From an optimization exercise on the open Yosys and OpenROAD flow, aimed at small area, a short achievable clock period and few clock cycles; shortcuts taken in it are not production practice.
Where RTL was checked, it was by simulation tests only, not by an equivalence proof against the original.
The series may have gaps, and a smaller design here may also do less where the tests do not look.
Function not checked in runs 2 to 11: the RTL went through the layout flow alone.
No activity file was given, so power comes from the tool's default toggle rates.

## flow/run.sh

```bash
#!/bin/bash
# synth_recipe.tcl (not shown) runs the flow's synth.tcl, then flattens the netlist and writes it again
# the make line also repeats each setting of config.mk as NAME=value (left out here)
make -C /OpenROAD-flow-scripts/flow DESIGN_CONFIG=/design/flow/config.mk WORK_HOME=/design/flow/orfs CLKGATE_MAP_FILE= SYNTH_SCRIPT=/design/flow/synth_recipe.tcl finish
```

## flow/config.mk

```make
export PLATFORM = sky130hd
export DESIGN_NAME = RV32I_Core
export DESIGN_NICKNAME = RV32I_Core
export VERILOG_FILES = /design/flow/design.v
export SDC_FILE = /design/flow/constraint.sdc
export NUM_CORES = 4
export LEC_CHECK = 0
export CAP_MARGIN = 20
export CORE_MARGIN = 2
export CORE_UTILIZATION = 40
export SLEW_MARGIN = 20
```

## flow/constraint.sdc

```tcl
create_clock -name core_clock -period 8.0 [get_ports {clk}]
set_input_delay 1.6000 -clock core_clock [delete_from_list [all_inputs] [get_ports {clk}]]
set_output_delay 1.6000 -clock core_clock [all_outputs]
set_load 0.01 [all_outputs]
```

## flow/design.v

```verilog
`timescale 1ns / 1ps
module ControlUnit (
    input  logic        clk,
    input  logic        reset,
    input  logic [31:0] instrCode,
    output logic        regFileWe,
    output logic [ 3:0] aluControl,
    output logic        aluSrcMuxSel,
    output logic        dataWe,
    output logic [ 2:0] RFWDSrcMuxSel,
    output logic        branch,
    output logic        jal,
    output logic        jalr,
    output logic        PCEn,
    output logic        transfer,
    input  logic        ready
);
    wire [6:0] opcode = instrCode[6:0];
    wire [3:0] operators = {
        instrCode[30], instrCode[14:12]
    };   
    logic [10:0] signals;
    assign {PCEn, regFileWe, aluSrcMuxSel, dataWe, RFWDSrcMuxSel, branch, jal, jalr,transfer} = signals;
    typedef enum {
        FETCH,
        DECODE,
        R_EXE,
        I_EXE,
        B_EXE,
        LU_EXE,
        AU_EXE,
        J_EXE,
        JL_EXE,
        S_EXE,
        S_MEM,
        L_EXE,
        L_MEM,
        L_WB
    } state_e;
    state_e state, state_next;
    always_ff @(posedge clk, posedge reset) begin
        if (reset) state <= FETCH;
        else state <= state_next;
    end
    always_comb begin
        state_next = state;
        case (state)
            FETCH:  state_next = DECODE;
            DECODE: begin
                case (opcode)
                    7'b0110011:  state_next = R_EXE;
                    7'b0100011:  state_next = S_EXE;
                    7'b0000011:  state_next = L_EXE;
                    7'b0010011:  state_next = I_EXE;
                    7'b1100011:  state_next = B_EXE;
                    7'b0110111: state_next = LU_EXE;
                    7'b0010111: state_next = AU_EXE;
                    7'b1101111:  state_next = J_EXE;
                    7'b1100111: state_next = JL_EXE;
                endcase
            end
            R_EXE:  state_next = FETCH;
            S_EXE:  state_next = S_MEM;
            S_MEM:  if (ready) state_next = FETCH;
            L_EXE:  state_next = L_MEM;
            L_MEM:  if (ready) state_next = L_WB;
            L_WB:   state_next = FETCH;
            I_EXE:  state_next = FETCH;
            B_EXE:  state_next = FETCH;
            LU_EXE: state_next = FETCH;
            AU_EXE: state_next = FETCH;
            J_EXE:  state_next = FETCH;
            JL_EXE: state_next = FETCH;
        endcase
    end
    always_comb begin
        signals = 11'b0_0_0_0_000_0_0_0_0;
        aluControl = operators;
        case (state)
            FETCH:  signals = 11'b1_0_0_0_000_0_0_0_0;
            DECODE: signals = 11'b0_0_0_0_000_0_0_0_0;
            R_EXE:  signals = 11'b0_1_0_0_000_0_0_0_0;
            S_EXE: begin
                signals    = 11'b0_0_1_0_000_0_0_0_0;
                aluControl = 4'b0000;
            end
            S_MEM:  signals = 11'b0_0_1_1_000_0_0_0_1;
            L_EXE: begin
                signals = 11'b0_0_1_0_001_0_0_0_0;
                aluControl = 4'b0000;
            end
            L_MEM:  signals = 11'b0_0_1_0_001_0_0_0_1;
            L_WB:   signals = 11'b0_1_1_0_001_0_0_0_0;
            I_EXE: begin
                signals = 11'b0_1_1_0_000_0_0_0_0;
                if (operators == 4'b1101)
                    aluControl = operators;   
                else aluControl = {1'b0, operators[2:0]};   
            end
            B_EXE:  signals = 11'b0_0_0_0_000_1_0_0_0;
            LU_EXE: signals = 11'b0_1_0_0_010_0_0_0_0;
            AU_EXE: signals = 11'b0_1_0_0_011_0_0_0_0;
            J_EXE:  signals = 11'b0_1_0_0_100_0_1_0_0;
            JL_EXE: begin
                signals    = 11'b0_1_0_0_100_0_1_1_0;
                aluControl = 4'b0000;
            end
        endcase
    end
endmodule
`timescale 1ns / 1ps
module DataPath (
    input  logic        clk,
    input  logic        reset,
    input  logic        regFileWe,
    input  logic [ 3:0] aluControl,
    input  logic        aluSrcMuxSel,
    input  logic [ 2:0] RFWDSrcMuxSel,
    input  logic        branch,
    input  logic        jal,
    input  logic        jalr,
    input  logic        PCEn,
    output logic [31:0] instrMemAddr,
    input  logic [31:0] instrCode,
    output logic [31:0] dataAddr,
    output logic [31:0] dataWData,
    input  logic [31:0] dataRData
);
    logic [31:0] aluResult, RFData1, RFData2;
    logic [31:0] PCSrcData, PCOutData, PC_Imm_Adder_SrcMuxOut;
    logic [31:0] immExt, aluSrcMuxOut, RFWDSrcMuxOut;
    logic btaken, PCSrcMuxSel;
    logic [31:0] PC_Imm_AdderResult, PC_4_AdderResult, PCSrcMuxOut;
    logic [31:0] DecReg_RFData1, DecReg_RFData2, DecReg_immExt;
    logic [31:0] ExeReg_aluResult, ExeReg_RFData2, ExeReg_PCSrcMuxOut, MemAccReg_dataRData;
    assign instrMemAddr = PCOutData;
    assign dataAddr     = ExeReg_aluResult;
    assign dataWData    = ExeReg_RFData2;
    assign PCSrcMuxSel  = jal | (btaken & branch);
    RegisterFile U_RegFile (
        .clk(clk),
        .we(regFileWe),
        .RAddr1(instrCode[19:15]),
        .RAddr2(instrCode[24:20]),
        .WAddr(instrCode[11:7]),
        .WData(RFWDSrcMuxOut),
        .RData1(RFData1),
        .RData2(RFData2)
    );
    register U_DecReg_RFRD1 (
        .clk  (clk),
        .reset(reset),
        .d    (RFData1),
        .q    (DecReg_RFData1)
    );
    register U_DecReg_RFRD2 (
        .clk  (clk),
        .reset(reset),
        .d    (RFData2),
        .q    (DecReg_RFData2)
    );
    register U_ExeReg_RFRD2 (
        .clk  (clk),
        .reset(reset),
        .d    (DecReg_RFData2),
        .q    (ExeReg_RFData2)
    );
    mux_2x1 U_ALUSrcMux (
        .sel(aluSrcMuxSel),
        .x0 (DecReg_RFData2),
        .x1 (DecReg_immExt),
        .y  (aluSrcMuxOut)
    );
    register U_MemAccReg_dataRData (
        .clk  (clk),
        .reset(reset),
        .d    (dataRData),
        .q    (MemAccReg_dataRData)
    );
    mux_5x1 U_RFWDSrcMux (
        .sel(RFWDSrcMuxSel),
        .x0 (aluResult),
        .x1 (MemAccReg_dataRData),
        .x2 (DecReg_immExt),
        .x3 (PC_Imm_AdderResult),
        .x4 (PC_4_AdderResult),
        .y  (RFWDSrcMuxOut)
    );
    alu U_ALU (
        .aluControl(aluControl),
        .a(DecReg_RFData1),
        .b(aluSrcMuxOut),
        .btaken(btaken),
        .result(aluResult)
    );
    register U_ExeReg_ALU (
        .clk  (clk),
        .reset(reset),
        .d    (aluResult),
        .q    (ExeReg_aluResult)
    );
    extend U_ImmExtend (
        .instrCode(instrCode),
        .immExt(immExt)
    );
    register U_DecReg_ImmExtend (
        .clk  (clk),
        .reset(reset),
        .d    (immExt),
        .q    (DecReg_immExt)
    );
    mux_2x1 U_PC_Imm_Adder_SrcMux (
        .sel(jalr),
        .x0 (PCOutData),
        .x1 (RFData1),
        .y  (PC_Imm_Adder_SrcMuxOut)
    );
    adder U_PC_Imm_Adder (
        .a(DecReg_immExt),
        .b(PC_Imm_Adder_SrcMuxOut),
        .y(PC_Imm_AdderResult)
    );
    adder U_PC_4_Adder (
        .a(32'd4),
        .b(PCOutData),
        .y(PC_4_AdderResult)
    );
    mux_2x1 U_PCSrcMux (
        .sel(PCSrcMuxSel),
        .x0 (PC_4_AdderResult),
        .x1 (PC_Imm_AdderResult),
        .y  (PCSrcMuxOut)
    );
    register U_ExeReg_PCSrcMux (
        .clk  (clk),
        .reset(reset),
        .d    (PCSrcMuxOut),
        .q    (ExeReg_PCSrcMuxOut)
    );
    registerEn U_PC (
        .clk  (clk),
        .reset(reset),
        .en   (PCEn),
        .d    (ExeReg_PCSrcMuxOut),
        .q    (PCOutData)
    );
endmodule
module alu (
    input  logic [ 3:0] aluControl,
    input  logic [31:0] a,
    input  logic [31:0] b,
    output logic        btaken,
    output logic [31:0] result
);
    always_comb begin
        case (aluControl)
            4'b0000:    result = a + b;
            4'b1000:    result = a - b;
            4'b0001:    result = a << b;
            4'b0101:    result = a >> b;
            4'b1101:    result = $signed(a) >>> b[4:0];
            4'b0010:    result = ($signed(a) < $signed(b)) ? 1 : 0;
            4'b0011:   result = (a < b) ? 1 : 0;
            4'b0100:    result = a ^ b;
            4'b0110:     result = a | b;
            4'b0111:    result = a & b;
            default: result = 32'b0;
        endcase
    end
    always_comb begin : branch_processor
        btaken = 1'b0;
        case (aluControl[2:0])
            3'b000:    btaken = (a == b);
            3'b001:    btaken = (a != b);
            3'b100:    btaken = ($signed(a) < $signed(b));
            3'b101:    btaken = ($signed(a) >= $signed(b));
            3'b110:   btaken = (a < b);
            3'b111:   btaken = (a >= b);
            default: btaken = 1'b0;
        endcase
    end
endmodule
module register (
    input  logic        clk,
    input  logic        reset,
    input  logic [31:0] d,
    output logic [31:0] q
);
    always_ff @(posedge clk, posedge reset) begin
        if (reset) q <= 0;
        else q <= d;
    end
endmodule
module registerEn (
    input  logic        clk,
    input  logic        reset,
    input  logic        en,
    input  logic [31:0] d,
    output logic [31:0] q
);
    always_ff @(posedge clk, posedge reset) begin
        if (reset) q <= 0;
        else begin
            if (en) q <= d;
        end
    end
endmodule
module adder (
    input  logic [31:0] a,
    input  logic [31:0] b,
    output logic [31:0] y
);
    assign y = a + b;
endmodule
module RegisterFile (
    input  logic        clk,
    input  logic        we,
    input  logic [ 4:0] RAddr1,
    input  logic [ 4:0] RAddr2,
    input  logic [ 4:0] WAddr,
    input  logic [31:0] WData,
    output logic [31:0] RData1,
    output logic [31:0] RData2
);
    logic [31:0] RegFile[0:2**5-1];
    always_ff @(posedge clk) begin
        if (we) RegFile[WAddr] <= WData;
    end
    assign RData1 = (RAddr1 != 0) ? RegFile[RAddr1] : 32'b0;
    assign RData2 = (RAddr2 != 0) ? RegFile[RAddr2] : 32'b0;
endmodule
module mux_2x1 (
    input  logic        sel,
    input  logic [31:0] x0,
    input  logic [31:0] x1,
    output logic [31:0] y
);
    always_comb begin
        case (sel)
            1'b0:    y = x0;
            1'b1:    y = x1;
            default: y = 32'b0;
        endcase
    end
endmodule
module mux_5x1 (
    input  logic [ 2:0] sel,
    input  logic [31:0] x0,
    input  logic [31:0] x1,
    input  logic [31:0] x2,
    input  logic [31:0] x3,
    input  logic [31:0] x4,
    output logic [31:0] y
);
    always_comb begin
        y = 32'b0;
        case (sel)
            3'd0: y = x0;
            3'd1: y = x1;
            3'd2: y = x2;
            3'd3: y = x3;
            3'd4: y = x4;
        endcase
    end
endmodule
module extend (
    input  logic [31:0] instrCode,
    output logic [31:0] immExt
);
    wire [6:0] opcode = instrCode[6:0];
    wire [2:0] func3 = instrCode[14:12];
    always_comb begin
        immExt = 32'b0;
        case (opcode)
            7'b0110011: immExt = 32'b0;
            7'b0000011: immExt = {{20{instrCode[31]}}, instrCode[31:20]};
            7'b0100011:
            immExt = {{20{instrCode[31]}}, instrCode[31:25], instrCode[11:7]};
            7'b0010011: begin
                case (func3)
                    3'b001:  immExt = {27'b0, instrCode[24:20]};
                    3'b101:  immExt = {27'b0, instrCode[24:20]};
                    3'b011:  immExt = {20'b0, instrCode[31:20]};
                    default: immExt = {{20{instrCode[31]}}, instrCode[31:20]};
                endcase
            end
            7'b1100011:
            immExt = {
                {20{instrCode[31]}},
                instrCode[7],
                instrCode[30:25],
                instrCode[11:8],
                1'b0
            };
            7'b0110111: immExt = {instrCode[31:12], 12'b0};
            7'b0010111: immExt = {instrCode[31:12], 12'b0};
            7'b1101111:
            immExt = {
                {12{instrCode[31]}},
                instrCode[19:12],
                instrCode[20],
                instrCode[30:21],
                1'b0
            };
            7'b1100111: immExt = {{20{instrCode[31]}}, instrCode[31:20]};
            default: immExt = 32'b0;
        endcase
    end
endmodule
`timescale 1ns / 1ps
module RV32I_Core (
    input  logic        clk,
    input  logic        reset,
    input  logic [31:0] instrCode,
    output logic [31:0] instrMemAddr,
    output logic        dataWe,
    output logic [31:0] dataAddr,
    output logic [31:0] dataWData,
    input  logic [31:0] dataRData,
    output logic        transfer,
    input  logic        ready
);
    logic        regFileWe;
    logic [ 3:0] aluControl;
    logic        aluSrcMuxSel;
    logic [ 2:0] RFWDSrcMuxSel;
    logic        branch;
    logic        jal;
    logic        jalr;
    logic        PCEn;
    ControlUnit U_ControlUnit (.*);
    DataPath U_DataPath (.*);
endmodule
```

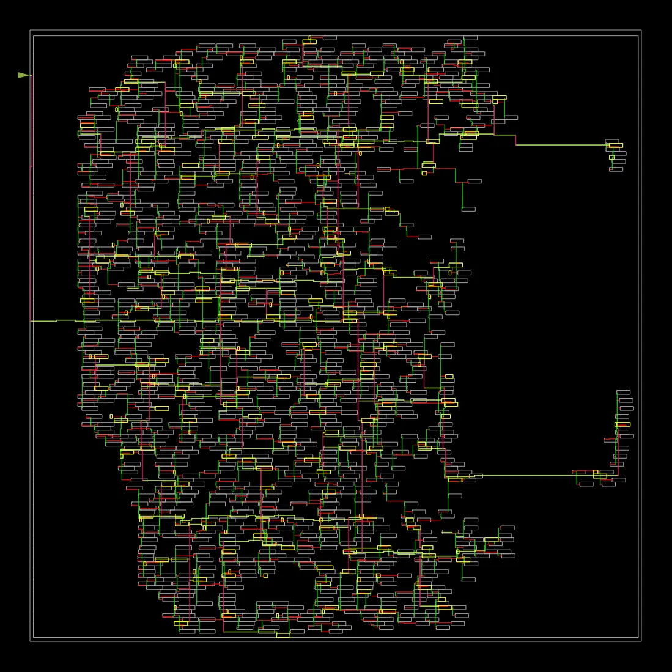
Run 1: the clock network
Clock Buffer Count: 191
total CTS buffers: 138
Setup Skew: 0.03541 ns

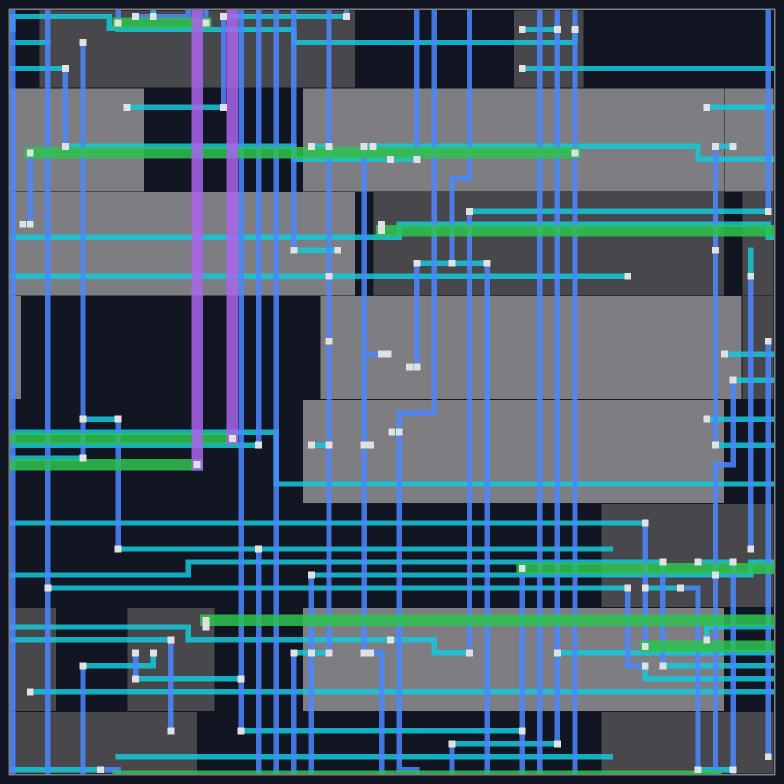
Run 1: close-up of the layout
Window x 94 to 114, y 303 to 323 µm. Cells in grey, sequential cells in the stronger grey; small squares are vias.
Key: metal 3 = green; metal 2 = blue; metal 1 = cyan; metal 4 = purple
Netlist names of flops here include U_DataPath.U_RegFile.RegFile (5). Most frequent: edfxtp_1 (5), mux4_2 (4). Sequential cells in the window: 5. 12 logic cells have their middle in the window.

==> summary.txt, run 1 <==
Route
  – # DRC: 0
  – Total number of vias: 46,056
  – Aggregate routed wire length: between 200,000 and 250,000 µm

Clocking
  – Maximum clock path buffer count: 3
  – Postcts setup bufs: 0
  – CTS Sinks: 1,284
  – Clock latency on the worst-skew pair: 0.79 ns
  – CTS tree: built
  – # hold bufs at CTS: 0

Outcome
  – Status: no timing/DRC/antenna violations

Pwr
  – VDD IR max: 197.3 µV
  – Main power group: registers
  – Sequential fraction of design power: 38.7%
  – Switching pwr: 0.008240 W

Setup path
  – Setup crit end kind: flip-flop
  – Worst reg2reg setup slack: 0.94 ns
  – Worst path buffer plus inverter count: 2
  – Worst Path Required: between 8 and 9 ns
  – Critical Path AT: 7.59 ns
  – CP Class: flip-flop to flip-flop
  – Worst Reg-to-Reg Cells: 17
  – Worst setup path start: U_ControlUnit.state[1]
  – CP delay by family, top: compound AO/OA/AOI/OAI gates

Global routing
  – GRT Util Overall: 28.48%
  – Largest net degree at the start of global routing: approximately 140
  – GRT overflow: 0

Synthesis
  – Library cells used by synthesis: 104
  – Sequential area share after synthesis: 54.48%
  – Compound-cell area share of the yosys netlist: roughly 8.6%

Die
  – I/O Pins: 165
  – Floorplan core area: roughly 170,000 µm²
  – Tap cells: 2,218
  – Die Span Y: 417.5 µm
  – Die outline width: between 400 and 500 µm

Cells and area
  – Fillers: 14,630
  – Seq_cells: ~1,300
  – Multi-input combinational area share: 37.90%
  – Most frequent cells in the layout: edfxtp_1, mux4_2, dfrtp_1
  – Multi-Input Combinational: about 2,800
  – Commonest non-fill, non-tap cell in the layout: edfxtp_1

Placement
  – Port bufs: 164
  – Final HPWL DP: about 170,000 µm
  – Dpl cell area: 73,540 µm²

Timing
  – Fin crit period: 7.061 ns
  – Fmax: around 140 MHz
  – Setup-failing EPs final: 0
Testbench counts for the RTL of run 1, summed over its fixed seeds: cycles 94,057.
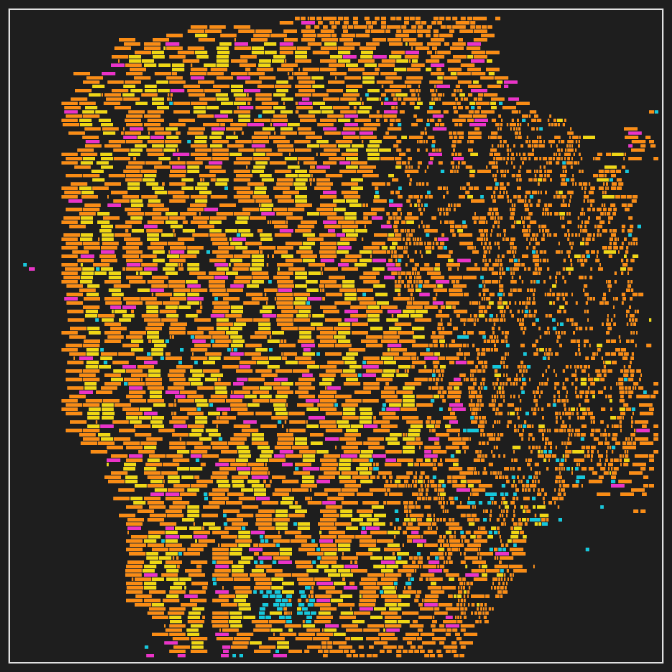
Run 1: sizing map
Key: _6 and larger = magenta [cells 204]; _0 and _1 cells = orange [cells 3,583]; _2 cells = yellow [cells 798]; _3 and _4 cells = cyan [cells 221]
Syn-to-layout area delta: 14.26%
Final WS setup: 0.9387 ns
number of non-clock buffers in the layout: 354

-- run 1: Yosys cell counts (37+ instances only) --
cell	number	area [µm²]
nand2_1	228	855.8
mux2i_1	209	2092
a21o_1	64	480.5
o221ai_1	37	324.1
nor2_1	255	957.2
mux2_2	71	799.5
nand3_1	50	250.2
dfrtp_1	260	6506
o21ai_0	147	735.7
ha_1	122	1526
mux4_2	647	14570
a211oi_1	42	315.3
inv_1	136	510.5
clkbuf_1	207	777.0
buf_1	73	274.0
nor3_1	46	230.2
a21oi_1	217	1086
nand2b_1	54	337.8
xnor2_1	42	367.9
edfxtp_1	1024	30750
-- run 1: through the flow --
step	std cells	total power [W]	hold WS, ns
global placement	6776	0.01656	0.4312
CTS	7023	0.02302	0.4379
global route	7026	0.02389	0.4389
floorplan	4528	0.01333	0.3534
detailed placement	6776	0.01657	0.4255
finish	7030	0.02315	0.4274
-- run 1: metal layers --
layer | wire length, µm | global-route usage [%] | share of wire [%] | vias to the layer above
li1 | - | - | - | 18711
met1 | 91870 | 36.11 | 37 | 24189
met2 | 121700 | 46.95 | 49 | 2539
met3 | 19390 | 4.369 | 7.8 | 611
met4 | 16030 | 15.93 | 6.4 | 6
met5 | 41 | 0 | 0.016 | -
==> run 2: a larger rewrite; changed files in full <==
==> flow/design.v <==
`timescale 1ns / 1ps
module RV32I_Core (
    input  logic        clk,
    input  logic        reset,
    input  logic [31:0] instrCode,
    output logic [31:0] instrMemAddr,
    output logic        dataWe,
    output logic [31:0] dataAddr,
    output logic [31:0] dataWData,
    input  logic [31:0] dataRData,
    output logic        transfer,
    input  logic        ready
);
    localparam logic [6:0] OP_R = 7'b0110011, OP_L = 7'b0000011, OP_I = 7'b0010011,
        OP_S = 7'b0100011, OP_B = 7'b1100011, OP_LU = 7'b0110111, OP_AU = 7'b0010111,
        OP_J = 7'b1101111, OP_JL = 7'b1100111;
    logic [31:0] pc_f;
    logic        v_e;
    logic [31:0] pc_e, a_e, b_e, imm_e;
    logic [ 4:0] rs1_e, rs2_e, rd_e;
    logic        we_e, ld_e, st_e, br_e, jal_e, jalr_e, link_e, useImm_e;
    logic [ 3:0] aluc_e;
    logic [ 2:0] f3_e;
    logic        v_m, mem_m;
    logic [31:0] res_m, sd_m;
    logic [ 4:0] rd_m;
    logic        we_m, ld_m, st_m;
    wire         m_busy = mem_m & ~ready;
    wire         wb_en = v_m & we_m & (~ld_m | ready);
    wire  [31:0] wb_data = ld_m ? dataRData : res_m;
    assign transfer = mem_m;
    assign dataWe   = st_m;
    assign dataAddr = res_m;
    assign dataWData = sd_m;
    logic [31:0] rf[1:31];
    always_ff @(posedge clk) begin
        if (wb_en) rf[rd_m] <= wb_data;
    end
    assign instrMemAddr = pc_f;
    wire [6:0] op = instrCode[6:0];
    wire [2:0] f3 = instrCode[14:12];
    wire [4:0] rs1 = instrCode[19:15];
    wire [4:0] rs2 = instrCode[24:20];
    wire [4:0] rd = instrCode[11:7];
    logic [31:0] imm;
    always_comb begin
        case (op)
            OP_L, OP_JL: imm = {{20{instrCode[31]}}, instrCode[31:20]};
            OP_S: imm = {{20{instrCode[31]}}, instrCode[31:25], instrCode[11:7]};
            OP_I: begin
                case (f3)
                    3'b001, 3'b101: imm = {27'b0, instrCode[24:20]};
                    3'b011: imm = {20'b0, instrCode[31:20]};
                    default: imm = {{20{instrCode[31]}}, instrCode[31:20]};
                endcase
            end
            OP_B: imm = {{20{instrCode[31]}}, instrCode[7], instrCode[30:25], instrCode[11:8], 1'b0};
            OP_LU, OP_AU: imm = {instrCode[31:12], 12'b0};
            OP_J: imm = {{12{instrCode[31]}}, instrCode[19:12], instrCode[20], instrCode[30:21], 1'b0};
            default: imm = 32'b0;
        endcase
    end
    wire [31:0] rd1_raw = (rs1 == 5'd0) ? 32'b0 : rf[rs1];
    wire [31:0] rd2_raw = (rs2 == 5'd0) ? 32'b0 : rf[rs2];
    wire        byp1 = wb_en & (rd_m == rs1) & (rs1 != 5'd0);
    wire        byp2 = wb_en & (rd_m == rs2) & (rs2 != 5'd0);
    wire [31:0] rd1 = byp1 ? wb_data : rd1_raw;
    wire [31:0] rd2 = byp2 ? wb_data : rd2_raw;
    logic [3:0] aluc;
    logic d_we, d_ld, d_st, d_br, d_jal, d_jalr, d_link, d_useImm, d_zeroA;
    always_comb begin
        aluc = {instrCode[30], f3};
        d_we = 1'b0; d_ld = 1'b0; d_st = 1'b0; d_br = 1'b0; d_jal = 1'b0; d_jalr = 1'b0;
        d_link = 1'b0; d_useImm = 1'b0; d_zeroA = 1'b0;
        case (op)
            OP_R: d_we = 1'b1;
            OP_I: begin
                d_we = 1'b1; d_useImm = 1'b1;
                aluc = ({instrCode[30], f3} == 4'b1101) ? 4'b1101 : {1'b0, f3};
            end
            OP_L: begin d_we = 1'b1; d_ld = 1'b1; d_useImm = 1'b1; aluc = 4'b0000; end
            OP_S: begin d_st = 1'b1; d_useImm = 1'b1; aluc = 4'b0000; end
            OP_B: d_br = 1'b1;
            OP_LU: begin d_we = 1'b1; d_useImm = 1'b1; d_zeroA = 1'b1; aluc = 4'b0000; end
            OP_AU: d_we = 1'b1;
            OP_J: begin d_we = 1'b1; d_jal = 1'b1; d_link = 1'b1; end
            OP_JL: begin d_we = 1'b1; d_jalr = 1'b1; d_link = 1'b1; d_useImm = 1'b1; aluc = 4'b0000; end
            default: ;
        endcase
    end
    wire d_auipc = (op == OP_AU);
    wire fwdA = v_m & we_m & ~ld_m & (rd_m == rs1_e) & (rs1_e != 5'd0);
    wire fwdB = v_m & we_m & ~ld_m & (rd_m == rs2_e) & (rs2_e != 5'd0);
    wire [31:0] a = fwdA ? res_m : a_e;
    wire [31:0] b = fwdB ? res_m : b_e;
    wire [31:0] srcB = useImm_e ? imm_e : b;
    wire [31:0] sum = a + srcB;
    wire [31:0] diff = a - srcB;
    wire        eq = (a == srcB);
    wire        ltu = a < srcB;
    wire        lts = $signed(a) < $signed(srcB);
    logic [31:0] alu;
    always_comb begin
        case (aluc_e)
            4'b0000: alu = sum;
            4'b1000: alu = diff;
            4'b0001: alu = a << srcB;
            4'b0101: alu = a >> srcB;
            4'b1101: alu = $signed(a) >>> srcB[4:0];
            4'b0010: alu = {31'b0, lts};
            4'b0011: alu = {31'b0, ltu};
            4'b0100: alu = a ^ srcB;
            4'b0110: alu = a | srcB;
            4'b0111: alu = a & srcB;
            default: alu = 32'b0;
        endcase
    end
    logic cond;
    always_comb begin
        case (f3_e)
            3'b000: cond = eq;
            3'b001: cond = ~eq;
            3'b100: cond = lts;
            3'b101: cond = ~lts;
            3'b110: cond = ltu;
            3'b111: cond = ~ltu;
            default: cond = 1'b0;
        endcase
    end
    wire [31:0] pc_imm = pc_e + imm_e;
    wire [31:0] pc_4 = pc_e + 32'd4;
    wire taken = v_e & (jal_e | jalr_e | (br_e & cond));
    wire [31:0] target = jalr_e ? sum : pc_imm;
    wire [31:0] res_e = link_e ? pc_4 : (aluc_e == 4'b1111 ? pc_imm : alu);
    wire ld_use = v_m & ld_m & v_e & (rd_m != 5'd0) & ((rd_m == rs1_e) | (rd_m == rs2_e));
    wire stall = m_busy | ld_use;
    wire m_done = ~m_busy;
    wire fillA = wb_en & (rd_m == rs1_e) & (rs1_e != 5'd0);
    wire fillB = wb_en & (rd_m == rs2_e) & (rs2_e != 5'd0);
    always_ff @(posedge clk, posedge reset) begin
        if (reset) begin
            pc_f  <= 32'b0;
            v_e   <= 1'b0;
            v_m   <= 1'b0;
            mem_m <= 1'b0;
        end else begin
            if (taken & ~stall) pc_f <= target;
            else if (~stall) pc_f <= pc_f + 32'd4;
            if (~stall) v_e <= ~taken;
            if (~stall) begin
                v_m   <= v_e;
                mem_m <= v_e & (ld_e | st_e);
            end else if (m_done) begin
                v_m   <= 1'b0;
                mem_m <= 1'b0;
            end
        end
    end
    always_ff @(posedge clk) begin
        if (~stall) begin
            pc_e <= pc_f;
            a_e <= d_zeroA ? 32'b0 : rd1;
            b_e <= rd2;
            imm_e <= imm;
            rs1_e <= d_zeroA ? 5'd0 : rs1;
            rs2_e <= ((d_useImm & ~d_st) | d_auipc | d_jal) ? 5'd0 : rs2;
            rd_e <= rd;
            we_e <= d_we & (rd != 5'd0);
            ld_e <= d_ld;
            st_e <= d_st;
            br_e <= d_br;
            jal_e <= d_jal;
            jalr_e <= d_jalr;
            link_e <= d_link;
            useImm_e <= d_useImm;
            aluc_e <= d_auipc ? 4'b1111 : aluc;
            f3_e <= f3;
        end else begin
            if (fillA) a_e <= wb_data;
            if (fillB) b_e <= wb_data;
        end
        if (~stall) begin
            res_m <= res_e;
            sd_m <= b;
            rd_m <= rd_e;
            we_m <= we_e;
            ld_m <= ld_e;
            st_m <= st_e;
        end
    end
endmodule
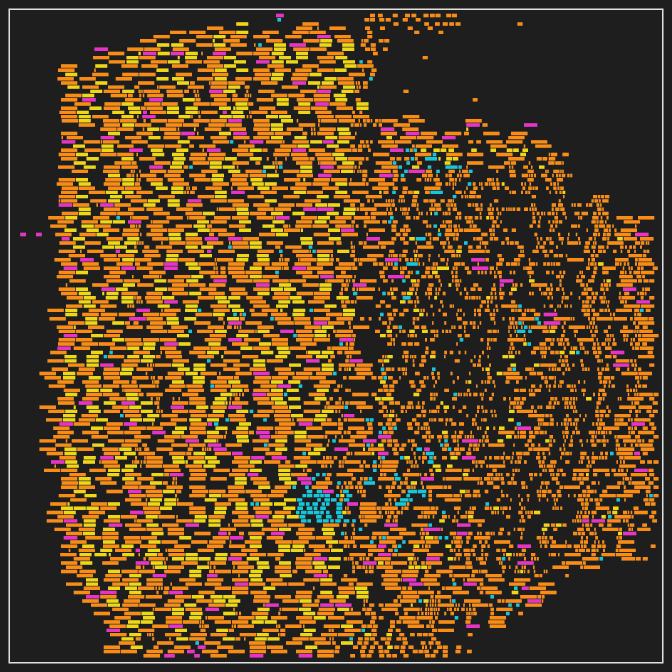
Run 2: sizing map
Key: _2 cells = yellow [cells 707]; _6 and larger = magenta [cells 186]; _3 and _4 cells = cyan [cells 201]; _0 and _1 cells = orange [cells 3,943]
number of non-clock buffers in the layout: 321
Syn-to-layout area delta: 13.40%
final instance area: 78,910 µm²

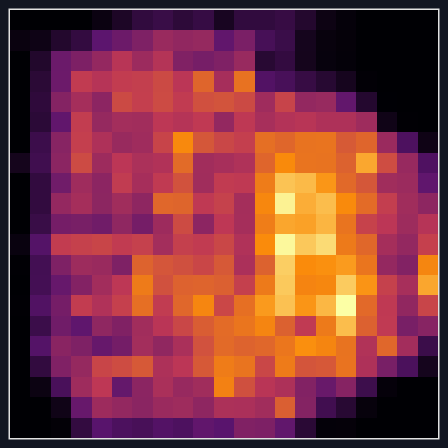
Run 2: routed metal per tile
21 x 21 tiles, from black (low) to pale yellow (high), scaled to the fullest tile. Values are wire area over tile area, all layers added.
36% of the tiles are over half the peak. The mean over all tiles is 0.25. The fullest tile reaches 0.63. The emptiest ninth of the die: north-east.
GRT Util Overall: 28.81%
aggregate routed wire length: 259,300 µm
total number of vias: 47,216
average wire per standard cell: 35.18 µm

==> run 2 against run 1 <==
Effect of this change: still clean on timing, DRC and antenna; worst setup slack better by 0.050 ns; hold slack better by 0.050 ns; sequential share of layout area down 0.070 points; cell area up 0.99%; register-to-register slack better by 0.05 ns; critical path type unchanged.
==> summary.txt, run 2 <==
Pwr
  – P_leak: 27.11 nW
  – Comb pwr share: between 40% and 50%
  – Main power group: combinational logic
  – Sequential fraction of design power: 34.6% (-4.1 points)
  – Switching pwr: 0.01254 W (+52%)
  – Pwr Total: 0.02957 W (+28%)
  – VDD IR max: 189.8 µV (-3.8%)

Outcome
  – Status: no timing/DRC/antenna violations

Cells and area
  – Commonest non-fill, non-tap cell in the layout: edfxtp_1
  – Fraction of layout cells with a size suffix above 1: 21.72%
  – Most frequent cells in the layout: edfxtp_1, mux4_2, mux2i_1
  – Non-Filler Instances: 7,370 (+4.8%)

Route
  – Metal3 WL: 22,140 µm (+14%)
  – Metal-1 WL: 98,390 µm (+7.1%)
  – # DRC: 0 (unchanged)
  – DR WL met2: 123,500 µm (+1.5%)
  – Max layer used: met5

Synthesis
  – Compound-cell area share of the yosys netlist: 8.301% (-0.32 points)
  – Sequential area share after synthesis: 53.99% (-0.49 points)
  – Syn Nets: 4,994
  – Number of synthesized flops with an enable pin: 1,222
  – Most frequent cell after synthesis: edfxtp_1
  – Library cells used by synthesis: 101 (-2.9%)
  – Primary FF master, synth: edfxtp_1
  – Cell taking the most area after synthesis: edfxtp_1
  – Synth warn: 1
  – Commonest cells in the netlist: edfxtp_1, mux4_2, mux2i_1, nor2_1
  – Synth area leaders: edfxtp_1, mux4_2, mux2i_1
  – Synth top area share: 52.73% (+7.8 points)

Die
  – Die outline width: 421.1 µm (+0.87%)
  – Die Span Y: 421.1 µm (+0.87%)
  – I/O Pins: 165 (unchanged)
  – Die Area: 177,300 µm²
  – Floorplan core area: 173,400 µm² (+2.2%)

Clocking
  – Clock latency on the worst-skew pair: 0.82 ns (+0.03 ns)
  – CTS Sinks: 1,257 (-2.1%)
  – Total CTS buffers: 139 (+0.72%)
  – # hold bufs at CTS: 0 (unchanged)
  – Postcts setup bufs: 0 (unchanged)
  – CTS tree: built
  – Maximum clock path buffer count: 3 (unchanged)

Global routing
  – Met3 usage: 5.660% (+1.3 points)
  – Top Usage Layer GRT: met2
  – GRT overflow: 0 (unchanged)
  – Met2 usage in global routing: 46.23% (-0.71 points)
  – Largest net degree at the start of global routing: 82 (-39%)
  – Met1 Use GR: 37.33% (+1.2 points)

Setup path
  – CP delay by family, top: compound AO/OA/AOI/OAI gates
  – CP Class: flip-flop to flip-flop
  – Crit Path Max Fanout: 12
  – Critical Path AT: 7.55 ns (-0.04 ns)
  – Worst Reg-to-Reg Cells: 18 (+1)
  – CP Launch Type: flip-flop
  – Worst Path Required: 8.54 ns (about the same)
  – Setup crit end kind: flip-flop
  – Worst path buffer plus inverter count: 2 (unchanged)

Timing
  – Setup-failing EPs final: 0 (unchanged)
  – Setup Skew: 0.04452 ns (+0.009107 ns)
  – Fmax: 142.6 MHz (+0.71%)
  – Final WS setup: 0.9888 ns (+0.05005 ns)
  – Slew Viols, Final: 0
  – Fin crit period: 7.011 ns (-0.05005 ns)
  – Fin Hold WS: 0.4777 ns (+0.05031 ns)

Placement
  – Final HPWL DP: 173,000 µm (+4.0%)
  – Placed insts: 7,109 (+4.9%)
  – Dpl cell area: 74,410 µm² (+1.2%)
  – Port bufs: 164 (unchanged)

Hold path
  – Hold crit path type: flip-flop to flip-flop
==> run 2: worst paths after layout <==
kind,slack [ns],startpoint,endpoint
min reg2reg,0.48,rd_e[0],rd_m[0]
max,0.99,rd_m[3],res_m[26]
max in group asynchronous,6.33,reset,pc_f[7]
min in group asynchronous,1.24,reset,pc_f[30]
max reg2reg,0.99,rd_m[3],res_m[26]
min,0.48,rd_e[0],rd_m[0]
==> run 2: final cells by class <==
cell class / count / area, µm²
Tap cell: 2325 / 2909
Inverter: 153 / 589.3
Timing Repair Buffer: 321 / 2967
Antenna cell: 8 / 20.02
Clock inverter: 79 / 822.0
Fill cell: 15349 / 94520
Multi-Input combinational cell: 3055 / 30410
Clock buffer: 172 / 3622
Sequential cell: 1257 / 37570
==> run 2: worst reg2reg max path, cell delays in order, from the launching register on <==
cell and delay (ns):
edfxtp_1 0.61, xnor2_1 0.26, nand3_1 0.23, nor3_4 0.47, buf_4 0.28, mux2i_1 0.71, inv_1 0.16, ha_1 0.45
nor3b_1 0.37, nor4b_1 0.39, o41ai_1 0.20, o211ai_1 0.44, a22oi_1 0.35, o41ai_1 0.79, o41ai_1 0.18, xnor2_1 0.23
o221ai_1 0.15, a2111oi_0 0.38, a22oi_1 0.12
==> run 3: a larger rewrite; changed files in full <==
==> flow/design.v <==
`timescale 1ns / 1ps
module RV32I_Core (
    input  logic        clk,
    input  logic        reset,
    input  logic [31:0] instrCode,
    output logic [31:0] instrMemAddr,
    output logic        dataWe,
    output logic [31:0] dataAddr,
    output logic [31:0] dataWData,
    input  logic [31:0] dataRData,
    output logic        transfer,
    input  logic        ready
);
    localparam logic [6:0] OP_R = 7'b0110011, OP_L = 7'b0000011, OP_I = 7'b0010011,
        OP_S = 7'b0100011, OP_B = 7'b1100011, OP_LU = 7'b0110111, OP_AU = 7'b0010111,
        OP_J = 7'b1101111, OP_JL = 7'b1100111;
    logic [31:0] pc_f;
    logic        v_e;
    logic [31:0] a_e, b_e, imm_e;
    logic [ 4:0] rs1_e, rs2_e, rd_e;
    logic        we_e, ld_e, st_e, br_e, pred_e, jalr_e, useImm_e;
    logic        sub_e, uns_e, s_add_e, s_slt_e, s_xor_e, s_or_e, s_and_e, s_sh_e;
    logic        shl_e, sha_e;
    logic [ 2:0] f3_e;
    logic        v_m, mem_m, pend;
    logic [31:0] res_m, sd_m;
    logic [ 4:0] rd_m;
    logic        we_m, ld_m, st_m;
    wire         m_ld = v_m & ld_m;
    wire         wb_en = v_m & we_m & (~ld_m | ready);
    wire  [31:0] wb_data = ld_m ? dataRData : res_m;
    assign transfer  = pend | mem_m;
    assign dataWe    = st_m;
    assign dataAddr  = res_m;
    assign dataWData = sd_m;
    logic [31:0] rf[1:31];
    always_ff @(posedge clk) begin
        if (wb_en) rf[rd_m] <= wb_data;
    end
    assign instrMemAddr = pc_f;
    wire [6:0] op = instrCode[6:0];
    wire [2:0] f3 = instrCode[14:12];
    wire [4:0] rs1 = instrCode[19:15];
    wire [4:0] rs2 = instrCode[24:20];
    wire [4:0] rd = instrCode[11:7];
    wire is_r = (op == OP_R), is_i = (op == OP_I), is_l = (op == OP_L), is_s = (op == OP_S);
    wire is_b = (op == OP_B), is_lu = (op == OP_LU), is_au = (op == OP_AU);
    wire is_j = (op == OP_J), is_jl = (op == OP_JL);
    logic [31:0] imm;
    always_comb begin
        imm = {{20{instrCode[31]}}, instrCode[31:20]};   
        if (is_i & (f3 == 3'b011)) imm = {20'b0, instrCode[31:20]};   
        if (is_s) imm = {{20{instrCode[31]}}, instrCode[31:25], instrCode[11:7]};
        if (is_b) imm = {{20{instrCode[31]}}, instrCode[7], instrCode[30:25], instrCode[11:8], 1'b0};
        if (is_lu | is_au) imm = {instrCode[31:12], 12'b0};
        if (is_j) imm = {{12{instrCode[31]}}, instrCode[19:12], instrCode[20], instrCode[30:21], 1'b0};
    end
    wire        pred = is_j | (is_b & instrCode[31]);
    wire [31:0] pc4_f = pc_f + 32'd4;
    wire [31:0] tgt_f = pc_f + imm;
    wire [31:0] rd1_raw = (rs1 == 5'd0) ? 32'b0 : rf[rs1];
    wire [31:0] rd2_raw = (rs2 == 5'd0) ? 32'b0 : rf[rs2];
    wire        byp1 = wb_en & (rd_m == rs1);
    wire        byp2 = wb_en & (rd_m == rs2);
    wire [31:0] rd1 = byp1 ? wb_data : rd1_raw;
    wire [31:0] rd2 = byp2 ? wb_data : rd2_raw;
    wire fwdA = v_m & we_m & ~ld_m & (rd_m == rs1_e);
    wire fwdB = v_m & we_m & ~ld_m & (rd_m == rs2_e);
    wire [31:0] a = fwdA ? res_m : a_e;
    wire [31:0] b = fwdB ? res_m : b_e;
    wire [31:0] srcB = useImm_e ? imm_e : b;
    wire [32:0] sum33 = {1'b0, a} + {1'b0, srcB ^ {32{sub_e}}} + {32'b0, sub_e};
    wire [31:0] sum = sum33[31:0];
    wire [31:0] x = a ^ srcB;
    wire        eq = (x == 32'b0);
    wire        lt = (a[31] ^ srcB[31]) ? (uns_e ? srcB[31] : a[31]) : sum[31];
    logic [31:0] a_rev, sh_r, sh_rev;
    always_comb for (int i = 0; i < 32; i++) a_rev[i] = a[31-i];
    wire [31:0] sh_in = shl_e ? a_rev : a;
    wire [32:0] sh_ext = {sha_e & a[31], sh_in};
    assign sh_r = 32'($signed(sh_ext) >>> srcB[4:0]);
    always_comb for (int i = 0; i < 32; i++) sh_rev[i] = sh_r[31-i];
    wire        sh_zero = ~sha_e & (srcB[31:5] != 27'b0);
    wire [31:0] sh = sh_zero ? 32'b0 : (shl_e ? sh_rev : sh_r);
    wire [31:0] alu = ({32{s_add_e}} & sum) | ({32{s_xor_e}} & x) | ({32{s_or_e}} & (a | srcB))
                    | ({32{s_and_e}} & (a & srcB)) | ({32{s_sh_e}} & sh) | {31'b0, s_slt_e & lt};
    logic cond;
    always_comb begin
        case ({f3_e[2], f3_e[0]})
            2'b00: cond = eq;
            2'b01: cond = ~eq;
            2'b10: cond = lt;
            default: cond = ~lt;
        endcase
    end
    wire        redirect = v_e & (jalr_e | (br_e & (cond ^ pred_e)));
    wire [31:0] raddr = jalr_e ? sum : imm_e;
    wire [31:0] res_e = jalr_e ? pc_f : alu;
    wire m_ld_wait = m_ld & ~ready;
    wire bus_busy = (pend | mem_m) & ~ready;
    wire e_mem = v_e & (ld_e | st_e);
    wire ld_use = m_ld & v_e & ((rd_m == rs1_e) | (rd_m == rs2_e));
    wire stall = m_ld_wait | ld_use | (e_mem & bus_busy);
    wire fillA = wb_en & (rd_m == rs1_e);
    wire fillB = wb_en & (rd_m == rs2_e);
    always_ff @(posedge clk, posedge reset) begin
        if (reset) begin
            pc_f  <= 32'b0;
            v_e   <= 1'b0;
            v_m   <= 1'b0;
            mem_m <= 1'b0;
            pend  <= 1'b0;
        end else begin
            pend <= (pend | (v_m & st_m)) & ~ready;
            if (~stall) begin
                pc_f  <= redirect ? raddr : (pred ? tgt_f : pc4_f);
                v_e   <= ~redirect;
                v_m   <= v_e;
                mem_m <= e_mem;
            end else if (~m_ld_wait) begin
                v_m   <= 1'b0;
                mem_m <= 1'b0;
            end
        end
    end
    always_ff @(posedge clk) begin
        if (~stall) begin
            a_e <= (is_lu | is_au | is_j) ? 32'b0 : rd1;
            b_e <= rd2;
            imm_e <= (is_b | is_j | is_au) ? (pred ? pc4_f : tgt_f) : imm;
            rs1_e <= (is_lu | is_au | is_j) ? 5'd0 : rs1;
            rs2_e <= (is_r | is_s | is_b) ? rs2 : 5'd0;
            rd_e <= (is_s | is_b) ? 5'd0 : rd;
            we_e <= ~(is_s | is_b) & (rd != 5'd0);
            ld_e <= is_l;
            st_e <= is_s;
            br_e <= is_b;
            pred_e <= pred;
            jalr_e <= is_jl;
            useImm_e <= ~(is_r | is_b);
            sub_e <= is_b | ((is_r | is_i) & (f3[2:1] == 2'b01)) | (is_r & (f3 == 3'b000) & instrCode[30]);
            uns_e <= is_b ? f3[1] : f3[0];
            s_add_e <= ~(is_r | is_i) | (f3 == 3'b000);
            s_slt_e <= (is_r | is_i) & (f3[2:1] == 2'b01);
            s_xor_e <= (is_r | is_i) & (f3 == 3'b100);
            s_or_e <= (is_r | is_i) & (f3 == 3'b110);
            s_and_e <= (is_r | is_i) & (f3 == 3'b111);
            s_sh_e <= (is_r | is_i) & (f3[1:0] == 2'b01);
            shl_e <= ~f3[2];
            sha_e <= instrCode[30] & f3[2];
            f3_e <= f3;
        end else begin
            if (fillA) a_e <= wb_data;
            if (fillB) b_e <= wb_data;
        end
        if (~m_ld_wait) begin
            rd_m <= rd_e;
            we_m <= we_e;
            ld_m <= ld_e;
            st_m <= st_e;
        end
        res_m <= res_e;
        sd_m <= b;
    end
endmodule
==> flow/config.mk <==
export PLATFORM = sky130hd
export DESIGN_NAME = RV32I_Core
export DESIGN_NICKNAME = RV32I_Core
export VERILOG_FILES = /design/flow/design.v
export SDC_FILE = /design/flow/constraint.sdc
export NUM_CORES = 4
export LEC_CHECK = 0
export ABC_CLOCK_PERIOD_IN_PS = 5000
export CAP_MARGIN = 20
export CORE_MARGIN = 2
export CORE_UTILIZATION = 40
export SETUP_SLACK_MARGIN = 3.0
export SLEW_MARGIN = 20
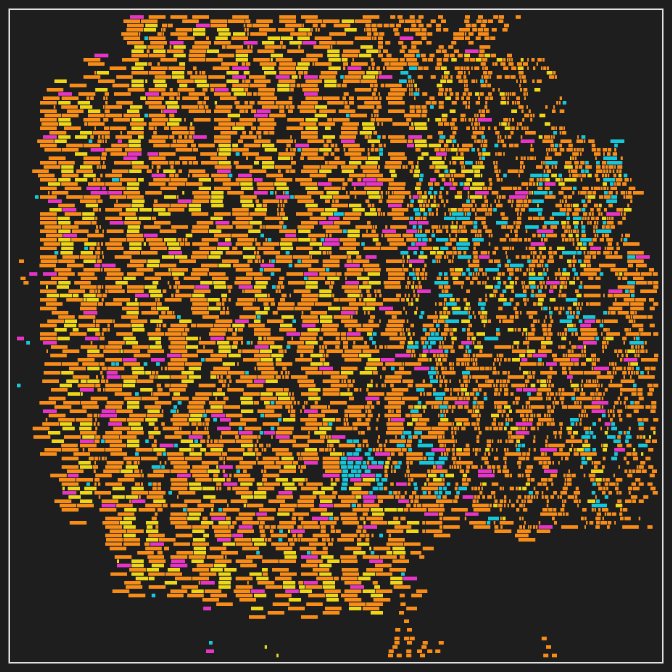
Run 3: sizing map
Key: _6 and larger = magenta [cells 218]; _0 and _1 cells = orange [cells 3,825]; _2 cells = yellow [cells 736]; _3 and _4 cells = cyan [cells 393]
Syn-to-layout area delta: 17.78%
number of non-clock buffers in the layout: 456

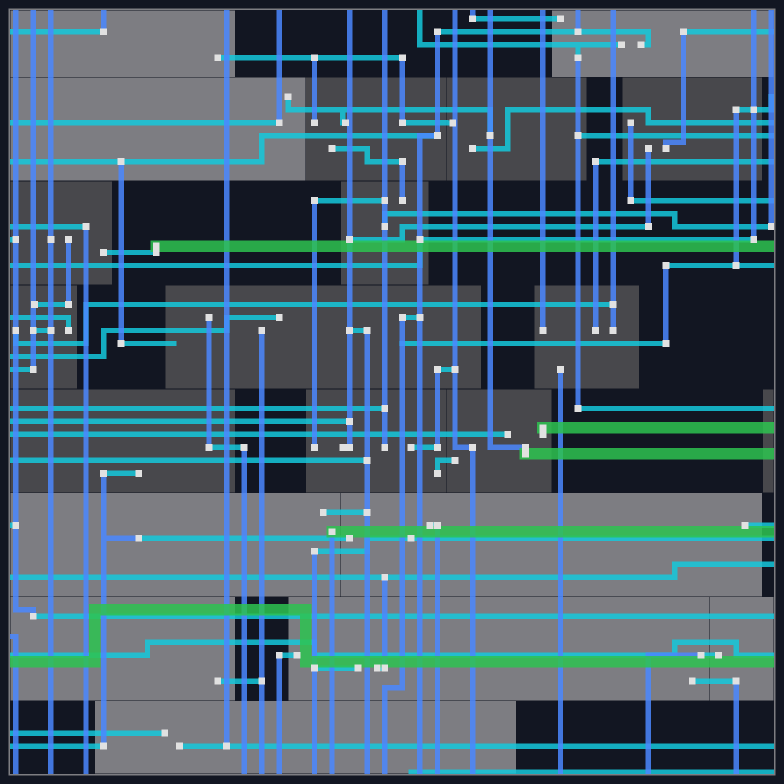
Run 3: close-up of the layout
Window x 93 to 113, y 300 to 320 µm. Cells in grey, sequential cells in the stronger grey; small squares are vias.
Key: metal 1 = cyan; metal 2 = blue; metal 3 = green
19 logic cells have their middle in the window. Netlist names of flops here include rf (8). Most frequent: edfxtp_1 (8), mux2i_1 (3), a211oi_1 (2). Sequential cells in the window: 8.

==> run 3 against run 2 <==
Effect of this change: still clean on timing, DRC and antenna; wire length is 1.7% higher; area after synthesis down 3.5%; global-route usage up 1.4 points; hold slack lost 0.055 ns; critical path type unchanged; critical endpoint is now pc_f[30]; largest power group is now registers.
==> summary.txt, run 3 <==
Outcome
  – Status: no timing/DRC/antenna violations

Setup path
  – Setup crit end kind: flip-flop
  – Crit Path Max Fanout: 23 (+11)
  – Worst path buffer plus inverter count: 3 (+1)
  – Worst reg2reg endpoint: pc_f[30]
  – Critical Path AT: 5.93 ns (-1.62 ns)
  – Worst Path Required: 8.66 ns (+0.12 ns)
  – Worst setup path start: useImm_e
  – Worst Reg-to-Reg Cells: 17 (-1)
  – CP Launch Type: flip-flop
  – Worst reg2reg setup slack: 2.74 ns (+1.75 ns)

Clocking
  – CTS Sinks: 1,230 (-2.1%)
  – # hold bufs at CTS: 0 (unchanged)
  – Maximum clock path buffer count: 3 (unchanged)
  – CTS tree: built
  – Clock latency on the worst-skew pair: 0.81 ns (about the same)
  – Total CTS buffers: 140 (+0.72%)

Placement
  – Final HPWL DP: 174,200 µm (+0.65%)
  – Port bufs: 164 (unchanged)

Timing
  – Setup Skew: 0.05333 ns (+0.008812 ns)
  – Slew Viols, Final: 0 (unchanged)
  – Fmax: 190.0 MHz (+33%)
  – Fin Hold WS: 0.4231 ns (-0.05463 ns)
  – Setup-failing EPs final: 0 (unchanged)
  – Final WS setup: 2.737 ns (+1.748 ns)
  – Fin crit period: 5.263 ns (-1.748 ns)

Die
  – Die outline width: 413.8 µm (-1.7%)
  – Floorplan core area: 167,000 µm² (-3.7%)
  – I/O Pins: 165 (unchanged)
  – Die Area: 171,200 µm² (-3.5%)
  – Die Span Y: 413.8 µm (-1.7%)

Route
  – Total number of vias: 48,537 (+2.8%)
  – DR WL met2: 121,800 µm (-1.4%)
  – Average wire per standard cell: 35.72 µm (+1.5%)
  – # DRC: 0 (unchanged)
  – Metal3 WL: 26,450 µm (+19%)
  – Aggregate routed wire length: 263,700 µm (+1.7%)
  – Max layer used: met5

Global routing
  – GRT Util Overall: 30.26% (+1.4 points)
  – Met1 Use GR: 37.80% (+0.48 points)
  – GRT overflow: 0 (unchanged)
  – Met3 usage: 7.124% (+1.5 points)
  – Largest net degree at the start of global routing: 81 (-1.2%)
  – Met2 usage in global routing: 48.01% (+1.8 points)
  – Top Usage Layer GRT: met2

Pwr
  – VDD IR max: 195.4 µV (+2.9%)
  – Sequential fraction of design power: 38.3% (+3.7 points)
  – Main power group: registers
  – Switching pwr: 0.009585 W (-24%)
  – P_leak: 27.29 nW (+0.66%)
  – Comb pwr share: 36.5% (-7.4 points)
  – Pwr Total: 0.02511 W (-15%)

Synthesis
  – Cell taking the most area after synthesis: edfxtp_1
  – Commonest cells in the netlist: edfxtp_1, mux4_2, mux2i_1, nand2_1, nor2_1
  – Synth area leaders: edfxtp_1, mux4_2, mux2i_1
  – Synth warn: 1 (unchanged)
  – Sequential area share after synthesis: 53.78% (-0.22 points)
  – Most frequent cell after synthesis: edfxtp_1
  – Primary FF master, synth: edfxtp_1
  – Syn Nets: 5,000 (+0.12%)
  – Number of synthesized flops with an enable pin: 1,130 (-7.5%)
  – Synth top area share: 50.53% (-2.2 points)

Hold path
  – WHS Endpoint: rd_m[2]
  – Hold crit path type: flip-flop to flip-flop
  – Worst Min Path Start: rd_e[2]

Cells and area
  – Commonest non-fill, non-tap cell in the layout: edfxtp_1
  – Fillers: 14,530 (-5.3%)
  – Fraction of layout cells with a size suffix above 1: 26.04% (+4.3 points)
-- run 3: final cells by class --
class / count / area, µm² / share of cell area (%)
multi-input cells: 3088 / 30880 / 39.04
diodes: 6 / 15.01 / 0.01898
clock inverters: 80 / 819.5 / 1.036
clock buffers: 173 / 3637 / 4.598
repair buffers: 456 / 4313 / 5.453
flip-flops and latches: 1230 / 36120 / 45.66
inverters: 145 / 558.0 / 0.7055
well taps: 2204 / 2758 / 3.486
-- run 3: logic make-up after synthesis --
group                    synth area share (%)
flip-flops                              53.78
XOR/XNOR                                1.807
buffers and inverters                   2.873
AO/OA/AOI/OAI                           10.39
AND/OR/NAND/NOR                         5.895
adder cells (fa/ha/maj)                 2.426
multiplexers                            22.83
-- run 3: timing repair --
item / in CTS / in global routing
endpoints found under the setup margin: 92 / 75
hold endpoints to repair: 0 / 0
buffers inserted: 92 / 34
cloned: 9 / 1
pin swaps: 87 / 64
gates resized for setup: 219 / 102
-- run 3: per-stage QoR --
step / area [µm²] / instances
global placement: 71820 / 6978
CTS: 78260 / 7338
global route: 79080 / 7376
floorplan: 67350 / 4804
finish: 79100 / 7382
detailed placement: 71970 / 6984
==> run 3 -> run 4 <==
--- a/flow/config.mk
+++ b/flow/config.mk
@@ -5,9 +5,9 @@
 export SDC_FILE = /design/flow/constraint.sdc
 export NUM_CORES = 4
 export LEC_CHECK = 0
-export ABC_CLOCK_PERIOD_IN_PS = 5000
+export ABC_CLOCK_PERIOD_IN_PS = 4000
 export CAP_MARGIN = 20
 export CORE_MARGIN = 2
 export CORE_UTILIZATION = 40
-export SETUP_SLACK_MARGIN = 3.0
+export SETUP_SLACK_MARGIN = 4.0
 export SLEW_MARGIN = 20
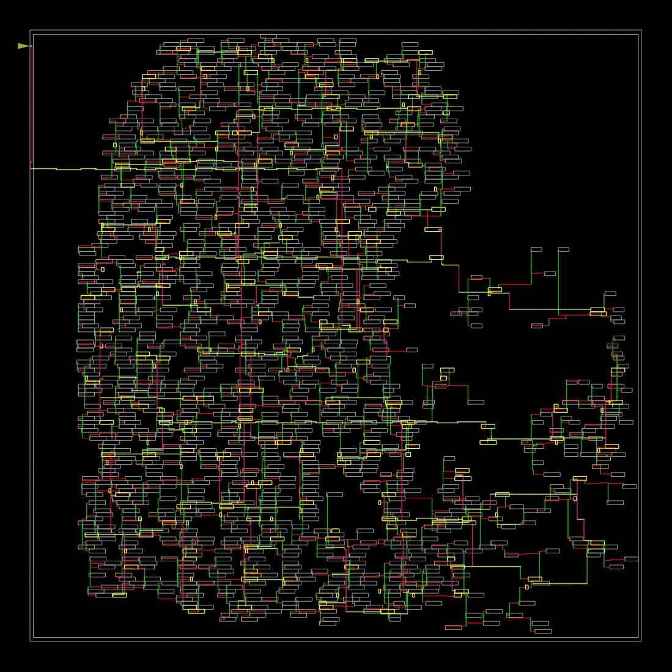
Run 4: the clock network
clock latency on the worst-skew pair: 0.82 ns
seq_cells: 1,230
clock group power: 0.00639 W
Clock Buffer Count: 181
Setup Skew: 0.05187 ns

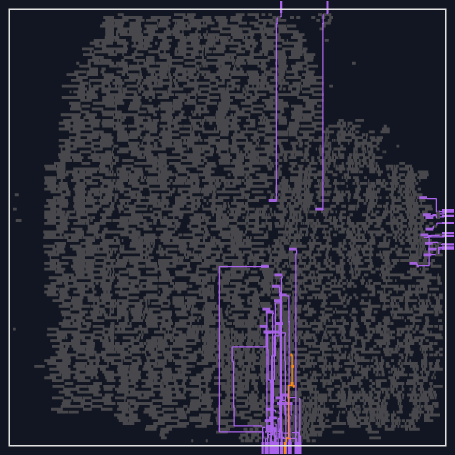
Run 4: nets reached from selected ports
Key: dataWData = purple [bits 32, direction output, end cells 32, buffers 32, wire 2,730 µm]; ready = orange [bits 1, direction input, end cells 4, buffers 1, wire 99.6 µm]
port bufs: 164
I/O Pins: 165

==> run 4 against run 3 <==
Effect of this change: area after synthesis did not move; largest power group is now combinational logic; first-iteration DRC count rose by 4.9%; cell count rose by 1.8%; utilization rose by 2.1 points; die area did not move; wire length rose by 3.8%; clock power rose by 1%; non-clock buffer count rose by 128; hold slack improved by 0.045 ns; total power rose by 6.0%; count of clock-buffer cells in the layout rose by 8; clock skew fell by 0.0015 ns.
==> summary.txt, run 4 <==
Pwr
  – Comb pwr share: 39.6% (+3.1 points)
  – VDD IR max: 185.2 µV (-5.2%)
  – P_leak: 28.57 nW (+4.7%)
  – Sequential fraction of design power: 36.4% (-1.9 points)

Hold path
  – Worst Min Path Start: rd_e[0]
  – WHS Endpoint: rd_m[0]

Setup path
  – CP Launch Type: flip-flop
  – Worst Path Required: 8.72 ns (+0.06 ns)
  – Crit Path Max Fanout: 18 (-22%)
  – Setup crit end kind: flip-flop
  – Worst reg2reg setup slack: 2.85 ns (+0.11 ns)

Timing
  – Setup-failing EPs final: 0 (unchanged)
  – Fmax: 194.1 MHz (+2.2%)
  – Slew Viols, Final: 0 (unchanged)

Synthesis
  – Primary FF master, synth: edfxtp_1
  – Number of synthesized flops with an enable pin: 1,130 (unchanged)
  – Most frequent cell after synthesis: edfxtp_1
  – Commonest cells in the netlist: edfxtp_1, mux4_2, mux2i_1, nand2_1, nor2_1
  – Synth area leaders: edfxtp_1, mux4_2, mux2i_1
  – Cell taking the most area after synthesis: edfxtp_1

Global routing
  – GRT overflow: 0 (unchanged)
  – GRT Util Overall: 31.33% (+1.1 points)
  – Met1 Use GR: 39.22% (+1.4 points)
  – Met3 usage: 7.155% (+0.030 points)

Route
  – Aggregate routed wire length: 273,800 µm (+3.8%)
  – DR WL met2: 124,200 µm (+2.0%)
  – Total number of vias: 49,449 (+1.9%)
  – Average wire per standard cell: 36.44 µm (+2.0%)
  – Metal3 WL: 27,410 µm (+3.6%)

Clocking
  – CTS Sinks: 1,230 (unchanged)
  – # hold bufs at CTS: 0 (unchanged)
  – Total CTS buffers: 137 (-2.1%)
  – CTS tree: built

Cells and area
  – Reg area: 36,110 µm² (about the same)
  – Non-clock buffering overhead: 7.098% (+1.6 points)
  – Multi-Input Combinational: 3,094 (+0.19%)
  – Commonest non-fill, non-tap cell in the layout: edfxtp_1
  – Fraction of layout cells with a size suffix above 1: 32.42% (+6.4 points)
  – Non-Filler Instances: 7,513 (+1.8%)
  – Biggest Area Class: registers
  – Syn-to-layout area delta: 23.11%
  – ANT cells: 4 (-2)
  – Final instance area: 82,680 µm² (+4.5%)

Die
  – Tap cells: 2,204 (unchanged)
  – Floorplan core area: 167,000 µm² (unchanged)
  – Die outline width: 413.8 µm (unchanged)
  – Die Area: 171,200 µm² (unchanged)

Placement
  – Placed insts: 6,980 (-0.057%)
  – Dpl cell area: 72,390 µm² (+0.58%)

Outcome
  – Status: no timing/DRC/antenna violations
run 4: metrics by stage:
step / utilization (%) / worst slack (ns) / hold WS, ns / total power, W
floorplan: - / 2.626 / 0.4003 / 0.01405
finish: 49.50 / 2.849 / 0.4683 / 0.02661
CTS: 48.46 / 2.998 / 0.4663 / 0.02564
global route: 49.49 / 2.819 / 0.4664 / 0.02729
global placement: 43.21 / 1.336 / 0.4503 / 0.01783
detailed placement: 43.34 / 1.344 / 0.4553 / 0.01786
run 4: cell families after synthesis:
group                    count (synthesis)  share of synthesized area, %
flip-flops                            1230                         53.78
XOR/XNOR                               136                         1.807
adder cells (fa/ha/maj)                129                         2.426
buffers and inverters                  491                         2.873
multiplexers                           943                         22.83
AND/OR/NAND/NOR                        853                         5.895
AO/OA/AOI/OAI                         1022                         10.39
run 4: repair_timing:
item	CTS	global route
cloned	16	7
gates resized for setup	488	197
pin swaps	189	119
endpoints found under the hold margin	0	0
buffers inserted	188	66
endpoints found under the setup margin	669	155
==> run 4 -> run 5 <==
--- a/flow/design.v
+++ b/flow/design.v
@@ -1,3 +1,20 @@
+`timescale 1ns / 1ps
+module rf_dec (
+    input  logic [ 4:0] a,
+    output logic [31:1] s
+);
+    always_comb for (int i = 1; i < 32; i++) s[i] = (a == i);
+endmodule
+module rf_sel (
+    input  logic [31:1]        s,
+    input  logic [32*32-1:32]  d,
+    output logic [31:0]        r
+);
+    always_comb begin
+        r = 32'b0;
+        for (int i = 1; i < 32; i++) r = r | ({32{s[i]}} & d[32*i+:32]);
+    end
+endmodule
 `timescale 1ns / 1ps
 module RV32I_Core (
     input  logic        clk,
@@ -22,6 +39,7 @@
     logic        sub_e, uns_e, s_add_e, s_slt_e, s_xor_e, s_or_e, s_and_e, s_sh_e;
     logic        shl_e, sha_e;
     logic [ 2:0] f3_e;
+    logic [ 4:0] rs1_d, rs2_d;
     logic        v_m, mem_m, pend;
     logic [31:0] res_m, sd_m;
     logic [ 4:0] rd_m;
@@ -33,9 +51,9 @@
     assign dataWe    = st_m;
     assign dataAddr  = res_m;
     assign dataWData = sd_m;
-    logic [31:0] rf[1:31];
+    logic [32*32-1:32] rf;   
     always_ff @(posedge clk) begin
-        if (wb_en) rf[rd_m] <= wb_data;
+        for (int i = 1; i < 32; i++) if (wb_en && rd_m == i) rf[32*i+:32] <= wb_data;
     end
     assign instrMemAddr = pc_f;
     wire [6:0] op = instrCode[6:0];
@@ -55,17 +73,22 @@
         if (is_lu | is_au) imm = {instrCode[31:12], 12'b0};
         if (is_j) imm = {{12{instrCode[31]}}, instrCode[19:12], instrCode[20], instrCode[30:21], 1'b0};
     end
+    assign rs1_d = (is_lu | is_au | is_j) ? 5'd0 : rs1;
+    assign rs2_d = (is_r | is_s | is_b) ? rs2 : 5'd0;
     wire        pred = is_j | (is_b & instrCode[31]);
     wire [31:0] pc4_f = pc_f + 32'd4;
     wire [31:0] tgt_f = pc_f + imm;
-    wire [31:0] rd1_raw = (rs1 == 5'd0) ? 32'b0 : rf[rs1];
-    wire [31:0] rd2_raw = (rs2 == 5'd0) ? 32'b0 : rf[rs2];
+    logic [31:1] sel1, sel2;
+    logic [31:0] rd1_raw, rd2_raw;
+    rf_dec u_dec1 (.a(rs1), .s(sel1));
+    rf_dec u_dec2 (.a(rs2), .s(sel2));
+    rf_sel u_sel1 (.s(sel1), .d(rf), .r(rd1_raw));
+    rf_sel u_sel2 (.s(sel2), .d(rf), .r(rd2_raw));
     wire        byp1 = wb_en & (rd_m == rs1);
     wire        byp2 = wb_en & (rd_m == rs2);
     wire [31:0] rd1 = byp1 ? wb_data : rd1_raw;
     wire [31:0] rd2 = byp2 ? wb_data : rd2_raw;
-    wire fwdA = v_m & we_m & ~ld_m & (rd_m == rs1_e);
-    wire fwdB = v_m & we_m & ~ld_m & (rd_m == rs2_e);
+    logic fwdA, fwdB, lduse_e;
     wire [31:0] a = fwdA ? res_m : a_e;
     wire [31:0] b = fwdB ? res_m : b_e;
     wire [31:0] srcB = useImm_e ? imm_e : b;
@@ -99,7 +122,7 @@
     wire m_ld_wait = m_ld & ~ready;
     wire bus_busy = (pend | mem_m) & ~ready;
     wire e_mem = v_e & (ld_e | st_e);
-    wire ld_use = m_ld & v_e & ((rd_m == rs1_e) | (rd_m == rs2_e));
+    wire ld_use = lduse_e;
     wire stall = m_ld_wait | ld_use | (e_mem & bus_busy);
     wire fillA = wb_en & (rd_m == rs1_e);
     wire fillB = wb_en & (rd_m == rs2_e);
@@ -108,10 +131,22 @@
             pc_f  <= 32'b0;
             v_e   <= 1'b0;
             v_m   <= 1'b0;
+            fwdA  <= 1'b0;
+            fwdB  <= 1'b0;
+            lduse_e <= 1'b0;
             mem_m <= 1'b0;
             pend  <= 1'b0;
         end else begin
             pend <= (pend | (v_m & st_m)) & ~ready;
+            if (~stall) begin
+                fwdA  <= v_e & we_e & ~ld_e & (rd_e == rs1_d);
+                fwdB  <= v_e & we_e & ~ld_e & (rd_e == rs2_d);
+                lduse_e <= v_e & ld_e & ~redirect & ((rd_e == rs1_d) | (rd_e == rs2_d)) & (rd_e != 5'd0);
+            end else begin
+                fwdA  <= 1'b0;
+                fwdB  <= 1'b0;
+                lduse_e <= lduse_e & m_ld_wait;
+            end
             if (~stall) begin
                 pc_f  <= redirect ? raddr : (pred ? tgt_f : pc4_f);
                 v_e   <= ~redirect;
@@ -128,8 +163,8 @@
             a_e <= (is_lu | is_au | is_j) ? 32'b0 : rd1;
             b_e <= rd2;
             imm_e <= (is_b | is_j | is_au) ? (pred ? pc4_f : tgt_f) : imm;
-            rs1_e <= (is_lu | is_au | is_j) ? 5'd0 : rs1;
-            rs2_e <= (is_r | is_s | is_b) ? rs2 : 5'd0;
+            rs1_e <= rs1_d;
+            rs2_e <= rs2_d;
             rd_e <= (is_s | is_b) ? 5'd0 : rd;
             we_e <= ~(is_s | is_b) & (rd != 5'd0);
             ld_e <= is_l;
--- a/flow/config.mk
+++ b/flow/config.mk
@@ -5,9 +5,9 @@
 export SDC_FILE = /design/flow/constraint.sdc
 export NUM_CORES = 4
 export LEC_CHECK = 0
-export ABC_CLOCK_PERIOD_IN_PS = 4000
 export CAP_MARGIN = 20
 export CORE_MARGIN = 2
 export CORE_UTILIZATION = 40
 export SETUP_SLACK_MARGIN = 4.0
 export SLEW_MARGIN = 20
+export SYNTH_HIERARCHICAL = 1
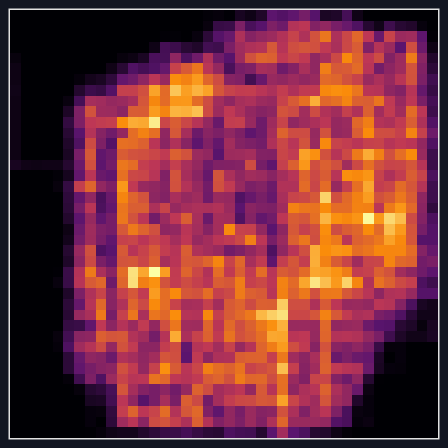
Run 5: routed metal per tile
40 x 40 tiles, from black (low) to pale yellow (high), scaled to the fullest tile. Values are wire area over tile area, all layers added.
The fullest tile reaches 0.78. The densest ninth of the die: east. 20% of the tiles are nearly empty. The mean over all tiles is 0.29. 35% of the tiles are over half the peak.
total number of vias: 50,166
average wire per standard cell: 34.56 µm
aggregate routed wire length: 255,800 µm
GRT Util Overall: 31.28%

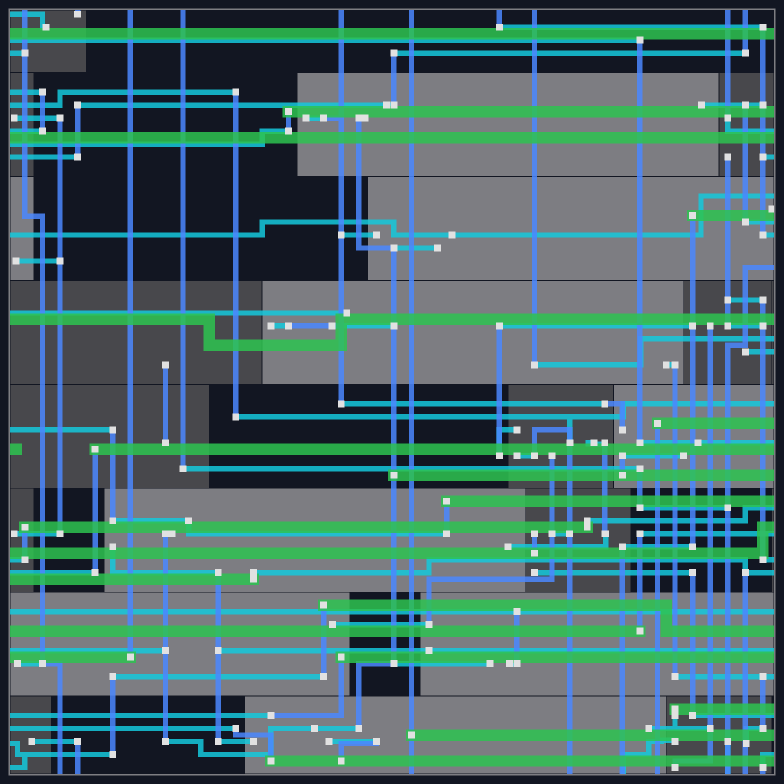
Run 5: close-up of the layout
Window x 90 to 110, y 289 to 309 µm. Cells in grey, sequential cells in the stronger grey; small squares are vias.
Key: metal 1 = cyan; metal 2 = blue; metal 3 = green
Netlist names of flops here include rf (7). Most frequent: edfxtp_1 (7), a22oi_1 (4), nand4_1 (2). 15 logic cells have their middle in the window. Sequential cells in the window: 7.

==> run 5 against run 4 <==
Effect of this change: count of clock-buffer cells in the layout is 4 lower; largest cell class unchanged; still clean; clock power fell by 6.1%; utilization down 0.15 points.
==> summary.txt, run 5 <==
Pwr
  – Switching pwr: ~0.012 W
  – Comb pwr share: 43.5% (+3.9 points)
  – Int Power: about 0.017 W
  – Clock power frac: 20.7%
  – Pwr Total: 0.02903 W (+9.1%)
  – Clock group power: 0.00600 W (-6.1%)
  – P_seq: 0.0104 W
  – P_leak: 26.02 nW (-8.9%)
  – VDD IR max: 244.5 µV (+32%)
  – Sequential fraction of design power: 35.8% (-0.6 points)

Setup path
  – Crit Path Max Fanout: 5 (-13)
  – Worst path buffer plus inverter count: 4
  – Worst Path Required: 8.54 ns (-0.18 ns)
  – Crit path cell chain: buf_8, nor2_4, nand3_4, nor3b_4, buf_6, buf_6, mux2i_4, nor2_2, ha_2, fa_2, a211oi_4, nor2_4, o211ai_1, buf_4, nand2b_1, a21o_1, a21o_1, a21oi_2, xor2_1, a21oi_1, a21o_1
  – Worst reg2reg setup slack: 3.54 ns (+0.69 ns)
  – CP Launch Type: input pin
  – Setup crit end kind: flip-flop

Clocking
  – Total CTS buffers: 134 (-2.2%)
  – CTS Sinks: 1,233 (+0.24%)
  – CTS root buffer: clkbuf_16
  – Clock latency on the worst-skew pair: 0.79 ns (-0.03 ns)
  – Maximum clock path buffer count: 3
  – CTS tree: built

Global routing
  – GRT overflow: 0 (unchanged)
  – Met1 Use GR: 40.20% (+0.98 points)
  – Met3 usage: 7.937% (+0.78 points)
  – Largest net degree at the start of global routing: 70
  – Vias in the first global route: roughly 48,000
  – First-pass GRT wire length: roughly 360,000 µm

Route
  – # DRC: 0
  – Initial DRC Count: approximately 7,500
  – Metal-1 WL: ~93,000 µm
  – Post-route ant nets: 0
  – Pre-Repair DR Iteration Count: 9
  – DR vias/cell: 6.778
  – DR WL met2: 113,400 µm (-8.7%)
  – Metal3 WL: 31,460 µm (+15%)

Outcome
  – Status: no timing/DRC/antenna violations

Synthesis
  – Synth area leaders: edfxtp_1, a22oi_1, mux2i_1
  – Number of synthesized flops with an enable pin: 1,130 (unchanged)
  – Primary FF master, synth: edfxtp_1
  – Library cells used by synthesis: 87
  – Post-Syn Instances: 4,901
  – Most frequent cell after synthesis: edfxtp_1
  – Synth top area share: 54.64%
  – Post-synthesis mux area share: 6.223% (-17 points)
  – Ys async rst share: 3.163%
  – Xor/xnor cell area share of the yosys netlist: 2.002% (+0.20 points)
  – Synth Area in Simple Gates: 8.655% (+2.8 points)
  – Sequential area share after synthesis: 58.27%
  – Cell taking the most area after synthesis: edfxtp_1
  – Compound-cell area share of the yosys netlist: 19.18% (+8.8 points)
  – Synth Area in Adders: 2.623% (+0.20 points)
  – Avg Synthesized Cell Area: approximately 13 µm²
  – Mapped Area: 62,110 µm²
  – Synth warn: 9
  – Commonest cells in the netlist: edfxtp_1, a22oi_1, clkbuf_1, nor2_1, nand2_1
  – Largest family of logic cells by synthesized area: compound AO/OA/AOI/OAI gates

Cells and area
  – Commonest non-fill, non-tap cell in the layout: edfxtp_1
  – ANT cells: 4 (unchanged)
  – Area of the multi-input gates: ~27,000 µm²
  – Fillers: 13,290
  – Non-clock buffering overhead: 7.071% (-0.026 points)
  – Clock Buffer Count: 177 (-2.2%)
  – Nets@finish: 5,446
  – Non-Filler Instances: 7,401 (-1.5%)
  – Seq_cells: 1,233 (+0.24%)
  – Core Util, Final: 49.34% (-0.15 points)
  – Fraction of layout cells with a size suffix above 1: 23.33% (-9.1 points)
  – Reg area: 36,200 µm² (+0.23%)
  – Final instance area: 76,010 µm² (-8.1%)
  – Multi-Input Combinational: 3,219 (+4.0%)
  – Number of non-clock buffers in the layout: about 550
  – Biggest Area Class: registers
  – Syn-to-layout area delta: 22.39%
  – Max reg flops: 992

Die
  – Die Area: 158,400 µm² (-7.4%)
  – Die outline width: 398.0 µm (-3.8%)
  – Floorplan core area: 154,000 µm² (-7.8%)
  – Starting density of the core: 40.32%
  – I/O Pins: 165 (unchanged)
  – Cell Rows: 144
  – Die Span Y: roughly 400 µm
  – Tap cells: 2,044 (-7.3%)

Timing
  – Fin Hold WS: 0.4648 ns (-0.003444 ns)
  – Setup-failing EPs final: 0 (unchanged)
  – Slew Viols, Final: 0 (unchanged)
  – Relative slew slack: 28.03%
  – Tightest Pin Transition: 1.079 ns
  – Fin. Hold Viols: 0
  – Fmax: 222.2 MHz (+14%)
  – Period utilization: 56.25%
  – Setup Skew: 0.03765 ns (-0.01422 ns)
  – Final WS setup: 3.500 ns (+0.6511 ns)

Placement
  – Dpl cell area: 67,150 µm² (-7.2%)
  – Dpl ws: 1.494 ns (+0.1496 ns)
  – Placed insts: 6,919 (-0.87%)
  – Port bufs: 164 (unchanged)

Hold path
  – Hold crit path type: flip-flop to flip-flop
==> run 5: timing repair <==
action                                 in CTS  in global routing
hold buffers                                0                  0
buffers inserted                          148                 75
endpoints found under the hold margin       0                  0
pin swaps                                 139                126
setup endpoints to repair                 163                130
resized for setup                         393                209
gates cloned                               13                  3
==> run 5: Yosys stat by module, one instance, submodules excluded <==
module,flops+latches,times used,cells
RV32I_Core,1233,1,3343
rf_dec,0,2,46
rf_sel,0,2,733
==> run 5: final timing paths <==
| kind | from | endpoint | cells past startpoint |
|---|---|---|---|
| setup / recovery | instrCode[2] | imm_e[12] | 21 |
| hold / removal | st_e | st_m | 0 |
| setup reg to reg | fwdB | pc_f[2] | 21 |
| hold reg to reg | st_e | st_m | 0 |
| max in group asynchronous | reset | fwdB | 2 |
| min in group asynchronous | reset | pc_f[20] | 2 |
==> run 5: kinds of logic after synthesis <==
group | count (synthesis)
adders and majority gates | 129
xor gates and xnor gates | 142
muxes | 327
buffers and inverters | 452
DFF | 1233
and+or+nand+nor | 1067
AOI/OAI and AO/OA | 1551
==> run 5 -> run 6 <==
--- a/flow/config.mk
+++ b/flow/config.mk
@@ -7,7 +7,7 @@
 export LEC_CHECK = 0
 export CAP_MARGIN = 20
 export CORE_MARGIN = 2
-export CORE_UTILIZATION = 40
-export SETUP_SLACK_MARGIN = 4.0
+export CORE_UTILIZATION = 50
+export SETUP_SLACK_MARGIN = 3.5
 export SLEW_MARGIN = 20
 export SYNTH_HIERARCHICAL = 1
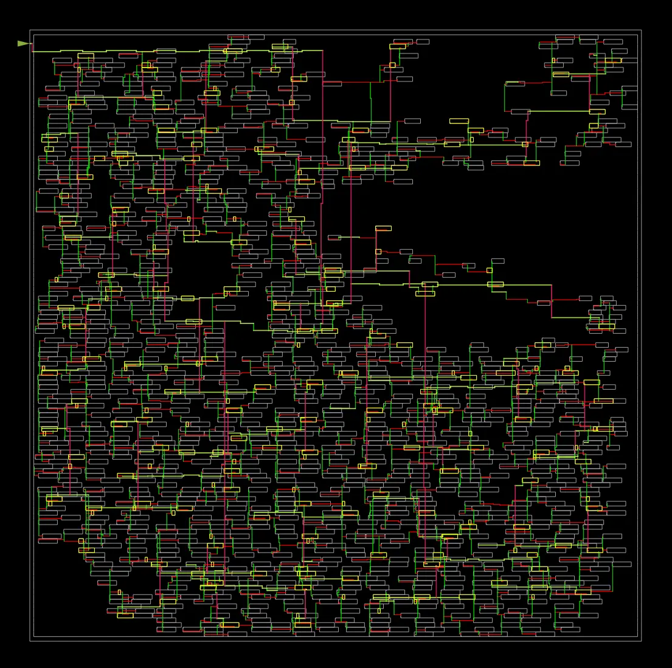
Run 6: the clock network
Setup Skew: 0.05777 ns
seq_cells: 1,233
clock latency on the worst-skew pair: 0.81 ns
Clock Buffer Count: 172

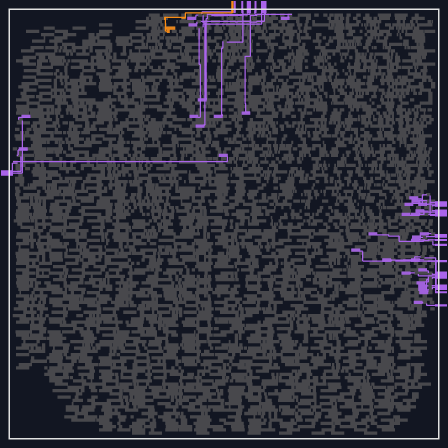
Run 6: nets reached from selected ports
Key: ready = orange [bits 1, direction input, end cells 3, buffers 1, wire 78.6 µm]; dataWData = purple [bits 32, direction output, end cells 32, buffers 32, wire 1,480 µm]

==> run 6 against run 5 <==
Effect of this change: via count increased by 0.94%; non-clock buffer count decreased by 104; clock skew increased by 0.020 ns; die area decreased by 20%; sequential power about the same; worst setup slack got worse by 0.15 ns; global-route usage increased by 8.6 points; area after synthesis unchanged; count of clock-buffer cells in the layout decreased by 5; largest cell class unchanged.
==> summary.txt, run 6 <==
Route
  – # DRC: 0 (unchanged)
  – Initial DRC Count: 9,152 (+22%)
  – Post-route ant nets: 0 (unchanged)
  – DR vias/cell: 7.351 (+8.5%)
  – Total number of vias: 50,636 (+0.94%)

Outcome
  – Status: no timing/DRC/antenna violations

Synthesis
  – Largest family of logic cells by synthesized area: compound AO/OA/AOI/OAI gates
  – Post-synthesis mux area share: 6.223% (unchanged)
  – Library cells used by synthesis: 87 (unchanged)
  – Post-Syn Instances: 4,901 (unchanged)
  – Number of synthesized flops with an enable pin: 1,130 (unchanged)
  – Sequential area share after synthesis: 58.27% (unchanged)
  – Compound-cell area share of the yosys netlist: 19.18% (unchanged)
  – Synth Area in Simple Gates: 8.655% (unchanged)
  – Commonest cells in the netlist: edfxtp_1, a22oi_1, clkbuf_1, nor2_1, nand2_1
  – Cell taking the most area after synthesis: edfxtp_1
  – Synth area leaders: edfxtp_1, a22oi_1, mux2i_1

Cells and area
  – Number of non-clock buffers in the layout: 445 (-19%)
  – Multi-Input Combinational: 3,216 (-0.093%)
  – Biggest Area Class: registers
  – ANT cells: 6 (+2)
  – Reg area: 36,200 µm² (unchanged)
  – Max reg flops: 992 (unchanged)
  – Syn-to-layout area delta: 18.41%

Hold path
  – Hold path cells: 0 (unchanged)
  – WHS Endpoint: we_m

Setup path
  – Worst reg2reg endpoint: pc_f[30]
  – Worst Path Required: 8.49 ns (-0.05 ns)
  – Critical path capture point: a_e[11]
  – Worst setup path start: instrCode[18]
  – Worst reg2reg setup slack: 3.46 ns (-0.08 ns)
  – Reg-to-reg startpoint: fwdB
  – Crit path cell chain: clkdlybuf4s15_1, nand2b_2, nor2_2, buf_4, a222oi_1, nand3_1, or4_1, mux2i_1, nor2_1
  – Setup crit end kind: flip-flop
  – CP Launch Type: input pin

Pwr
  – Comb pwr share: 42.1% (-1.4 points)
  – Sequential fraction of design power: 36.5% (+0.7 points)
  – Switching pwr: 0.01156 W (-0.61%)
  – P_leak: 25.22 nW (-3.1%)
  – Clock power frac: 21.3% (+0.6 points)

Global routing
  – GRT overflow: 0 (unchanged)
  – Largest net degree at the start of global routing: 71 (+1.4%)

Clocking
  – Post-cts resize count: 217 (-45%)
  – CTS Sinks: 1,233 (unchanged)
  – Maximum clock path buffer count: 3 (unchanged)
  – Total CTS buffers: 134 (unchanged)
  – # hold bufs at CTS: 0 (unchanged)
  – CTS root buffer: clkbuf_16
  – CTS tree: built

Die
  – Tap cells: 1,637 (-20%)
  – Die Area: 127,000 µm² (-20%)

Timing
  – Setup-failing EPs final: 0 (unchanged)
  – Relative slew slack: 17.47% (-11 points)
  – Slew Viols, Final: 0 (unchanged)
run 6: metal layers:
metal,wire (µm),part of all wire [%]
met5,194,0.074
met1,97230,37
met3,36000,14
met4,16850,6.4
met2,111200,43
run 6: stage by stage:
| stage | power, W | instance area, µm² | util [%] | setup WS (ns) |
|---|---|---|---|---|
| after floorplan | 0.01596 | 62520 | - | 2.874 |
| after global placement | 0.02053 | 66550 | 53.90 | 1.460 |
| after detailed placement | 0.02059 | 66560 | 53.91 | 1.389 |
| after CTS | 0.02727 | 72390 | 58.63 | 3.447 |
| after global routing | 0.02912 | 73530 | 59.55 | 3.326 |
| final | 0.02834 | 73540 | 59.56 | 3.353 |
run 6: worst max-delay path, delay by kind of cell:
family                 cells  cell delay [ns]
AOI/OAI and AO/OA          1             0.49
buffers and inverters      2             0.88
muxes                      1             0.49
and+or+nand+nor            5             1.63
run 6: per-module statistics from Yosys (local to each module, per instance):
module	flops+latches	cells	copies in the design	cell area, µm²
rf_dec	0	46	2	217.7
rf_sel	0	733	2	5344
RV32I_Core	1233	3343	1	50980
==> run 6 -> run 7 <==
--- a/flow/design.v
+++ b/flow/design.v
@@ -61,9 +61,15 @@
     wire [4:0] rs1 = instrCode[19:15];
     wire [4:0] rs2 = instrCode[24:20];
     wire [4:0] rd = instrCode[11:7];
-    wire is_r = (op == OP_R), is_i = (op == OP_I), is_l = (op == OP_L), is_s = (op == OP_S);
-    wire is_b = (op == OP_B), is_lu = (op == OP_LU), is_au = (op == OP_AU);
-    wire is_j = (op == OP_J), is_jl = (op == OP_JL);
+    wire is_r  = ~op[6] & op[5] & op[4] & ~op[2];
+    wire is_i  = ~op[6] & ~op[5] & op[4] & ~op[2];
+    wire is_l  = ~op[6] & ~op[5] & ~op[4] & ~op[2];
+    wire is_s  = ~op[6] & op[5] & ~op[4] & ~op[2];
+    wire is_b  = op[6] & ~op[2];
+    wire is_lu = ~op[6] & op[5] & op[2];
+    wire is_au = ~op[6] & ~op[5] & op[2];
+    wire is_j  = op[6] & op[3];
+    wire is_jl = op[6] & op[2] & ~op[3];
     logic [31:0] imm;
     always_comb begin
         imm = {{20{instrCode[31]}}, instrCode[31:20]};   
@@ -77,7 +83,9 @@
     assign rs2_d = (is_r | is_s | is_b) ? rs2 : 5'd0;
     wire        pred = is_j | (is_b & instrCode[31]);
     wire [31:0] pc4_f = pc_f + 32'd4;
-    wire [31:0] tgt_f = pc_f + imm;
+    wire [31:0] imm_bj = op[3] ? {{12{instrCode[31]}}, instrCode[19:12], instrCode[20], instrCode[30:21], 1'b0}
+                               : {{20{instrCode[31]}}, instrCode[7], instrCode[30:25], instrCode[11:8], 1'b0};
+    wire [31:0] tgt_f = pc_f + imm_bj;
     logic [31:1] sel1, sel2;
     logic [31:0] rd1_raw, rd2_raw;
     rf_dec u_dec1 (.a(rs1), .s(sel1));
@@ -86,11 +94,13 @@
     rf_sel u_sel2 (.s(sel2), .d(rf), .r(rd2_raw));
     wire        byp1 = wb_en & (rd_m == rs1);
     wire        byp2 = wb_en & (rd_m == rs2);
-    wire [31:0] rd1 = byp1 ? wb_data : rd1_raw;
-    wire [31:0] rd2 = byp2 ? wb_data : rd2_raw;
-    logic fwdA, fwdB, lduse_e;
-    wire [31:0] a = fwdA ? res_m : a_e;
-    wire [31:0] b = fwdB ? res_m : b_e;
+    wire        fwd1 = v_e & we_e & ~ld_e & (rd_e == rs1);
+    wire        fwd2 = v_e & we_e & ~ld_e & (rd_e == rs2);
+    wire [31:0] rd1 = fwd1 ? res_e : (byp1 ? wb_data : rd1_raw);
+    wire [31:0] rd2 = fwd2 ? res_e : (byp2 ? wb_data : rd2_raw);
+    logic lduse_e;
+    wire [31:0] a = a_e;
+    wire [31:0] b = b_e;
     wire [31:0] srcB = useImm_e ? imm_e : b;
     wire [32:0] sum33 = {1'b0, a} + {1'b0, srcB ^ {32{sub_e}}} + {32'b0, sub_e};
     wire [31:0] sum = sum33[31:0];
@@ -131,22 +141,13 @@
             pc_f  <= 32'b0;
             v_e   <= 1'b0;
             v_m   <= 1'b0;
-            fwdA  <= 1'b0;
-            fwdB  <= 1'b0;
             lduse_e <= 1'b0;
             mem_m <= 1'b0;
             pend  <= 1'b0;
         end else begin
             pend <= (pend | (v_m & st_m)) & ~ready;
-            if (~stall) begin
-                fwdA  <= v_e & we_e & ~ld_e & (rd_e == rs1_d);
-                fwdB  <= v_e & we_e & ~ld_e & (rd_e == rs2_d);
-                lduse_e <= v_e & ld_e & ~redirect & ((rd_e == rs1_d) | (rd_e == rs2_d)) & (rd_e != 5'd0);
-            end else begin
-                fwdA  <= 1'b0;
-                fwdB  <= 1'b0;
-                lduse_e <= lduse_e & m_ld_wait;
-            end
+            if (~stall) lduse_e <= v_e & ld_e & ((rd_e == rs1_d) | (rd_e == rs2_d)) & (rd_e != 5'd0);
+            else lduse_e <= lduse_e & m_ld_wait;
             if (~stall) begin
                 pc_f  <= redirect ? raddr : (pred ? tgt_f : pc4_f);
                 v_e   <= ~redirect;
@@ -160,9 +161,9 @@
     end
     always_ff @(posedge clk) begin
         if (~stall) begin
-            a_e <= (is_lu | is_au | is_j) ? 32'b0 : rd1;
+            a_e <= (is_lu | is_j) ? 32'b0 : (is_au ? pc_f : rd1);
             b_e <= rd2;
-            imm_e <= (is_b | is_j | is_au) ? (pred ? pc4_f : tgt_f) : imm;
+            imm_e <= (is_b | is_j) ? (pred ? pc4_f : tgt_f) : imm;
             rs1_e <= rs1_d;
             rs2_e <= rs2_d;
             rd_e <= (is_s | is_b) ? 5'd0 : rd;
--- a/flow/config.mk
+++ b/flow/config.mk
@@ -8,6 +8,6 @@
 export CAP_MARGIN = 20
 export CORE_MARGIN = 2
 export CORE_UTILIZATION = 50
-export SETUP_SLACK_MARGIN = 3.5
+export SETUP_SLACK_MARGIN = 4.0
 export SLEW_MARGIN = 20
 export SYNTH_HIERARCHICAL = 1
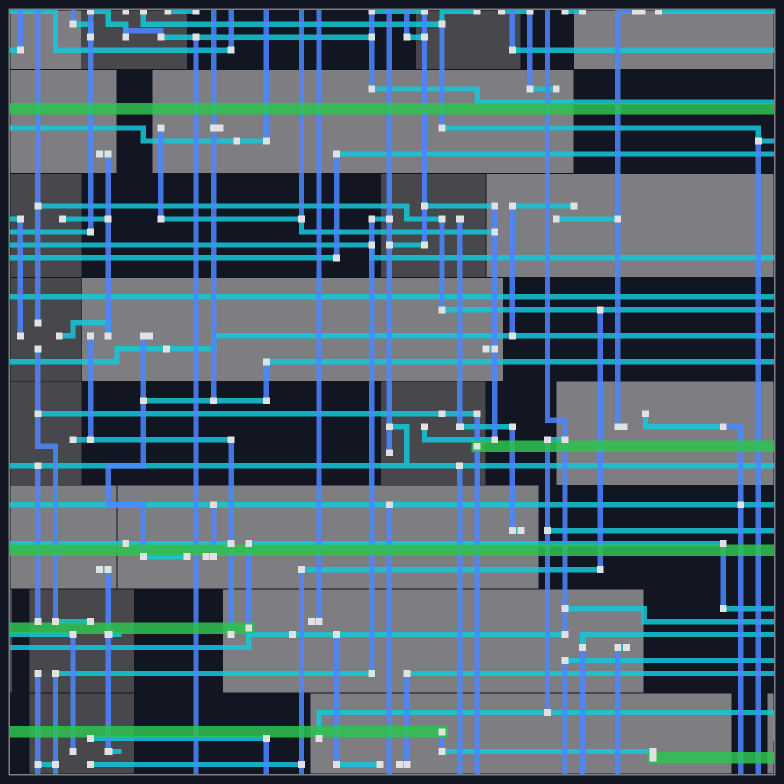
Run 7: close-up of the layout
Window x 80 to 100, y 259 to 279 µm. Cells in grey, sequential cells in the stronger grey; small squares are vias.
Key: metal 3 = green; metal 2 = blue; metal 1 = cyan
Sequential cells in the window: 7. 15 logic cells have their middle in the window. Most frequent: a22oi_1 (8), edfxtp_1 (7). Netlist names of flops here include rf (7).

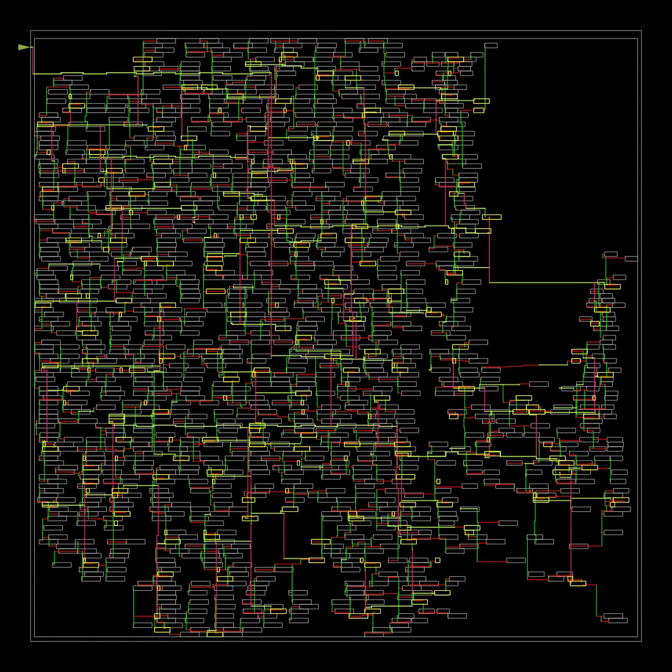
Run 7: the clock network
seq_cells: 1,231
clock group power: 0.00620 W
CTS Sinks: 1,231
Setup Skew: 0.04641 ns

==> run 7 against run 6 <==
Effect of this change: wire length up 4.4%; non-clock buffer count up 154; count of clock-buffer cells in the layout up 2; critical path type is now flip-flop to flip-flop; sequential power about the same; still clean; via count up 4.8%; first-iteration DRC count down 2.7%; area after synthesis up 1.0%; register-to-register slack better by 0.22 ns; flip-flop and latch count down 2; combinational power up 38%.
==> summary.txt, run 7 <==
Placement
  – Port bufs: 162
  – GPL Wtd Cong: 1.022
  – Placed insts: 6,701
  – Dpl ws: 2.200 ns (+0.8108 ns)

Setup path
  – Worst path buffer plus inverter count: 6 (+4)
  – Setup crit end kind: flip-flop
  – Crit Path Max Fanout: 13
  – Worst reg2reg setup slack: 3.68 ns (+0.22 ns)
  – Most frequent CP cell: buf_4
  – CP delay by family, top: compound AO/OA/AOI/OAI gates
  – Crit path cell chain: buf_4, bufbuf_16, mux2i_4, buf_4, ha_1, nor4_2, nand4_1, nor3_4, nor3_1, a21oi_1, o21ai_0, a41o_1, o21a_2, buf_12, buf_16, buf_4, a2111oi_2, a2111o_1
  – CP max stage cell: mux2i_4
  – Slowest stage delay, CP: between 0.4 and 0.5 ns
  – Critical Path AT: 5.03 ns
  – CP Launch Type: flip-flop
  – Worst Path Required: 8.71 ns (+0.22 ns)

Cells and area
  – Core Util, Final: 62.14% (+2.6 points)
  – Fillers: 9,731
  – Number of non-clock buffers in the layout: 599 (+35%)
  – Non-Filler Instances: between 7,000 and 8,000
  – Reg area: 36,140 µm² (-0.16%)
  – Non-clock inverter total of the final layout: 127
  – Clock Network Area Fraction: approximately 5.7%
  – Biggest Area Class: registers
  – Area of the multi-input gates: 28,090 µm²
  – Fraction of layout cells with a size suffix above 1: about a quarter
  – Max reg flops: 992 (unchanged)
  – Most frequent cells in the layout: edfxtp_1, a22oi_1, buf_4
  – Clock Buffer Count: 174 (+1.2%)
  – Commonest non-fill, non-tap cell in the layout: edfxtp_1
  – Multi-Input Combinational: 3,389 (+5.4%)
  – Syn-to-layout area delta: 22.90%
  – Seq area share: 46.86%
  – ANT cells: 9 (+3)
  – Multi-input combinational area share: 36.42%

Die
  – Tap cells: 1,637 (unchanged)
  – Starting density of the core: 50.56%
  – Cell Rows: 129
  – I/O Pins: ~170
  – Die Area: 128,400 µm² (+1.0%)
  – Die Span Y: 358.3 µm
  – Die outline width: around 360 µm

Synthesis
  – Syn Nets: 5,321
  – Cell taking the most area after synthesis: edfxtp_1
  – Number of synthesized flops with an enable pin: 1,130 (unchanged)
  – Synth Area in Simple Gates: 9.265% (+0.61 points)
  – Primary FF master, synth: edfxtp_1
  – Largest family of logic cells by synthesized area: compound AO/OA/AOI/OAI gates
  – Synth area leaders: edfxtp_1, a22oi_1, ha_1
  – Compound-cell area share of the yosys netlist: 21.11% (+1.9 points)
  – Library cells used by synthesis: 97 (+11%)
  – Most frequent cell after synthesis: edfxtp_1
  – Synth warn: 9
  – Sequential area share after synthesis: 57.59% (-0.68 points)
  – Commonest cells in the netlist: edfxtp_1, a22oi_1, clkbuf_1, nor2_1, nand2_1
  – Post-synthesis mux area share: 4.053% (-2.2 points)
  – Post-Syn Instances: 5,127 (+4.6%)

Clocking
  – Postcts setup bufs: between 150 and 200
  – CTS tree: built
  – CTS root buffer: clkbuf_16
  – H-Tree Depth: 4
  – Total CTS buffers: 136 (+1.5%)
  – Post-cts resize count: 494 (+130%)
  – Clock latency on the worst-skew pair: 0.80 ns (about the same)
  – Maximum clock path buffer count: 3 (unchanged)
  – # hold bufs at CTS: 0 (unchanged)

Pwr
  – P_leak: 26.29 nW (+4.3%)
  – Pwr Density: 430.4 nW/µm²
  – Int Power: 0.01883 W
  – Comb pwr share: 49.6% (+7.5 points)
  – Pwr Total: 0.03319 W (+17%)
  – Clock power frac: 18.7% (-2.6 points)
  – Switching pwr: 0.01436 W (+24%)
  – VDD IR max: 270.9 µV
  – Net Sw Frac: 43.26%
  – Sequential fraction of design power: 31.8% (-4.7 points)

Timing
  – Final WS setup: 3.683 ns (+0.3308 ns)
  – RSZ-0062 raised after global routing: true
  – Slew Viols, Final: 0 (unchanged)
  – Tightest Pin Transition: 1.102 ns
  – Fin. Hold Viols: 0
  – Setup-failing EPs final: 0 (unchanged)
  – Relative slew slack: 26.23% (+8.8 points)

Route
  – Initial DRC Count: 8,904 (-2.7%)
  – # DRC: 0 (unchanged)
  – Pre-Repair DR Iteration Count: 8
  – Total number of vias: 53,049 (+4.8%)
  – DR vias/cell: 7.331 (-0.27%)
  – Average wire per standard cell: 37.71 µm
  – Post-route ant nets: 0 (unchanged)

Global routing
  – First-pass GRT wire length: 370,500 µm
  – Vias in the first global route: slightly below 50,000
  – GRT overflow: 0 (unchanged)
  – Largest net degree at the start of global routing: 89 (+25%)
  – GRT Util Overall: 40.98%
  – Initial antenna violation count: 20

Run
  – Max cap viols: 0

Hold path
  – Hold crit path type: flip-flop to flip-flop

Outcome
  – Status: no timing/DRC/antenna violations
## run 7: metrics by stage
stage / instance area, µm² / hold slack, ns
4_1_cts: 74850 / 0.4391
2_1_floorplan: 63140 / 0.3473
6_report: 77130 / 0.4375
3_3_place_gp: 66800 / 0.3939
5_1_grt: 77100 / 0.4464
3_5_place_dp: 66800 / 0.3955
## run 7: final timing paths
path                          start  endpoint  cells past startpoint
min in group asynchronous     reset      pend                      2
hold / removal               b_e[2]   sd_m[2]                      0
max in group asynchronous     reset  pc_f[24]                      2
setup reg to reg           useImm_e  pc_f[23]                     18
hold reg to reg              b_e[2]   sd_m[2]                      0
setup / recovery           useImm_e  pc_f[23]                     18
## run 7: power groups by stage
stage / Clock, W / Sequential [W] / Combinational [W]
2_1_floorplan: 0 / 0.00983 / 0.00712
3_3_place_gp: 0 / 0.0105 / 0.0119
3_5_place_dp: 0 / 0.0105 / 0.0120
4_1_cts: 0.00621 / 0.0104 / 0.0144
5_1_grt: 0.00647 / 0.0105 / 0.0169
6_report: 0.00620 / 0.0105 / 0.0164
## run 7: layer usage
layer | global-route usage (%) | share of wire, %
met1 | 52.09 | 36
met2 | 62.89 | 44
met3 | 10.58 | 12
met4 | 25.37 | 7.6
met5 | 0 | 0.041
==> run 7 -> run 8 <==
--- a/flow/config.mk
+++ b/flow/config.mk
@@ -8,6 +8,6 @@
 export CAP_MARGIN = 20
 export CORE_MARGIN = 2
 export CORE_UTILIZATION = 50
-export SETUP_SLACK_MARGIN = 4.0
+export SETUP_SLACK_MARGIN = 3.0
 export SLEW_MARGIN = 20
 export SYNTH_HIERARCHICAL = 1
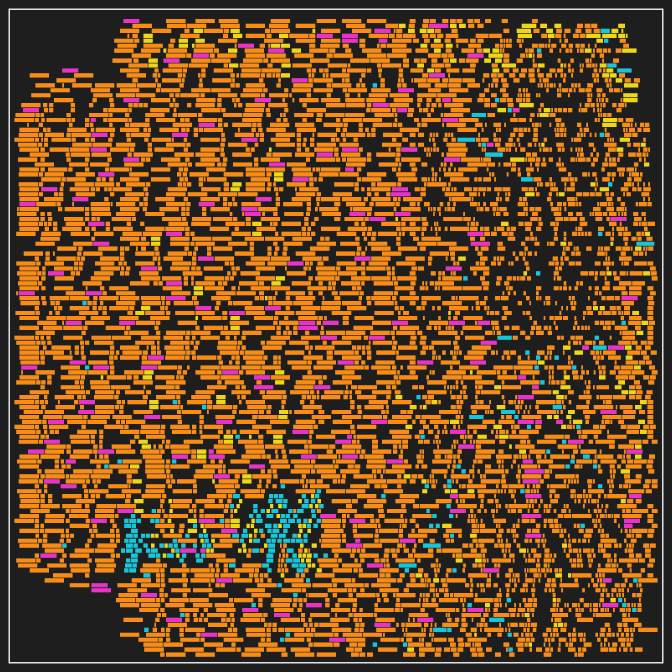
Run 8: sizing map
Key: _3 and _4 cells = cyan [cells 228]; _6 and larger = magenta [cells 171]; _0 and _1 cells = orange [cells 4,626]; _2 cells = yellow [cells 277]
Syn-to-layout area delta: 13.26%
final instance area: 71,080 µm²
Final WS setup: 2.872 ns
number of non-clock buffers in the layout: 323

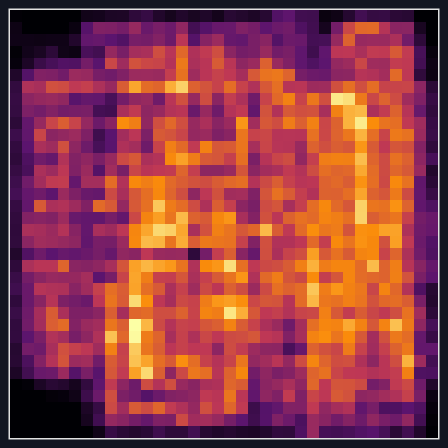
Run 8: routed metal per tile
36 x 36 tiles, from black (low) to pale yellow (high), scaled to the fullest tile. Values are wire area over tile area, all layers added.
The mean over all tiles is 0.36. The emptiest ninth of the die: north-west. 3.5% of the tiles are nearly empty. The fullest tile reaches 0.80. 44% of the tiles are over half the peak.
total number of vias: 50,585
aggregate routed wire length: 259,300 µm
average wire per standard cell: 37.33 µm
GRT Util Overall: 39.64%

==> run 8 against run 7 <==
Effect of this change: die area unchanged; utilization down 4.9 points; area after synthesis unchanged; synthesized cell count unchanged; first-iteration DRC count shrank 6.0%; fmax decreased by 16%; critical path depth is 5 lower; sequential share of layout area increased by 4.0 points; worst setup slack worse by 0.81 ns; count of clock-buffer cells in the layout grew 6; critical path type unchanged; largest cell class unchanged.
==> summary.txt, run 8 <==
Clocking
  – Maximum clock path buffer count: 3 (unchanged)
  – Total CTS buffers: 134 (-1.5%)
  – Clock latency on the worst-skew pair: 0.80 ns (about the same)
  – H-Tree Depth: 4 (unchanged)
  – Postcts setup bufs: 2 (-99%)

Setup path
  – Reg-to-reg startpoint: useImm_e
  – Worst path depth: 13 (-5)
  – Critical Path AT: 5.60 ns (+0.57 ns)
  – Worst setup path start: useImm_e
  – Crit path cell chain: buf_6, mux2i_4, buf_6, inv_2, mux2i_1, mux2i_1, mux2i_1, mux2i_1, a21oi_1, a221oi_1, a22oi_1, o22ai_1, a22oi_1
  – CP delay by family, top: compound AO/OA/AOI/OAI gates
  – Worst Reg-to-Reg Cells: 13 (-5)
  – Worst reg2reg setup slack: 2.87 ns (-0.81 ns)
  – CP Launch Type: flip-flop
  – Setup crit end kind: flip-flop
  – CP max stage cell: a221oi_1
  – Worst reg2reg endpoint: b_e[19]

Synthesis
  – Syn Nets: 5,321 (unchanged)
  – Primary FF master, synth: edfxtp_1
  – Synth area leaders: edfxtp_1, a22oi_1, ha_1
  – Commonest cells in the netlist: edfxtp_1, a22oi_1, clkbuf_1, nor2_1, nand2_1
  – Most frequent cell after synthesis: edfxtp_1
  – Sequential area share after synthesis: 57.59% (unchanged)

Pwr
  – P_seq: 0.0105 W (about the same)
  – Clock power frac: 20.9% (+2.2 points)
  – Clock group power: 0.00612 W (-1%)
  – Pwr Density: 411.1 nW/µm² (-4.5%)
  – P_comb: 0.0126 W (-23%)
  – Sequential fraction of design power: 35.8% (+4.0 points)
  – VDD IR max: 340.9 µV (+26%)
  – Net Sw Frac: 43.35% (+0.094 points)
  – P_leak: 24.03 nW (-8.6%)
  – Comb pwr share: 43.3% (-6.3 points)
  – Switching pwr: 0.01267 W (-12%)

Global routing
  – GRT overflow: 0 (unchanged)
  – First-pass GRT wire length: 357,700 µm (-3.5%)
  – Met2 usage in global routing: 60.54% (-2.4 points)
  – Top Usage Layer GRT: met2
  – Initial antenna violation count: 22 (+10%)
  – Met3 usage: 9.629% (-0.95 points)
  – Largest net degree at the start of global routing: 74 (-17%)

Cells and area
  – Multi-input combinational area share: 35.55% (-0.87 points)
  – Multi-Input Combinational: 3,387 (-0.059%)
  – Biggest Area Class: registers
  – Clock Network Area Fraction: 5.994% (+0.34 points)
  – Area of the multi-input gates: 25,270 µm² (-10%)
  – Seq area share: 50.84% (+4.0 points)
  – Non-clock inverter total of the final layout: 125 (-1.6%)
  – Most frequent cells in the layout: edfxtp_1, a22oi_1, nand2_1
  – Fraction of layout cells with a size suffix above 1: 12.75% (-11 points)
  – Seq_cells: 1,231 (unchanged)
  – Reg area: 36,140 µm² (unchanged)

Die
  – I/O Pins: 165 (unchanged)
  – Die Area: 128,400 µm² (unchanged)
  – Cell Rows: 129 (unchanged)
  – Die outline width: 358.3 µm (unchanged)
  – Tap cells: 1,637 (unchanged)
  – Die Span Y: 358.3 µm (unchanged)

Timing
  – Fin. Hold Viols: 0 (unchanged)
  – Setup-failing EPs final: 0 (unchanged)
  – RSZ-0062 raised after global routing: false
  – Setup Skew: 0.04487 ns (-0.001532 ns)
  – Slew Viols, Final: 0 (unchanged)

Route
  – # DRC: 0 (unchanged)
  – DR vias/cell: 7.284 (-0.65%)
  – Metal3 WL: 30,870 µm (-8.5%)
  – Initial DRC Count: 8,371 (-6.0%)
  – Pre-Repair DR Iteration Count: 11 (+3)
  – Max layer used: met5
  – Post-route ant nets: 0 (unchanged)

Run
  – Max cap viols: 0 (unchanged)

Hold path
  – Hold crit path type: flip-flop to flip-flop
  – Hold path cells: 0 (unchanged)
  – WHS Endpoint: sd_m[3]

Outcome
  – Status: no timing/DRC/antenna violations

Placement
  – GPL Wtd Cong: 1.015 (-0.75%)
==> run 8: cell count changes in the layout (fill, tap and decap cells not counted), moves of 24 or more <==
cell,delta
ha_1,+34
a21oi_1,+33
ha_4,-25
or4_1,+29
buf_12,-39
buf_6,-50
mux2i_4,-25
nor2_4,-24
o21ai_0,+37
mux2i_1,+30
or4_4,-29
buf_4,-166
==> run 8: through the flow <==
stage | util [%] | std cells | setup WS [ns] | hold WS (ns) | power (W)
after floorplan | - | 5127 | 3.084 | 0.3473 | 0.01679
after global routing | 57.26 | 6939 | 2.938 | 0.4451 | 0.02998
final | 57.27 | 6945 | 2.872 | 0.4363 | 0.02922
after global placement | 53.58 | 6697 | 1.956 | 0.4321 | 0.02237
after detailed placement | 53.58 | 6697 | 1.916 | 0.4302 | 0.02246
after CTS | 57.12 | 6936 | 2.824 | 0.4402 | 0.02860
==> run 8: kinds of logic after synthesis <==
group                    after synthesis  share of synthesized area (%)
buffers and inverters                509                          3.385
adder cells (fa/ha/maj)              127                          2.556
flip-flops                          1231                          57.59
XOR/XNOR                             145                          2.046
AND/OR/NAND/NOR                     1147                          9.265
multiplexers                         223                          4.053
AO/OA/AOI/OAI                       1745                          21.11
==> run 8 -> run 9 <==
--- a/flow/design.v
+++ b/flow/design.v
@@ -34,8 +34,8 @@
     logic [31:0] pc_f;
     logic        v_e;
     logic [31:0] a_e, b_e, imm_e;
-    logic [ 4:0] rs1_e, rs2_e, rd_e;
-    logic        we_e, ld_e, st_e, br_e, pred_e, jalr_e, useImm_e;
+    logic [ 4:0] rd_e;
+    logic        we_e, ld_e, st_e, br_e, pred_e, jalr_e;
     logic        sub_e, uns_e, s_add_e, s_slt_e, s_xor_e, s_or_e, s_and_e, s_sh_e;
     logic        shl_e, sha_e;
     logic [ 2:0] f3_e;
@@ -98,10 +98,9 @@
     wire        fwd2 = v_e & we_e & ~ld_e & (rd_e == rs2);
     wire [31:0] rd1 = fwd1 ? res_e : (byp1 ? wb_data : rd1_raw);
     wire [31:0] rd2 = fwd2 ? res_e : (byp2 ? wb_data : rd2_raw);
-    logic lduse_e;
     wire [31:0] a = a_e;
     wire [31:0] b = b_e;
-    wire [31:0] srcB = useImm_e ? imm_e : b;
+    wire [31:0] srcB = b;
     wire [32:0] sum33 = {1'b0, a} + {1'b0, srcB ^ {32{sub_e}}} + {32'b0, sub_e};
     wire [31:0] sum = sum33[31:0];
     wire [31:0] x = a ^ srcB;
@@ -116,7 +115,8 @@
     wire        sh_zero = ~sha_e & (srcB[31:5] != 27'b0);
     wire [31:0] sh = sh_zero ? 32'b0 : (shl_e ? sh_rev : sh_r);
     wire [31:0] alu = ({32{s_add_e}} & sum) | ({32{s_xor_e}} & x) | ({32{s_or_e}} & (a | srcB))
-                    | ({32{s_and_e}} & (a & srcB)) | ({32{s_sh_e}} & sh) | {31'b0, s_slt_e & lt};
+                    | ({32{s_and_e}} & (a & srcB)) | ({32{s_sh_e}} & sh) | {31'b0, s_slt_e & lt}
+                    | ({32{jalr_e}} & pc_f);   
     logic cond;
     always_comb begin
         case ({f3_e[2], f3_e[0]})
@@ -128,29 +128,25 @@
     end
     wire        redirect = v_e & (jalr_e | (br_e & (cond ^ pred_e)));
     wire [31:0] raddr = jalr_e ? sum : imm_e;
-    wire [31:0] res_e = jalr_e ? pc_f : alu;
+    wire [31:0] res_e = alu;
     wire m_ld_wait = m_ld & ~ready;
     wire bus_busy = (pend | mem_m) & ~ready;
     wire e_mem = v_e & (ld_e | st_e);
-    wire ld_use = lduse_e;
-    wire stall = m_ld_wait | ld_use | (e_mem & bus_busy);
-    wire fillA = wb_en & (rd_m == rs1_e);
-    wire fillB = wb_en & (rd_m == rs2_e);
+    wire stall = m_ld_wait | (e_mem & bus_busy);
+    wire ld_use = v_e & ld_e & (rd_e != 5'd0) & ((rd_e == rs1_d) | (rd_e == rs2_d));
     always_ff @(posedge clk, posedge reset) begin
         if (reset) begin
             pc_f  <= 32'b0;
             v_e   <= 1'b0;
             v_m   <= 1'b0;
-            lduse_e <= 1'b0;
             mem_m <= 1'b0;
             pend  <= 1'b0;
         end else begin
             pend <= (pend | (v_m & st_m)) & ~ready;
-            if (~stall) lduse_e <= v_e & ld_e & ((rd_e == rs1_d) | (rd_e == rs2_d)) & (rd_e != 5'd0);
-            else lduse_e <= lduse_e & m_ld_wait;
             if (~stall) begin
-                pc_f  <= redirect ? raddr : (pred ? tgt_f : pc4_f);
-                v_e   <= ~redirect;
+                if (redirect) pc_f <= raddr;
+                else if (~ld_use) pc_f <= pred ? tgt_f : pc4_f;
+                v_e   <= ~redirect & ~ld_use;
                 v_m   <= v_e;
                 mem_m <= e_mem;
             end else if (~m_ld_wait) begin
@@ -162,10 +158,8 @@
     always_ff @(posedge clk) begin
         if (~stall) begin
             a_e <= (is_lu | is_j) ? 32'b0 : (is_au ? pc_f : rd1);
-            b_e <= rd2;
-            imm_e <= (is_b | is_j) ? (pred ? pc4_f : tgt_f) : imm;
-            rs1_e <= rs1_d;
-            rs2_e <= rs2_d;
+            b_e <= (is_r | is_b) ? rd2 : (is_j ? pc4_f : imm);
+            imm_e <= is_s ? rd2 : (pred ? pc4_f : tgt_f);
             rd_e <= (is_s | is_b) ? 5'd0 : rd;
             we_e <= ~(is_s | is_b) & (rd != 5'd0);
             ld_e <= is_l;
@@ -173,10 +167,9 @@
             br_e <= is_b;
             pred_e <= pred;
             jalr_e <= is_jl;
-            useImm_e <= ~(is_r | is_b);
             sub_e <= is_b | ((is_r | is_i) & (f3[2:1] == 2'b01)) | (is_r & (f3 == 3'b000) & instrCode[30]);
             uns_e <= is_b ? f3[1] : f3[0];
-            s_add_e <= ~(is_r | is_i) | (f3 == 3'b000);
+            s_add_e <= ((is_r | is_i) & (f3 == 3'b000)) | ~(is_r | is_i | is_jl);
             s_slt_e <= (is_r | is_i) & (f3[2:1] == 2'b01);
             s_xor_e <= (is_r | is_i) & (f3 == 3'b100);
             s_or_e <= (is_r | is_i) & (f3 == 3'b110);
@@ -185,9 +178,6 @@
             shl_e <= ~f3[2];
             sha_e <= instrCode[30] & f3[2];
             f3_e <= f3;
-        end else begin
-            if (fillA) a_e <= wb_data;
-            if (fillB) b_e <= wb_data;
         end
         if (~m_ld_wait) begin
             rd_m <= rd_e;
@@ -196,6 +186,6 @@
             st_m <= st_e;
         end
         res_m <= res_e;
-        sd_m <= b;
+        sd_m <= imm_e;
     end
 endmodule
--- a/flow/config.mk
+++ b/flow/config.mk
@@ -8,6 +8,6 @@
 export CAP_MARGIN = 20
 export CORE_MARGIN = 2
 export CORE_UTILIZATION = 50
-export SETUP_SLACK_MARGIN = 3.0
+export SETUP_SLACK_MARGIN = 4.0
 export SLEW_MARGIN = 20
 export SYNTH_HIERARCHICAL = 1
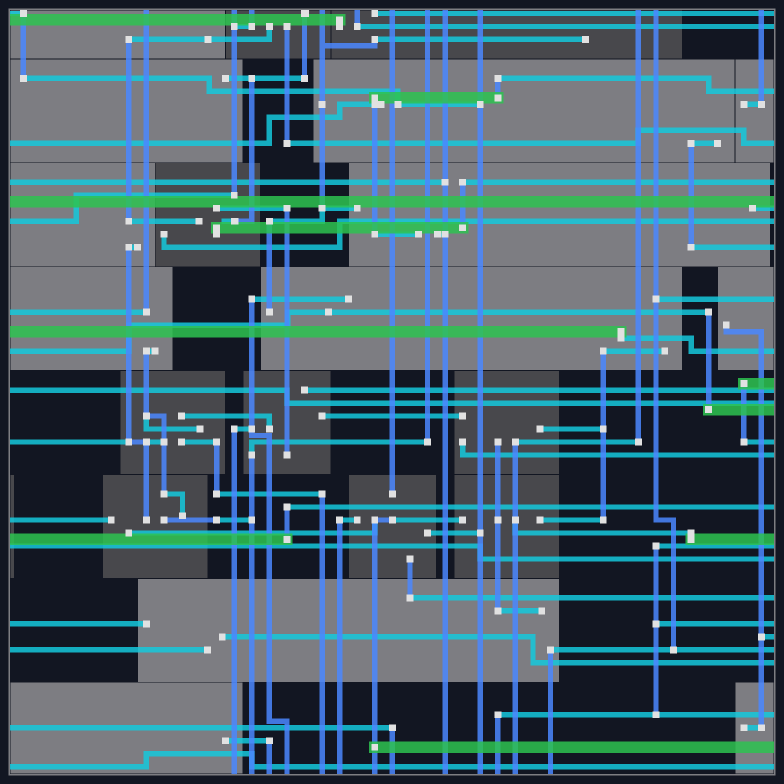
Run 9: close-up of the layout
Window x 79 to 99, y 256 to 276 µm. Cells in grey, sequential cells in the stronger grey; small squares are vias.
Key: metal 2 = blue; metal 3 = green; metal 1 = cyan
Netlist names of flops here include rf (6). Sequential cells in the window: 6. 13 logic cells have their middle in the window. Most frequent: edfxtp_1 (6), a22oi_1 (5), nand4_1 (2).

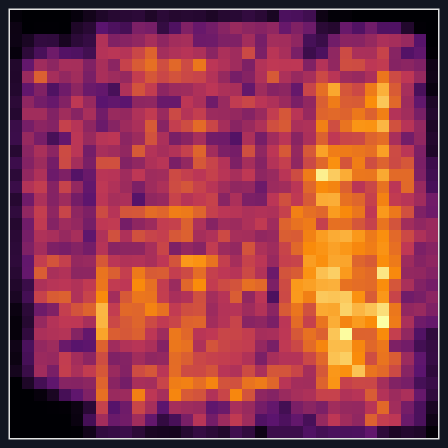
Run 9: routed metal per tile
35 x 35 tiles, from black (low) to pale yellow (high), scaled to the fullest tile. Values are wire area over tile area, all layers added.
The mean over all tiles is 0.36. 3.8% of the tiles are nearly empty. The fullest tile reaches 0.81. The densest ninth of the die: east.
total number of vias: 49,935
average wire per standard cell: 36.48 µm
GRT Util Overall: 39.17%

==> run 9 against run 8 <==
Effect of this change: global-route usage decreased by 0.46 points; critical path depth up 4; wire length shrank 2.3%; register-to-register slack gained 0.77 ns; clock skew increased by 0.013 ns; cell area grew 4.6%; flip-flop and latch count is 12 lower; total power is 2.1% lower; worst setup slack improved by 0.77 ns; via count decreased by 1.3%.
==> summary.txt, run 9 <==
Outcome
  – Status: no timing/DRC/antenna violations

Route
  – Max layer used: met5
  – Initial DRC Count: 8,059 (-3.7%)
  – Post-route ant nets: 0 (unchanged)
  – Metal3 WL: 30,560 µm (-0.98%)
  – Aggregate routed wire length: 253,300 µm (-2.3%)
  – DR vias/cell: 7.192 (-1.3%)

Global routing
  – Met3 usage: 9.409% (-0.22 points)
  – First-pass GRT wire length: 349,000 µm (-2.4%)
  – Largest net degree at the start of global routing: 67 (-9.5%)
  – GRT overflow: 0 (unchanged)

Timing
  – Setup Skew: 0.05739 ns (+0.01252 ns)
  – Final WS setup: 3.641 ns (+0.7685 ns)
  – Fin. Hold Viols: 0 (unchanged)
  – Slew Viols, Final: 0 (unchanged)
  – Fin Hold WS: 0.3627 ns (-0.07363 ns)

Setup path
  – CP max stage cell: a2111oi_4
  – Worst Reg-to-Reg Cells: 17 (+4)
  – Reg-to-reg startpoint: sub_e
  – Worst setup path start: sub_e
  – Worst path depth: 17 (+4)
  – Worst reg2reg endpoint: b_e[24]
  – CP delay by family, top: compound AO/OA/AOI/OAI gates

Pwr
  – Switching pwr: 0.01149 W (-9.3%)
  – P_seq: 0.00987 W (-6%)
  – P_comb: 0.0124 W (about the same)
  – VDD IR max: 326.0 µV (-4.4%)
  – Sequential fraction of design power: 34.5% (-1.3 points)
  – P_leak: 25.04 nW (+4.2%)
  – Comb pwr share: 43.3% (about the same)
  – Clock power frac: 22.2% (+1.3 points)

Die
  – I/O Pins: 165 (unchanged)

Placement
  – GPL Wtd Cong: 1.024 (+0.89%)
  – Placed insts: 6,485 (-3.2%)

Synthesis
  – Primary FF master, synth: edfxtp_1
  – Post-synthesis mux area share: 4.514% (+0.46 points)
  – Commonest cells in the netlist: edfxtp_1, a22oi_1, nor2_1, clkbuf_1, nand2_1

Cells and area
  – Most frequent cells in the layout: edfxtp_1, a22oi_1, buf_4
  – Fraction of layout cells with a size suffix above 1: 22.02% (+9.3 points)
  – Reg area: 35,780 µm² (-0.98%)
  – Final instance area: 74,380 µm² (+4.6%)
  – Syn-to-layout area delta: 21.21%
  – Area of the multi-input gates: 26,520 µm² (+5.0%)

Hold path
  – Hold crit path type: flip-flop to flip-flop
  – WHS Endpoint: sd_m[19]

Clocking
  – Total CTS buffers: 133 (-0.75%)
run 9: changes by cell type after synthesis, sizes merged, moves of 21 or more:
cell and delta:
a221o +23, mux2i -32, nand2 -34, o21ai -50, mux4 +36, xnor2 -39, clkbuf -21, nor2 +55
o22ai -22, xor2 +32, a211oi +80, o211ai -34, mux2 -22, nand3 -29
run 9: repair_timing:
action	CTS	global route
cloned	11	5
gates resized for setup	318	243
setup endpoints to repair	643	297
pin swaps	117	96
hold buffers	0	0
setup buffers	134	62
run 9: layout make-up:
| class | count | share of cell area (%) |
|---|---|---|
| clock inverters | 64 | 1.103 |
| inverters | 122 | 0.6426 |
| well taps | 1625 | 2.733 |
| repair buffers | 524 | 6.844 |
| flip-flops and latches | 1219 | 48.11 |
| clock buffers | 172 | 4.870 |
| multi-input cells | 3206 | 35.66 |
| diodes | 10 | 0.03364 |
| repair inverters | 1 | 0.006728 |
run 9: modules after synthesis, one instance, submodules excluded:
module / cell area (µm²) / copies in the design / cells
RV32I_Core: 50240 / 1 / 3337
rf_dec: 217.7 / 2 / 46
rf_sel: 5344 / 2 / 733
==> run 9 -> run 10 <==
--- a/flow/config.mk
+++ b/flow/config.mk
@@ -8,6 +8,6 @@
 export CAP_MARGIN = 20
 export CORE_MARGIN = 2
 export CORE_UTILIZATION = 50
-export SETUP_SLACK_MARGIN = 4.0
+export SETUP_SLACK_MARGIN = 5.0
 export SLEW_MARGIN = 20
 export SYNTH_HIERARCHICAL = 1
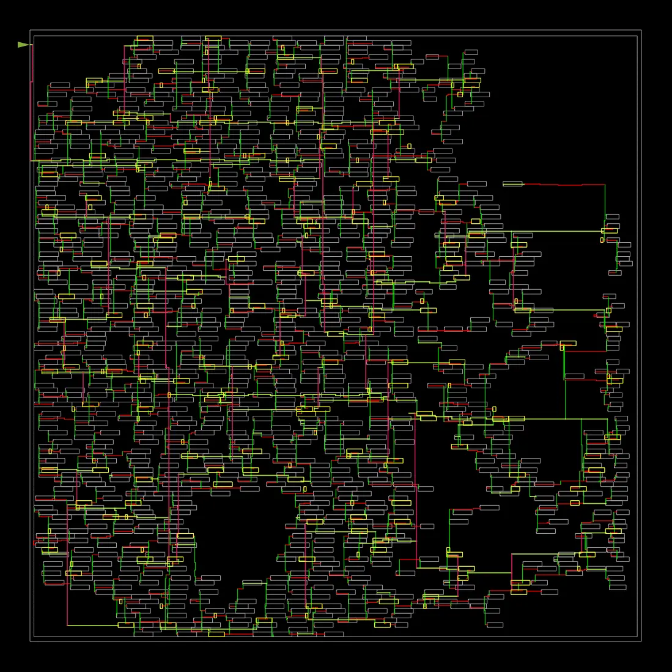
Run 10: the clock network
Setup Skew: 0.04051 ns
clock group power: 0.00600 W
CTS Sinks: 1,219

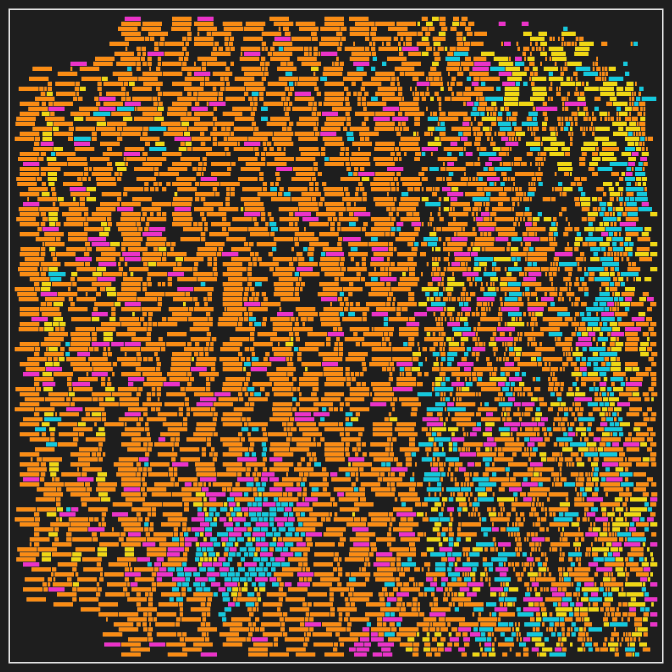
Run 10: sizing map
Key: _2 cells = yellow [cells 554]; _3 and _4 cells = cyan [cells 645]; _0 and _1 cells = orange [cells 3,886]; _6 and larger = magenta [cells 396]
number of non-clock buffers in the layout: 694
Final WS setup: 3.761 ns
final instance area: 77,630 µm²

==> run 10 against run 9 <==
Effect of this change: still clean; sequential power is 2.2% lower; flip-flop and latch count unchanged; via count rose by 1.8%; total power rose by 5.9%; synthesized cell count stayed put; area after synthesis unchanged; count of clock-buffer cells in the layout up 3; worst setup slack better by 0.12 ns; critical path depth shrank 3; hold slack better by 0.0089 ns; utilization grew 2.7 points; highest routed layer unchanged.
==> summary.txt, run 10 <==
Synthesis
  – Post-Syn Instances: slightly below 5,000
  – Synth top area share: 54.76%
  – Count of state elements after synthesis: ~1,200
  – Primary FF master, synth: edfxtp_1
  – Sequential area share after synthesis: 58.31%
  – Most frequent cell after synthesis: edfxtp_1
  – Synth warn: 9
  – Commonest cells in the netlist: edfxtp_1, a22oi_1, nor2_1, clkbuf_1, nand2_1
  – Mapped Area: around 60,000 µm²
  – Avg Synthesized Cell Area: around 13 µm²
  – Ys async rst share: 2.953%

Global routing
  – GRT overflow: 0 (unchanged)
  – First-pass GRT wire length: 359,700 µm (+3.1%)
  – Met3 usage: 8.797% (-0.61 points)
  – Vias in the first global route: between 40,000 and 50,000
  – GRT Util Overall: 40.43% (+1.3 points)
  – Largest net degree at the start of global routing: 68 (+1.5%)
  – Met2 usage in global routing: 63.43%

Hold path
  – Worst Min Path Start: imm_e[25]
  – Hold crit path type: flip-flop to flip-flop
  – Hold path cells: 0
  – WHS Endpoint: sd_m[25]

Timing
  – Fmax: 235.9 MHz
  – Slew Viols, Final: 0 (unchanged)
  – Relative slew slack: 17.15%
  – Fin. Hold Viols: 0 (unchanged)
  – Fin Hold WS: 0.3716 ns (+0.008906 ns)

Setup path
  – Reg-to-reg startpoint: sub_e
  – Worst Reg-to-Reg Cells: 14 (-3)
  – Setup crit end kind: flip-flop
  – Worst setup path start: sub_e
  – CP Class: flip-flop to flip-flop
  – CP max stage cell: edfxtp_1
  – Worst reg2reg endpoint: b_e[26]
  – Slowest stage delay, CP: 0.48 ns
  – Critical Path AT: 4.73 ns
  – Worst reg2reg setup slack: 3.76 ns

Route
  – Total number of vias: 50,816 (+1.8%)
  – Average wire per standard cell: 36.59 µm (+0.30%)
  – Initial DRC Count: 8,366 (+3.8%)
  – Post-route ant nets: 0 (unchanged)
  – DR vias/cell: 7.140 (-0.72%)
  – Aggregate routed wire length: 260,400 µm (+2.8%)

Cells and area
  – Syn-to-layout area delta: 26.50%
  – Seq_cells: 1,219 (unchanged)
  – Non-clock buffering overhead: 9.502% (+2.7 points)
  – Multi-input combinational area share: 35.62% (-0.041 points)
  – Reg area: 35,840 µm² (+0.15%)
  – Non-Filler Instances: 7,117
  – ANT cells: 11 (+1)
  – Fraction of layout cells with a size suffix above 1: 29.10% (+7.1 points)
  – Biggest Area Class: registers
  – Clock Buffer Count: 175 (+1.7%)
  – Fillers: 9,202
  – Multi-Input Combinational: 3,204 (-0.062%)
  – Area of the multi-input gates: 27,650 µm² (+4.2%)
  – Seq area share: 46.17% (-1.9 points)
  – Non-clock inverter total of the final layout: 128 (+4.1%)
  – Clock Network Area Fraction: 5.364% (-0.61 points)
  – Max reg flops: 992
  – Most frequent cells in the layout: edfxtp_1, a22oi_1, buf_4

Die
  – Tap cells: 1,625 (unchanged)
  – Die outline width: 354.3 µm
  – I/O Pins: 165 (unchanged)
  – Die Area: 125,600 µm²

Clocking
  – CTS clk-pin slew, worst paths: around 0.06 ns
  – # hold bufs at CTS: 0 (unchanged)
  – Postcts setup bufs: 300 (+120%)
  – CTS root buffer: clkbuf_16
  – Clock latency on the worst-skew pair: about 0.78 ns
  – Post-cts resize count: 1,170 (+270%)
  – Total CTS buffers: 132 (-0.75%)

Run
  – Max cap viols: 0

Placement
  – Final HPWL DP: 162,900 µm
  – GPL Wtd Cong: 0.9855 (-3.7%)
  – Placed insts: 6,490 (+0.077%)

Pwr
  – P_leak: 26.51 nW (+5.9%)
  – VDD IR max: 391.8 µV (+20%)

Outcome
  – Status: no timing/DRC/antenna violations
-- run 10: changes by cell type in the layout (fill, tap and decap cells not counted), sizes merged, moves of 12 or more --
| cell | change |
|---|---|
| inv | -12 |
| clkdlybuf4s50 | -101 |
| buf | +216 |
| dlygate4sd2 | +23 |
| clkinvlp | +13 |
| clkdlybuf4s15 | +35 |
-- run 10: cells by family after synthesis --
logic type	synth area share (%)
AND/OR/NAND/NOR	8.859
adder cells (fa/ha/maj)	2.634
XOR/XNOR	1.955
buffers and inverters	3.325
AO/OA/AOI/OAI	20.40
flip-flops	58.31
multiplexers	4.514
-- run 10: critical path, delay by kind of cell, from the launching register on --
family	cells	cell delay, ns
xor gates and xnor gates	2	0.31
adders and majority gates	1	0.38
DFF	1	0.48
and+or+nand+nor	1	0.17
buffers and inverters	2	0.26
AOI/OAI and AO/OA	8	2.33
-- run 10: per-layer routing --
layer	vias up	share of wire [%]
met5	-	0.023
met2	3712	46
li1	20920	-
met1	25408	36
met4	8	7.3
met3	768	11
-- run 10: report_power, final --
part	total, W	switching [W]	internal, W
clock	0.00600	0.00252	0.00347
sequential	0.00965	0.000772	0.00888
combinational	0.0147	0.00893	0.00572
total	0.0303	0.0122	0.0181
==> run 10 -> run 11 <==
--- a/flow/design.v
+++ b/flow/design.v
@@ -81,6 +81,7 @@
     end
     assign rs1_d = (is_lu | is_au | is_j) ? 5'd0 : rs1;
     assign rs2_d = (is_r | is_s | is_b) ? rs2 : 5'd0;
+    wire        d_sub = is_b | ((is_r | is_i) & (f3[2:1] == 2'b01)) | (is_r & (f3 == 3'b000) & instrCode[30]);
     wire        pred = is_j | (is_b & instrCode[31]);
     wire [31:0] pc4_f = pc_f + 32'd4;
     wire [31:0] imm_bj = op[3] ? {{12{instrCode[31]}}, instrCode[19:12], instrCode[20], instrCode[30:21], 1'b0}
@@ -101,11 +102,10 @@
     wire [31:0] a = a_e;
     wire [31:0] b = b_e;
     wire [31:0] srcB = b;
-    wire [32:0] sum33 = {1'b0, a} + {1'b0, srcB ^ {32{sub_e}}} + {32'b0, sub_e};
-    wire [31:0] sum = sum33[31:0];
+    wire [31:0] sum = a + srcB + {31'b0, sub_e};
     wire [31:0] x = a ^ srcB;
-    wire        eq = (x == 32'b0);
-    wire        lt = (a[31] ^ srcB[31]) ? (uns_e ? srcB[31] : a[31]) : sum[31];
+    wire        eq = &x;
+    wire        lt = (a[31] ^ ~srcB[31]) ? (uns_e ? ~srcB[31] : a[31]) : sum[31];
     logic [31:0] a_rev, sh_r, sh_rev;
     always_comb for (int i = 0; i < 32; i++) a_rev[i] = a[31-i];
     wire [31:0] sh_in = shl_e ? a_rev : a;
@@ -158,7 +158,7 @@
     always_ff @(posedge clk) begin
         if (~stall) begin
             a_e <= (is_lu | is_j) ? 32'b0 : (is_au ? pc_f : rd1);
-            b_e <= (is_r | is_b) ? rd2 : (is_j ? pc4_f : imm);
+            b_e <= ((is_r | is_b) ? rd2 : (is_j ? pc4_f : imm)) ^ {32{d_sub}};
             imm_e <= is_s ? rd2 : (pred ? pc4_f : tgt_f);
             rd_e <= (is_s | is_b) ? 5'd0 : rd;
             we_e <= ~(is_s | is_b) & (rd != 5'd0);
@@ -167,7 +167,7 @@
             br_e <= is_b;
             pred_e <= pred;
             jalr_e <= is_jl;
-            sub_e <= is_b | ((is_r | is_i) & (f3[2:1] == 2'b01)) | (is_r & (f3 == 3'b000) & instrCode[30]);
+            sub_e <= d_sub;
             uns_e <= is_b ? f3[1] : f3[0];
             s_add_e <= ((is_r | is_i) & (f3 == 3'b000)) | ~(is_r | is_i | is_jl);
             s_slt_e <= (is_r | is_i) & (f3[2:1] == 2'b01);
--- a/flow/config.mk
+++ b/flow/config.mk
@@ -8,6 +8,6 @@
 export CAP_MARGIN = 20
 export CORE_MARGIN = 2
 export CORE_UTILIZATION = 50
-export SETUP_SLACK_MARGIN = 5.0
+export SETUP_SLACK_MARGIN = 4.0
 export SLEW_MARGIN = 20
 export SYNTH_HIERARCHICAL = 1
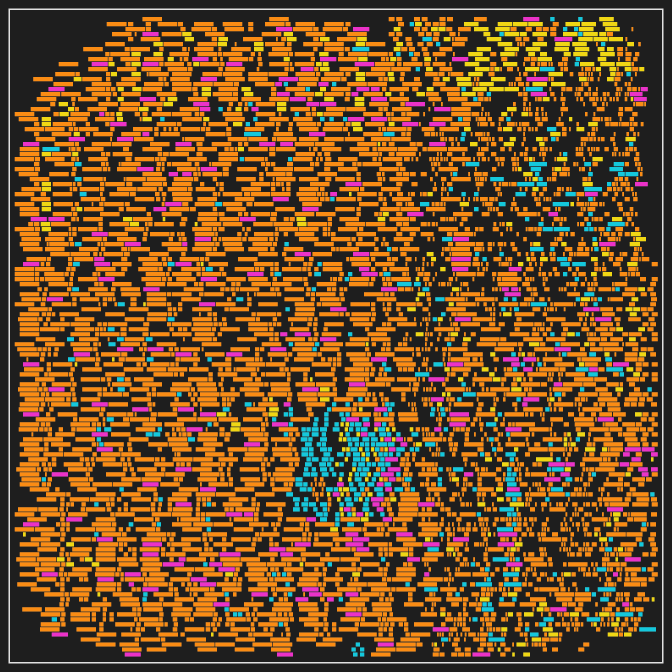
Run 11: sizing map
Key: _3 and _4 cells = cyan [cells 474]; _0 and _1 cells = orange [cells 4,245]; _2 cells = yellow [cells 395]; _6 and larger = magenta [cells 241]
number of non-clock buffers in the layout: 514
Syn-to-layout area delta: 19.22%
final instance area: 73,200 µm²
Final WS setup: 3.936 ns

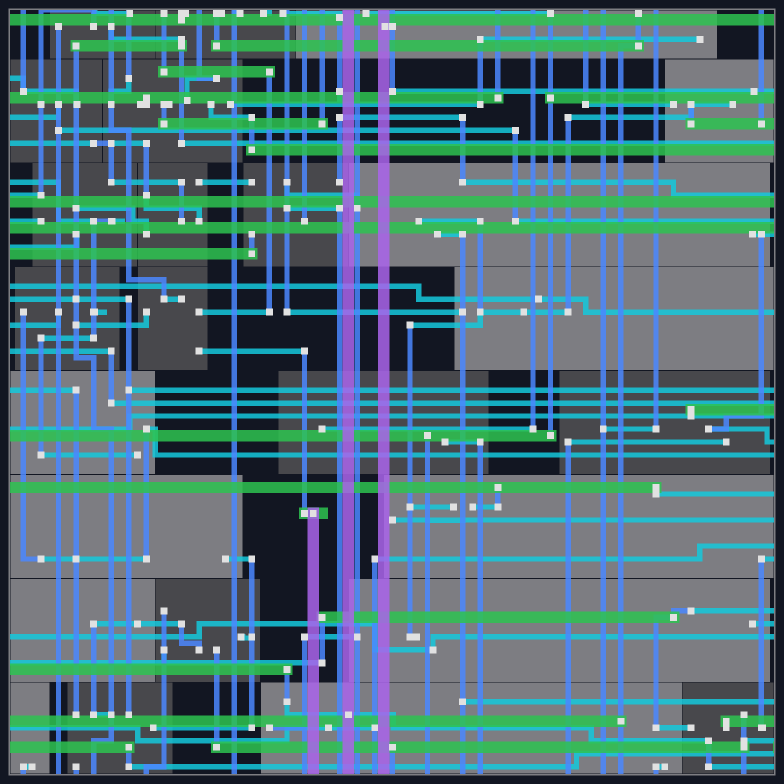
Run 11: close-up of the layout
Window x 79 to 99, y 256 to 276 µm. Cells in grey, sequential cells in the stronger grey; small squares are vias.
Key: metal 4 = purple; metal 2 = blue; metal 1 = cyan; metal 3 = green
18 logic cells have their middle in the window. Netlist names of flops here include rf (6). Sequential cells in the window: 6. Most frequent: a22oi_1 (6), edfxtp_1 (6).

==> run 11 against run 10 <==
Effect of this change: still clean on timing, DRC and antenna; flip-flop and latch count unchanged; worst setup slack better by 0.18 ns; highest routed layer unchanged; count of clock-buffer cells in the layout unchanged; combinational power down 21%; largest power group unchanged; largest cell class unchanged.
==> summary.txt, run 11 <==
Route
  – Aggregate routed wire length: 274,900 µm (+5.6%)
  – Post-route ant nets: 0 (unchanged)
  – Metal3 WL: 31,670 µm (+8.3%)

Setup path
  – Slowest stage delay, CP: 0.74 ns (+0.26 ns)
  – CP delay by family, top: simple AND/OR/NAND/NOR gates
  – Critical Path AT: 4.60 ns (-0.13 ns)
  – Worst path depth: 15 (+1)
  – Reg-to-reg startpoint: a_e[31]

Synthesis
  – Synth top area share: 54.73% (about the same)
  – Primary FF master, synth: edfxtp_1
  – Count of state elements after synthesis: 1,219 (unchanged)

Global routing
  – GRT Util Overall: 42.75% (+2.3 points)
  – Largest net degree at the start of global routing: 73 (+7.4%)
  – GRT overflow: 0 (unchanged)

Outcome
  – Status: no timing/DRC/antenna violations

Cells and area
  – Area of the multi-input gates: 25,810 µm² (-6.6%)
  – Max reg flops: 992 (unchanged)

Timing
  – Fin. Hold Viols: 0 (unchanged)

Clocking
  – CTS clk-pin slew, worst paths: 0.06 ns (about the same)

Pwr
  – Switching pwr: 0.01146 W (-6.3%)
  – Net Sw Frac: 41.80% (+1.4 points)
  – Comb pwr share: 42.4% (-6.0 points)

Placement
  – Placed insts: 6,590 (+1.5%)

Hold path
  – Hold crit path type: flip-flop to flip-flop
  – WHS Endpoint: sd_m[28]
-- run 11: changes by cell type after synthesis, sizes merged, moves of 14 or more --
cell    before  now
a221o       52    5
a211oi     112   87
nor3        24   44
nor2b       35   19
a21oi      205  172
o211ai      28   74
xor2        74   59
nand2      217  250
ha         126   95
nor2       310  324
a21o        22   54
o21ai       96  131
clkbuf     285  307
-- run 11: per-module statistics from Yosys (local to each module, per instance) --
| module | flip-flops and latches | cell area [µm²] | times used | cells |
|---|---|---|---|---|
| RV32I_Core | 1219 | 50280 | 1 | 3421 |
| rf_sel | 0 | 5344 | 2 | 733 |
| rf_dec | 0 | 217.7 | 2 | 46 |
-- run 11: logic make-up after synthesis --
kind of cell,Yosys count,synth area share [%]
DFF,1219,58.28
adders and majority gates,98,2.034
AOI/OAI and AO/OA,1679,20.69
and+or+nand+nor,1144,9.152
buffers and inverters,502,3.419
muxes,203,4.520
xor gates and xnor gates,134,1.911
-- run 11: timing repair --
action	CTS	global route
resized for setup	376	168
gates cloned	8	3
endpoints found under the setup margin	219	171
pin swaps	75	57
buffers inserted	84	61

Check on run 11: ideal ports give 3.936 ns setup slack; a clkbuf_16 on the clock port and buf_2 on the inputs give 3.924 ns; moving port delays by the midpoint clock arrival (0.862 ns) as well gives 3.062 ns.
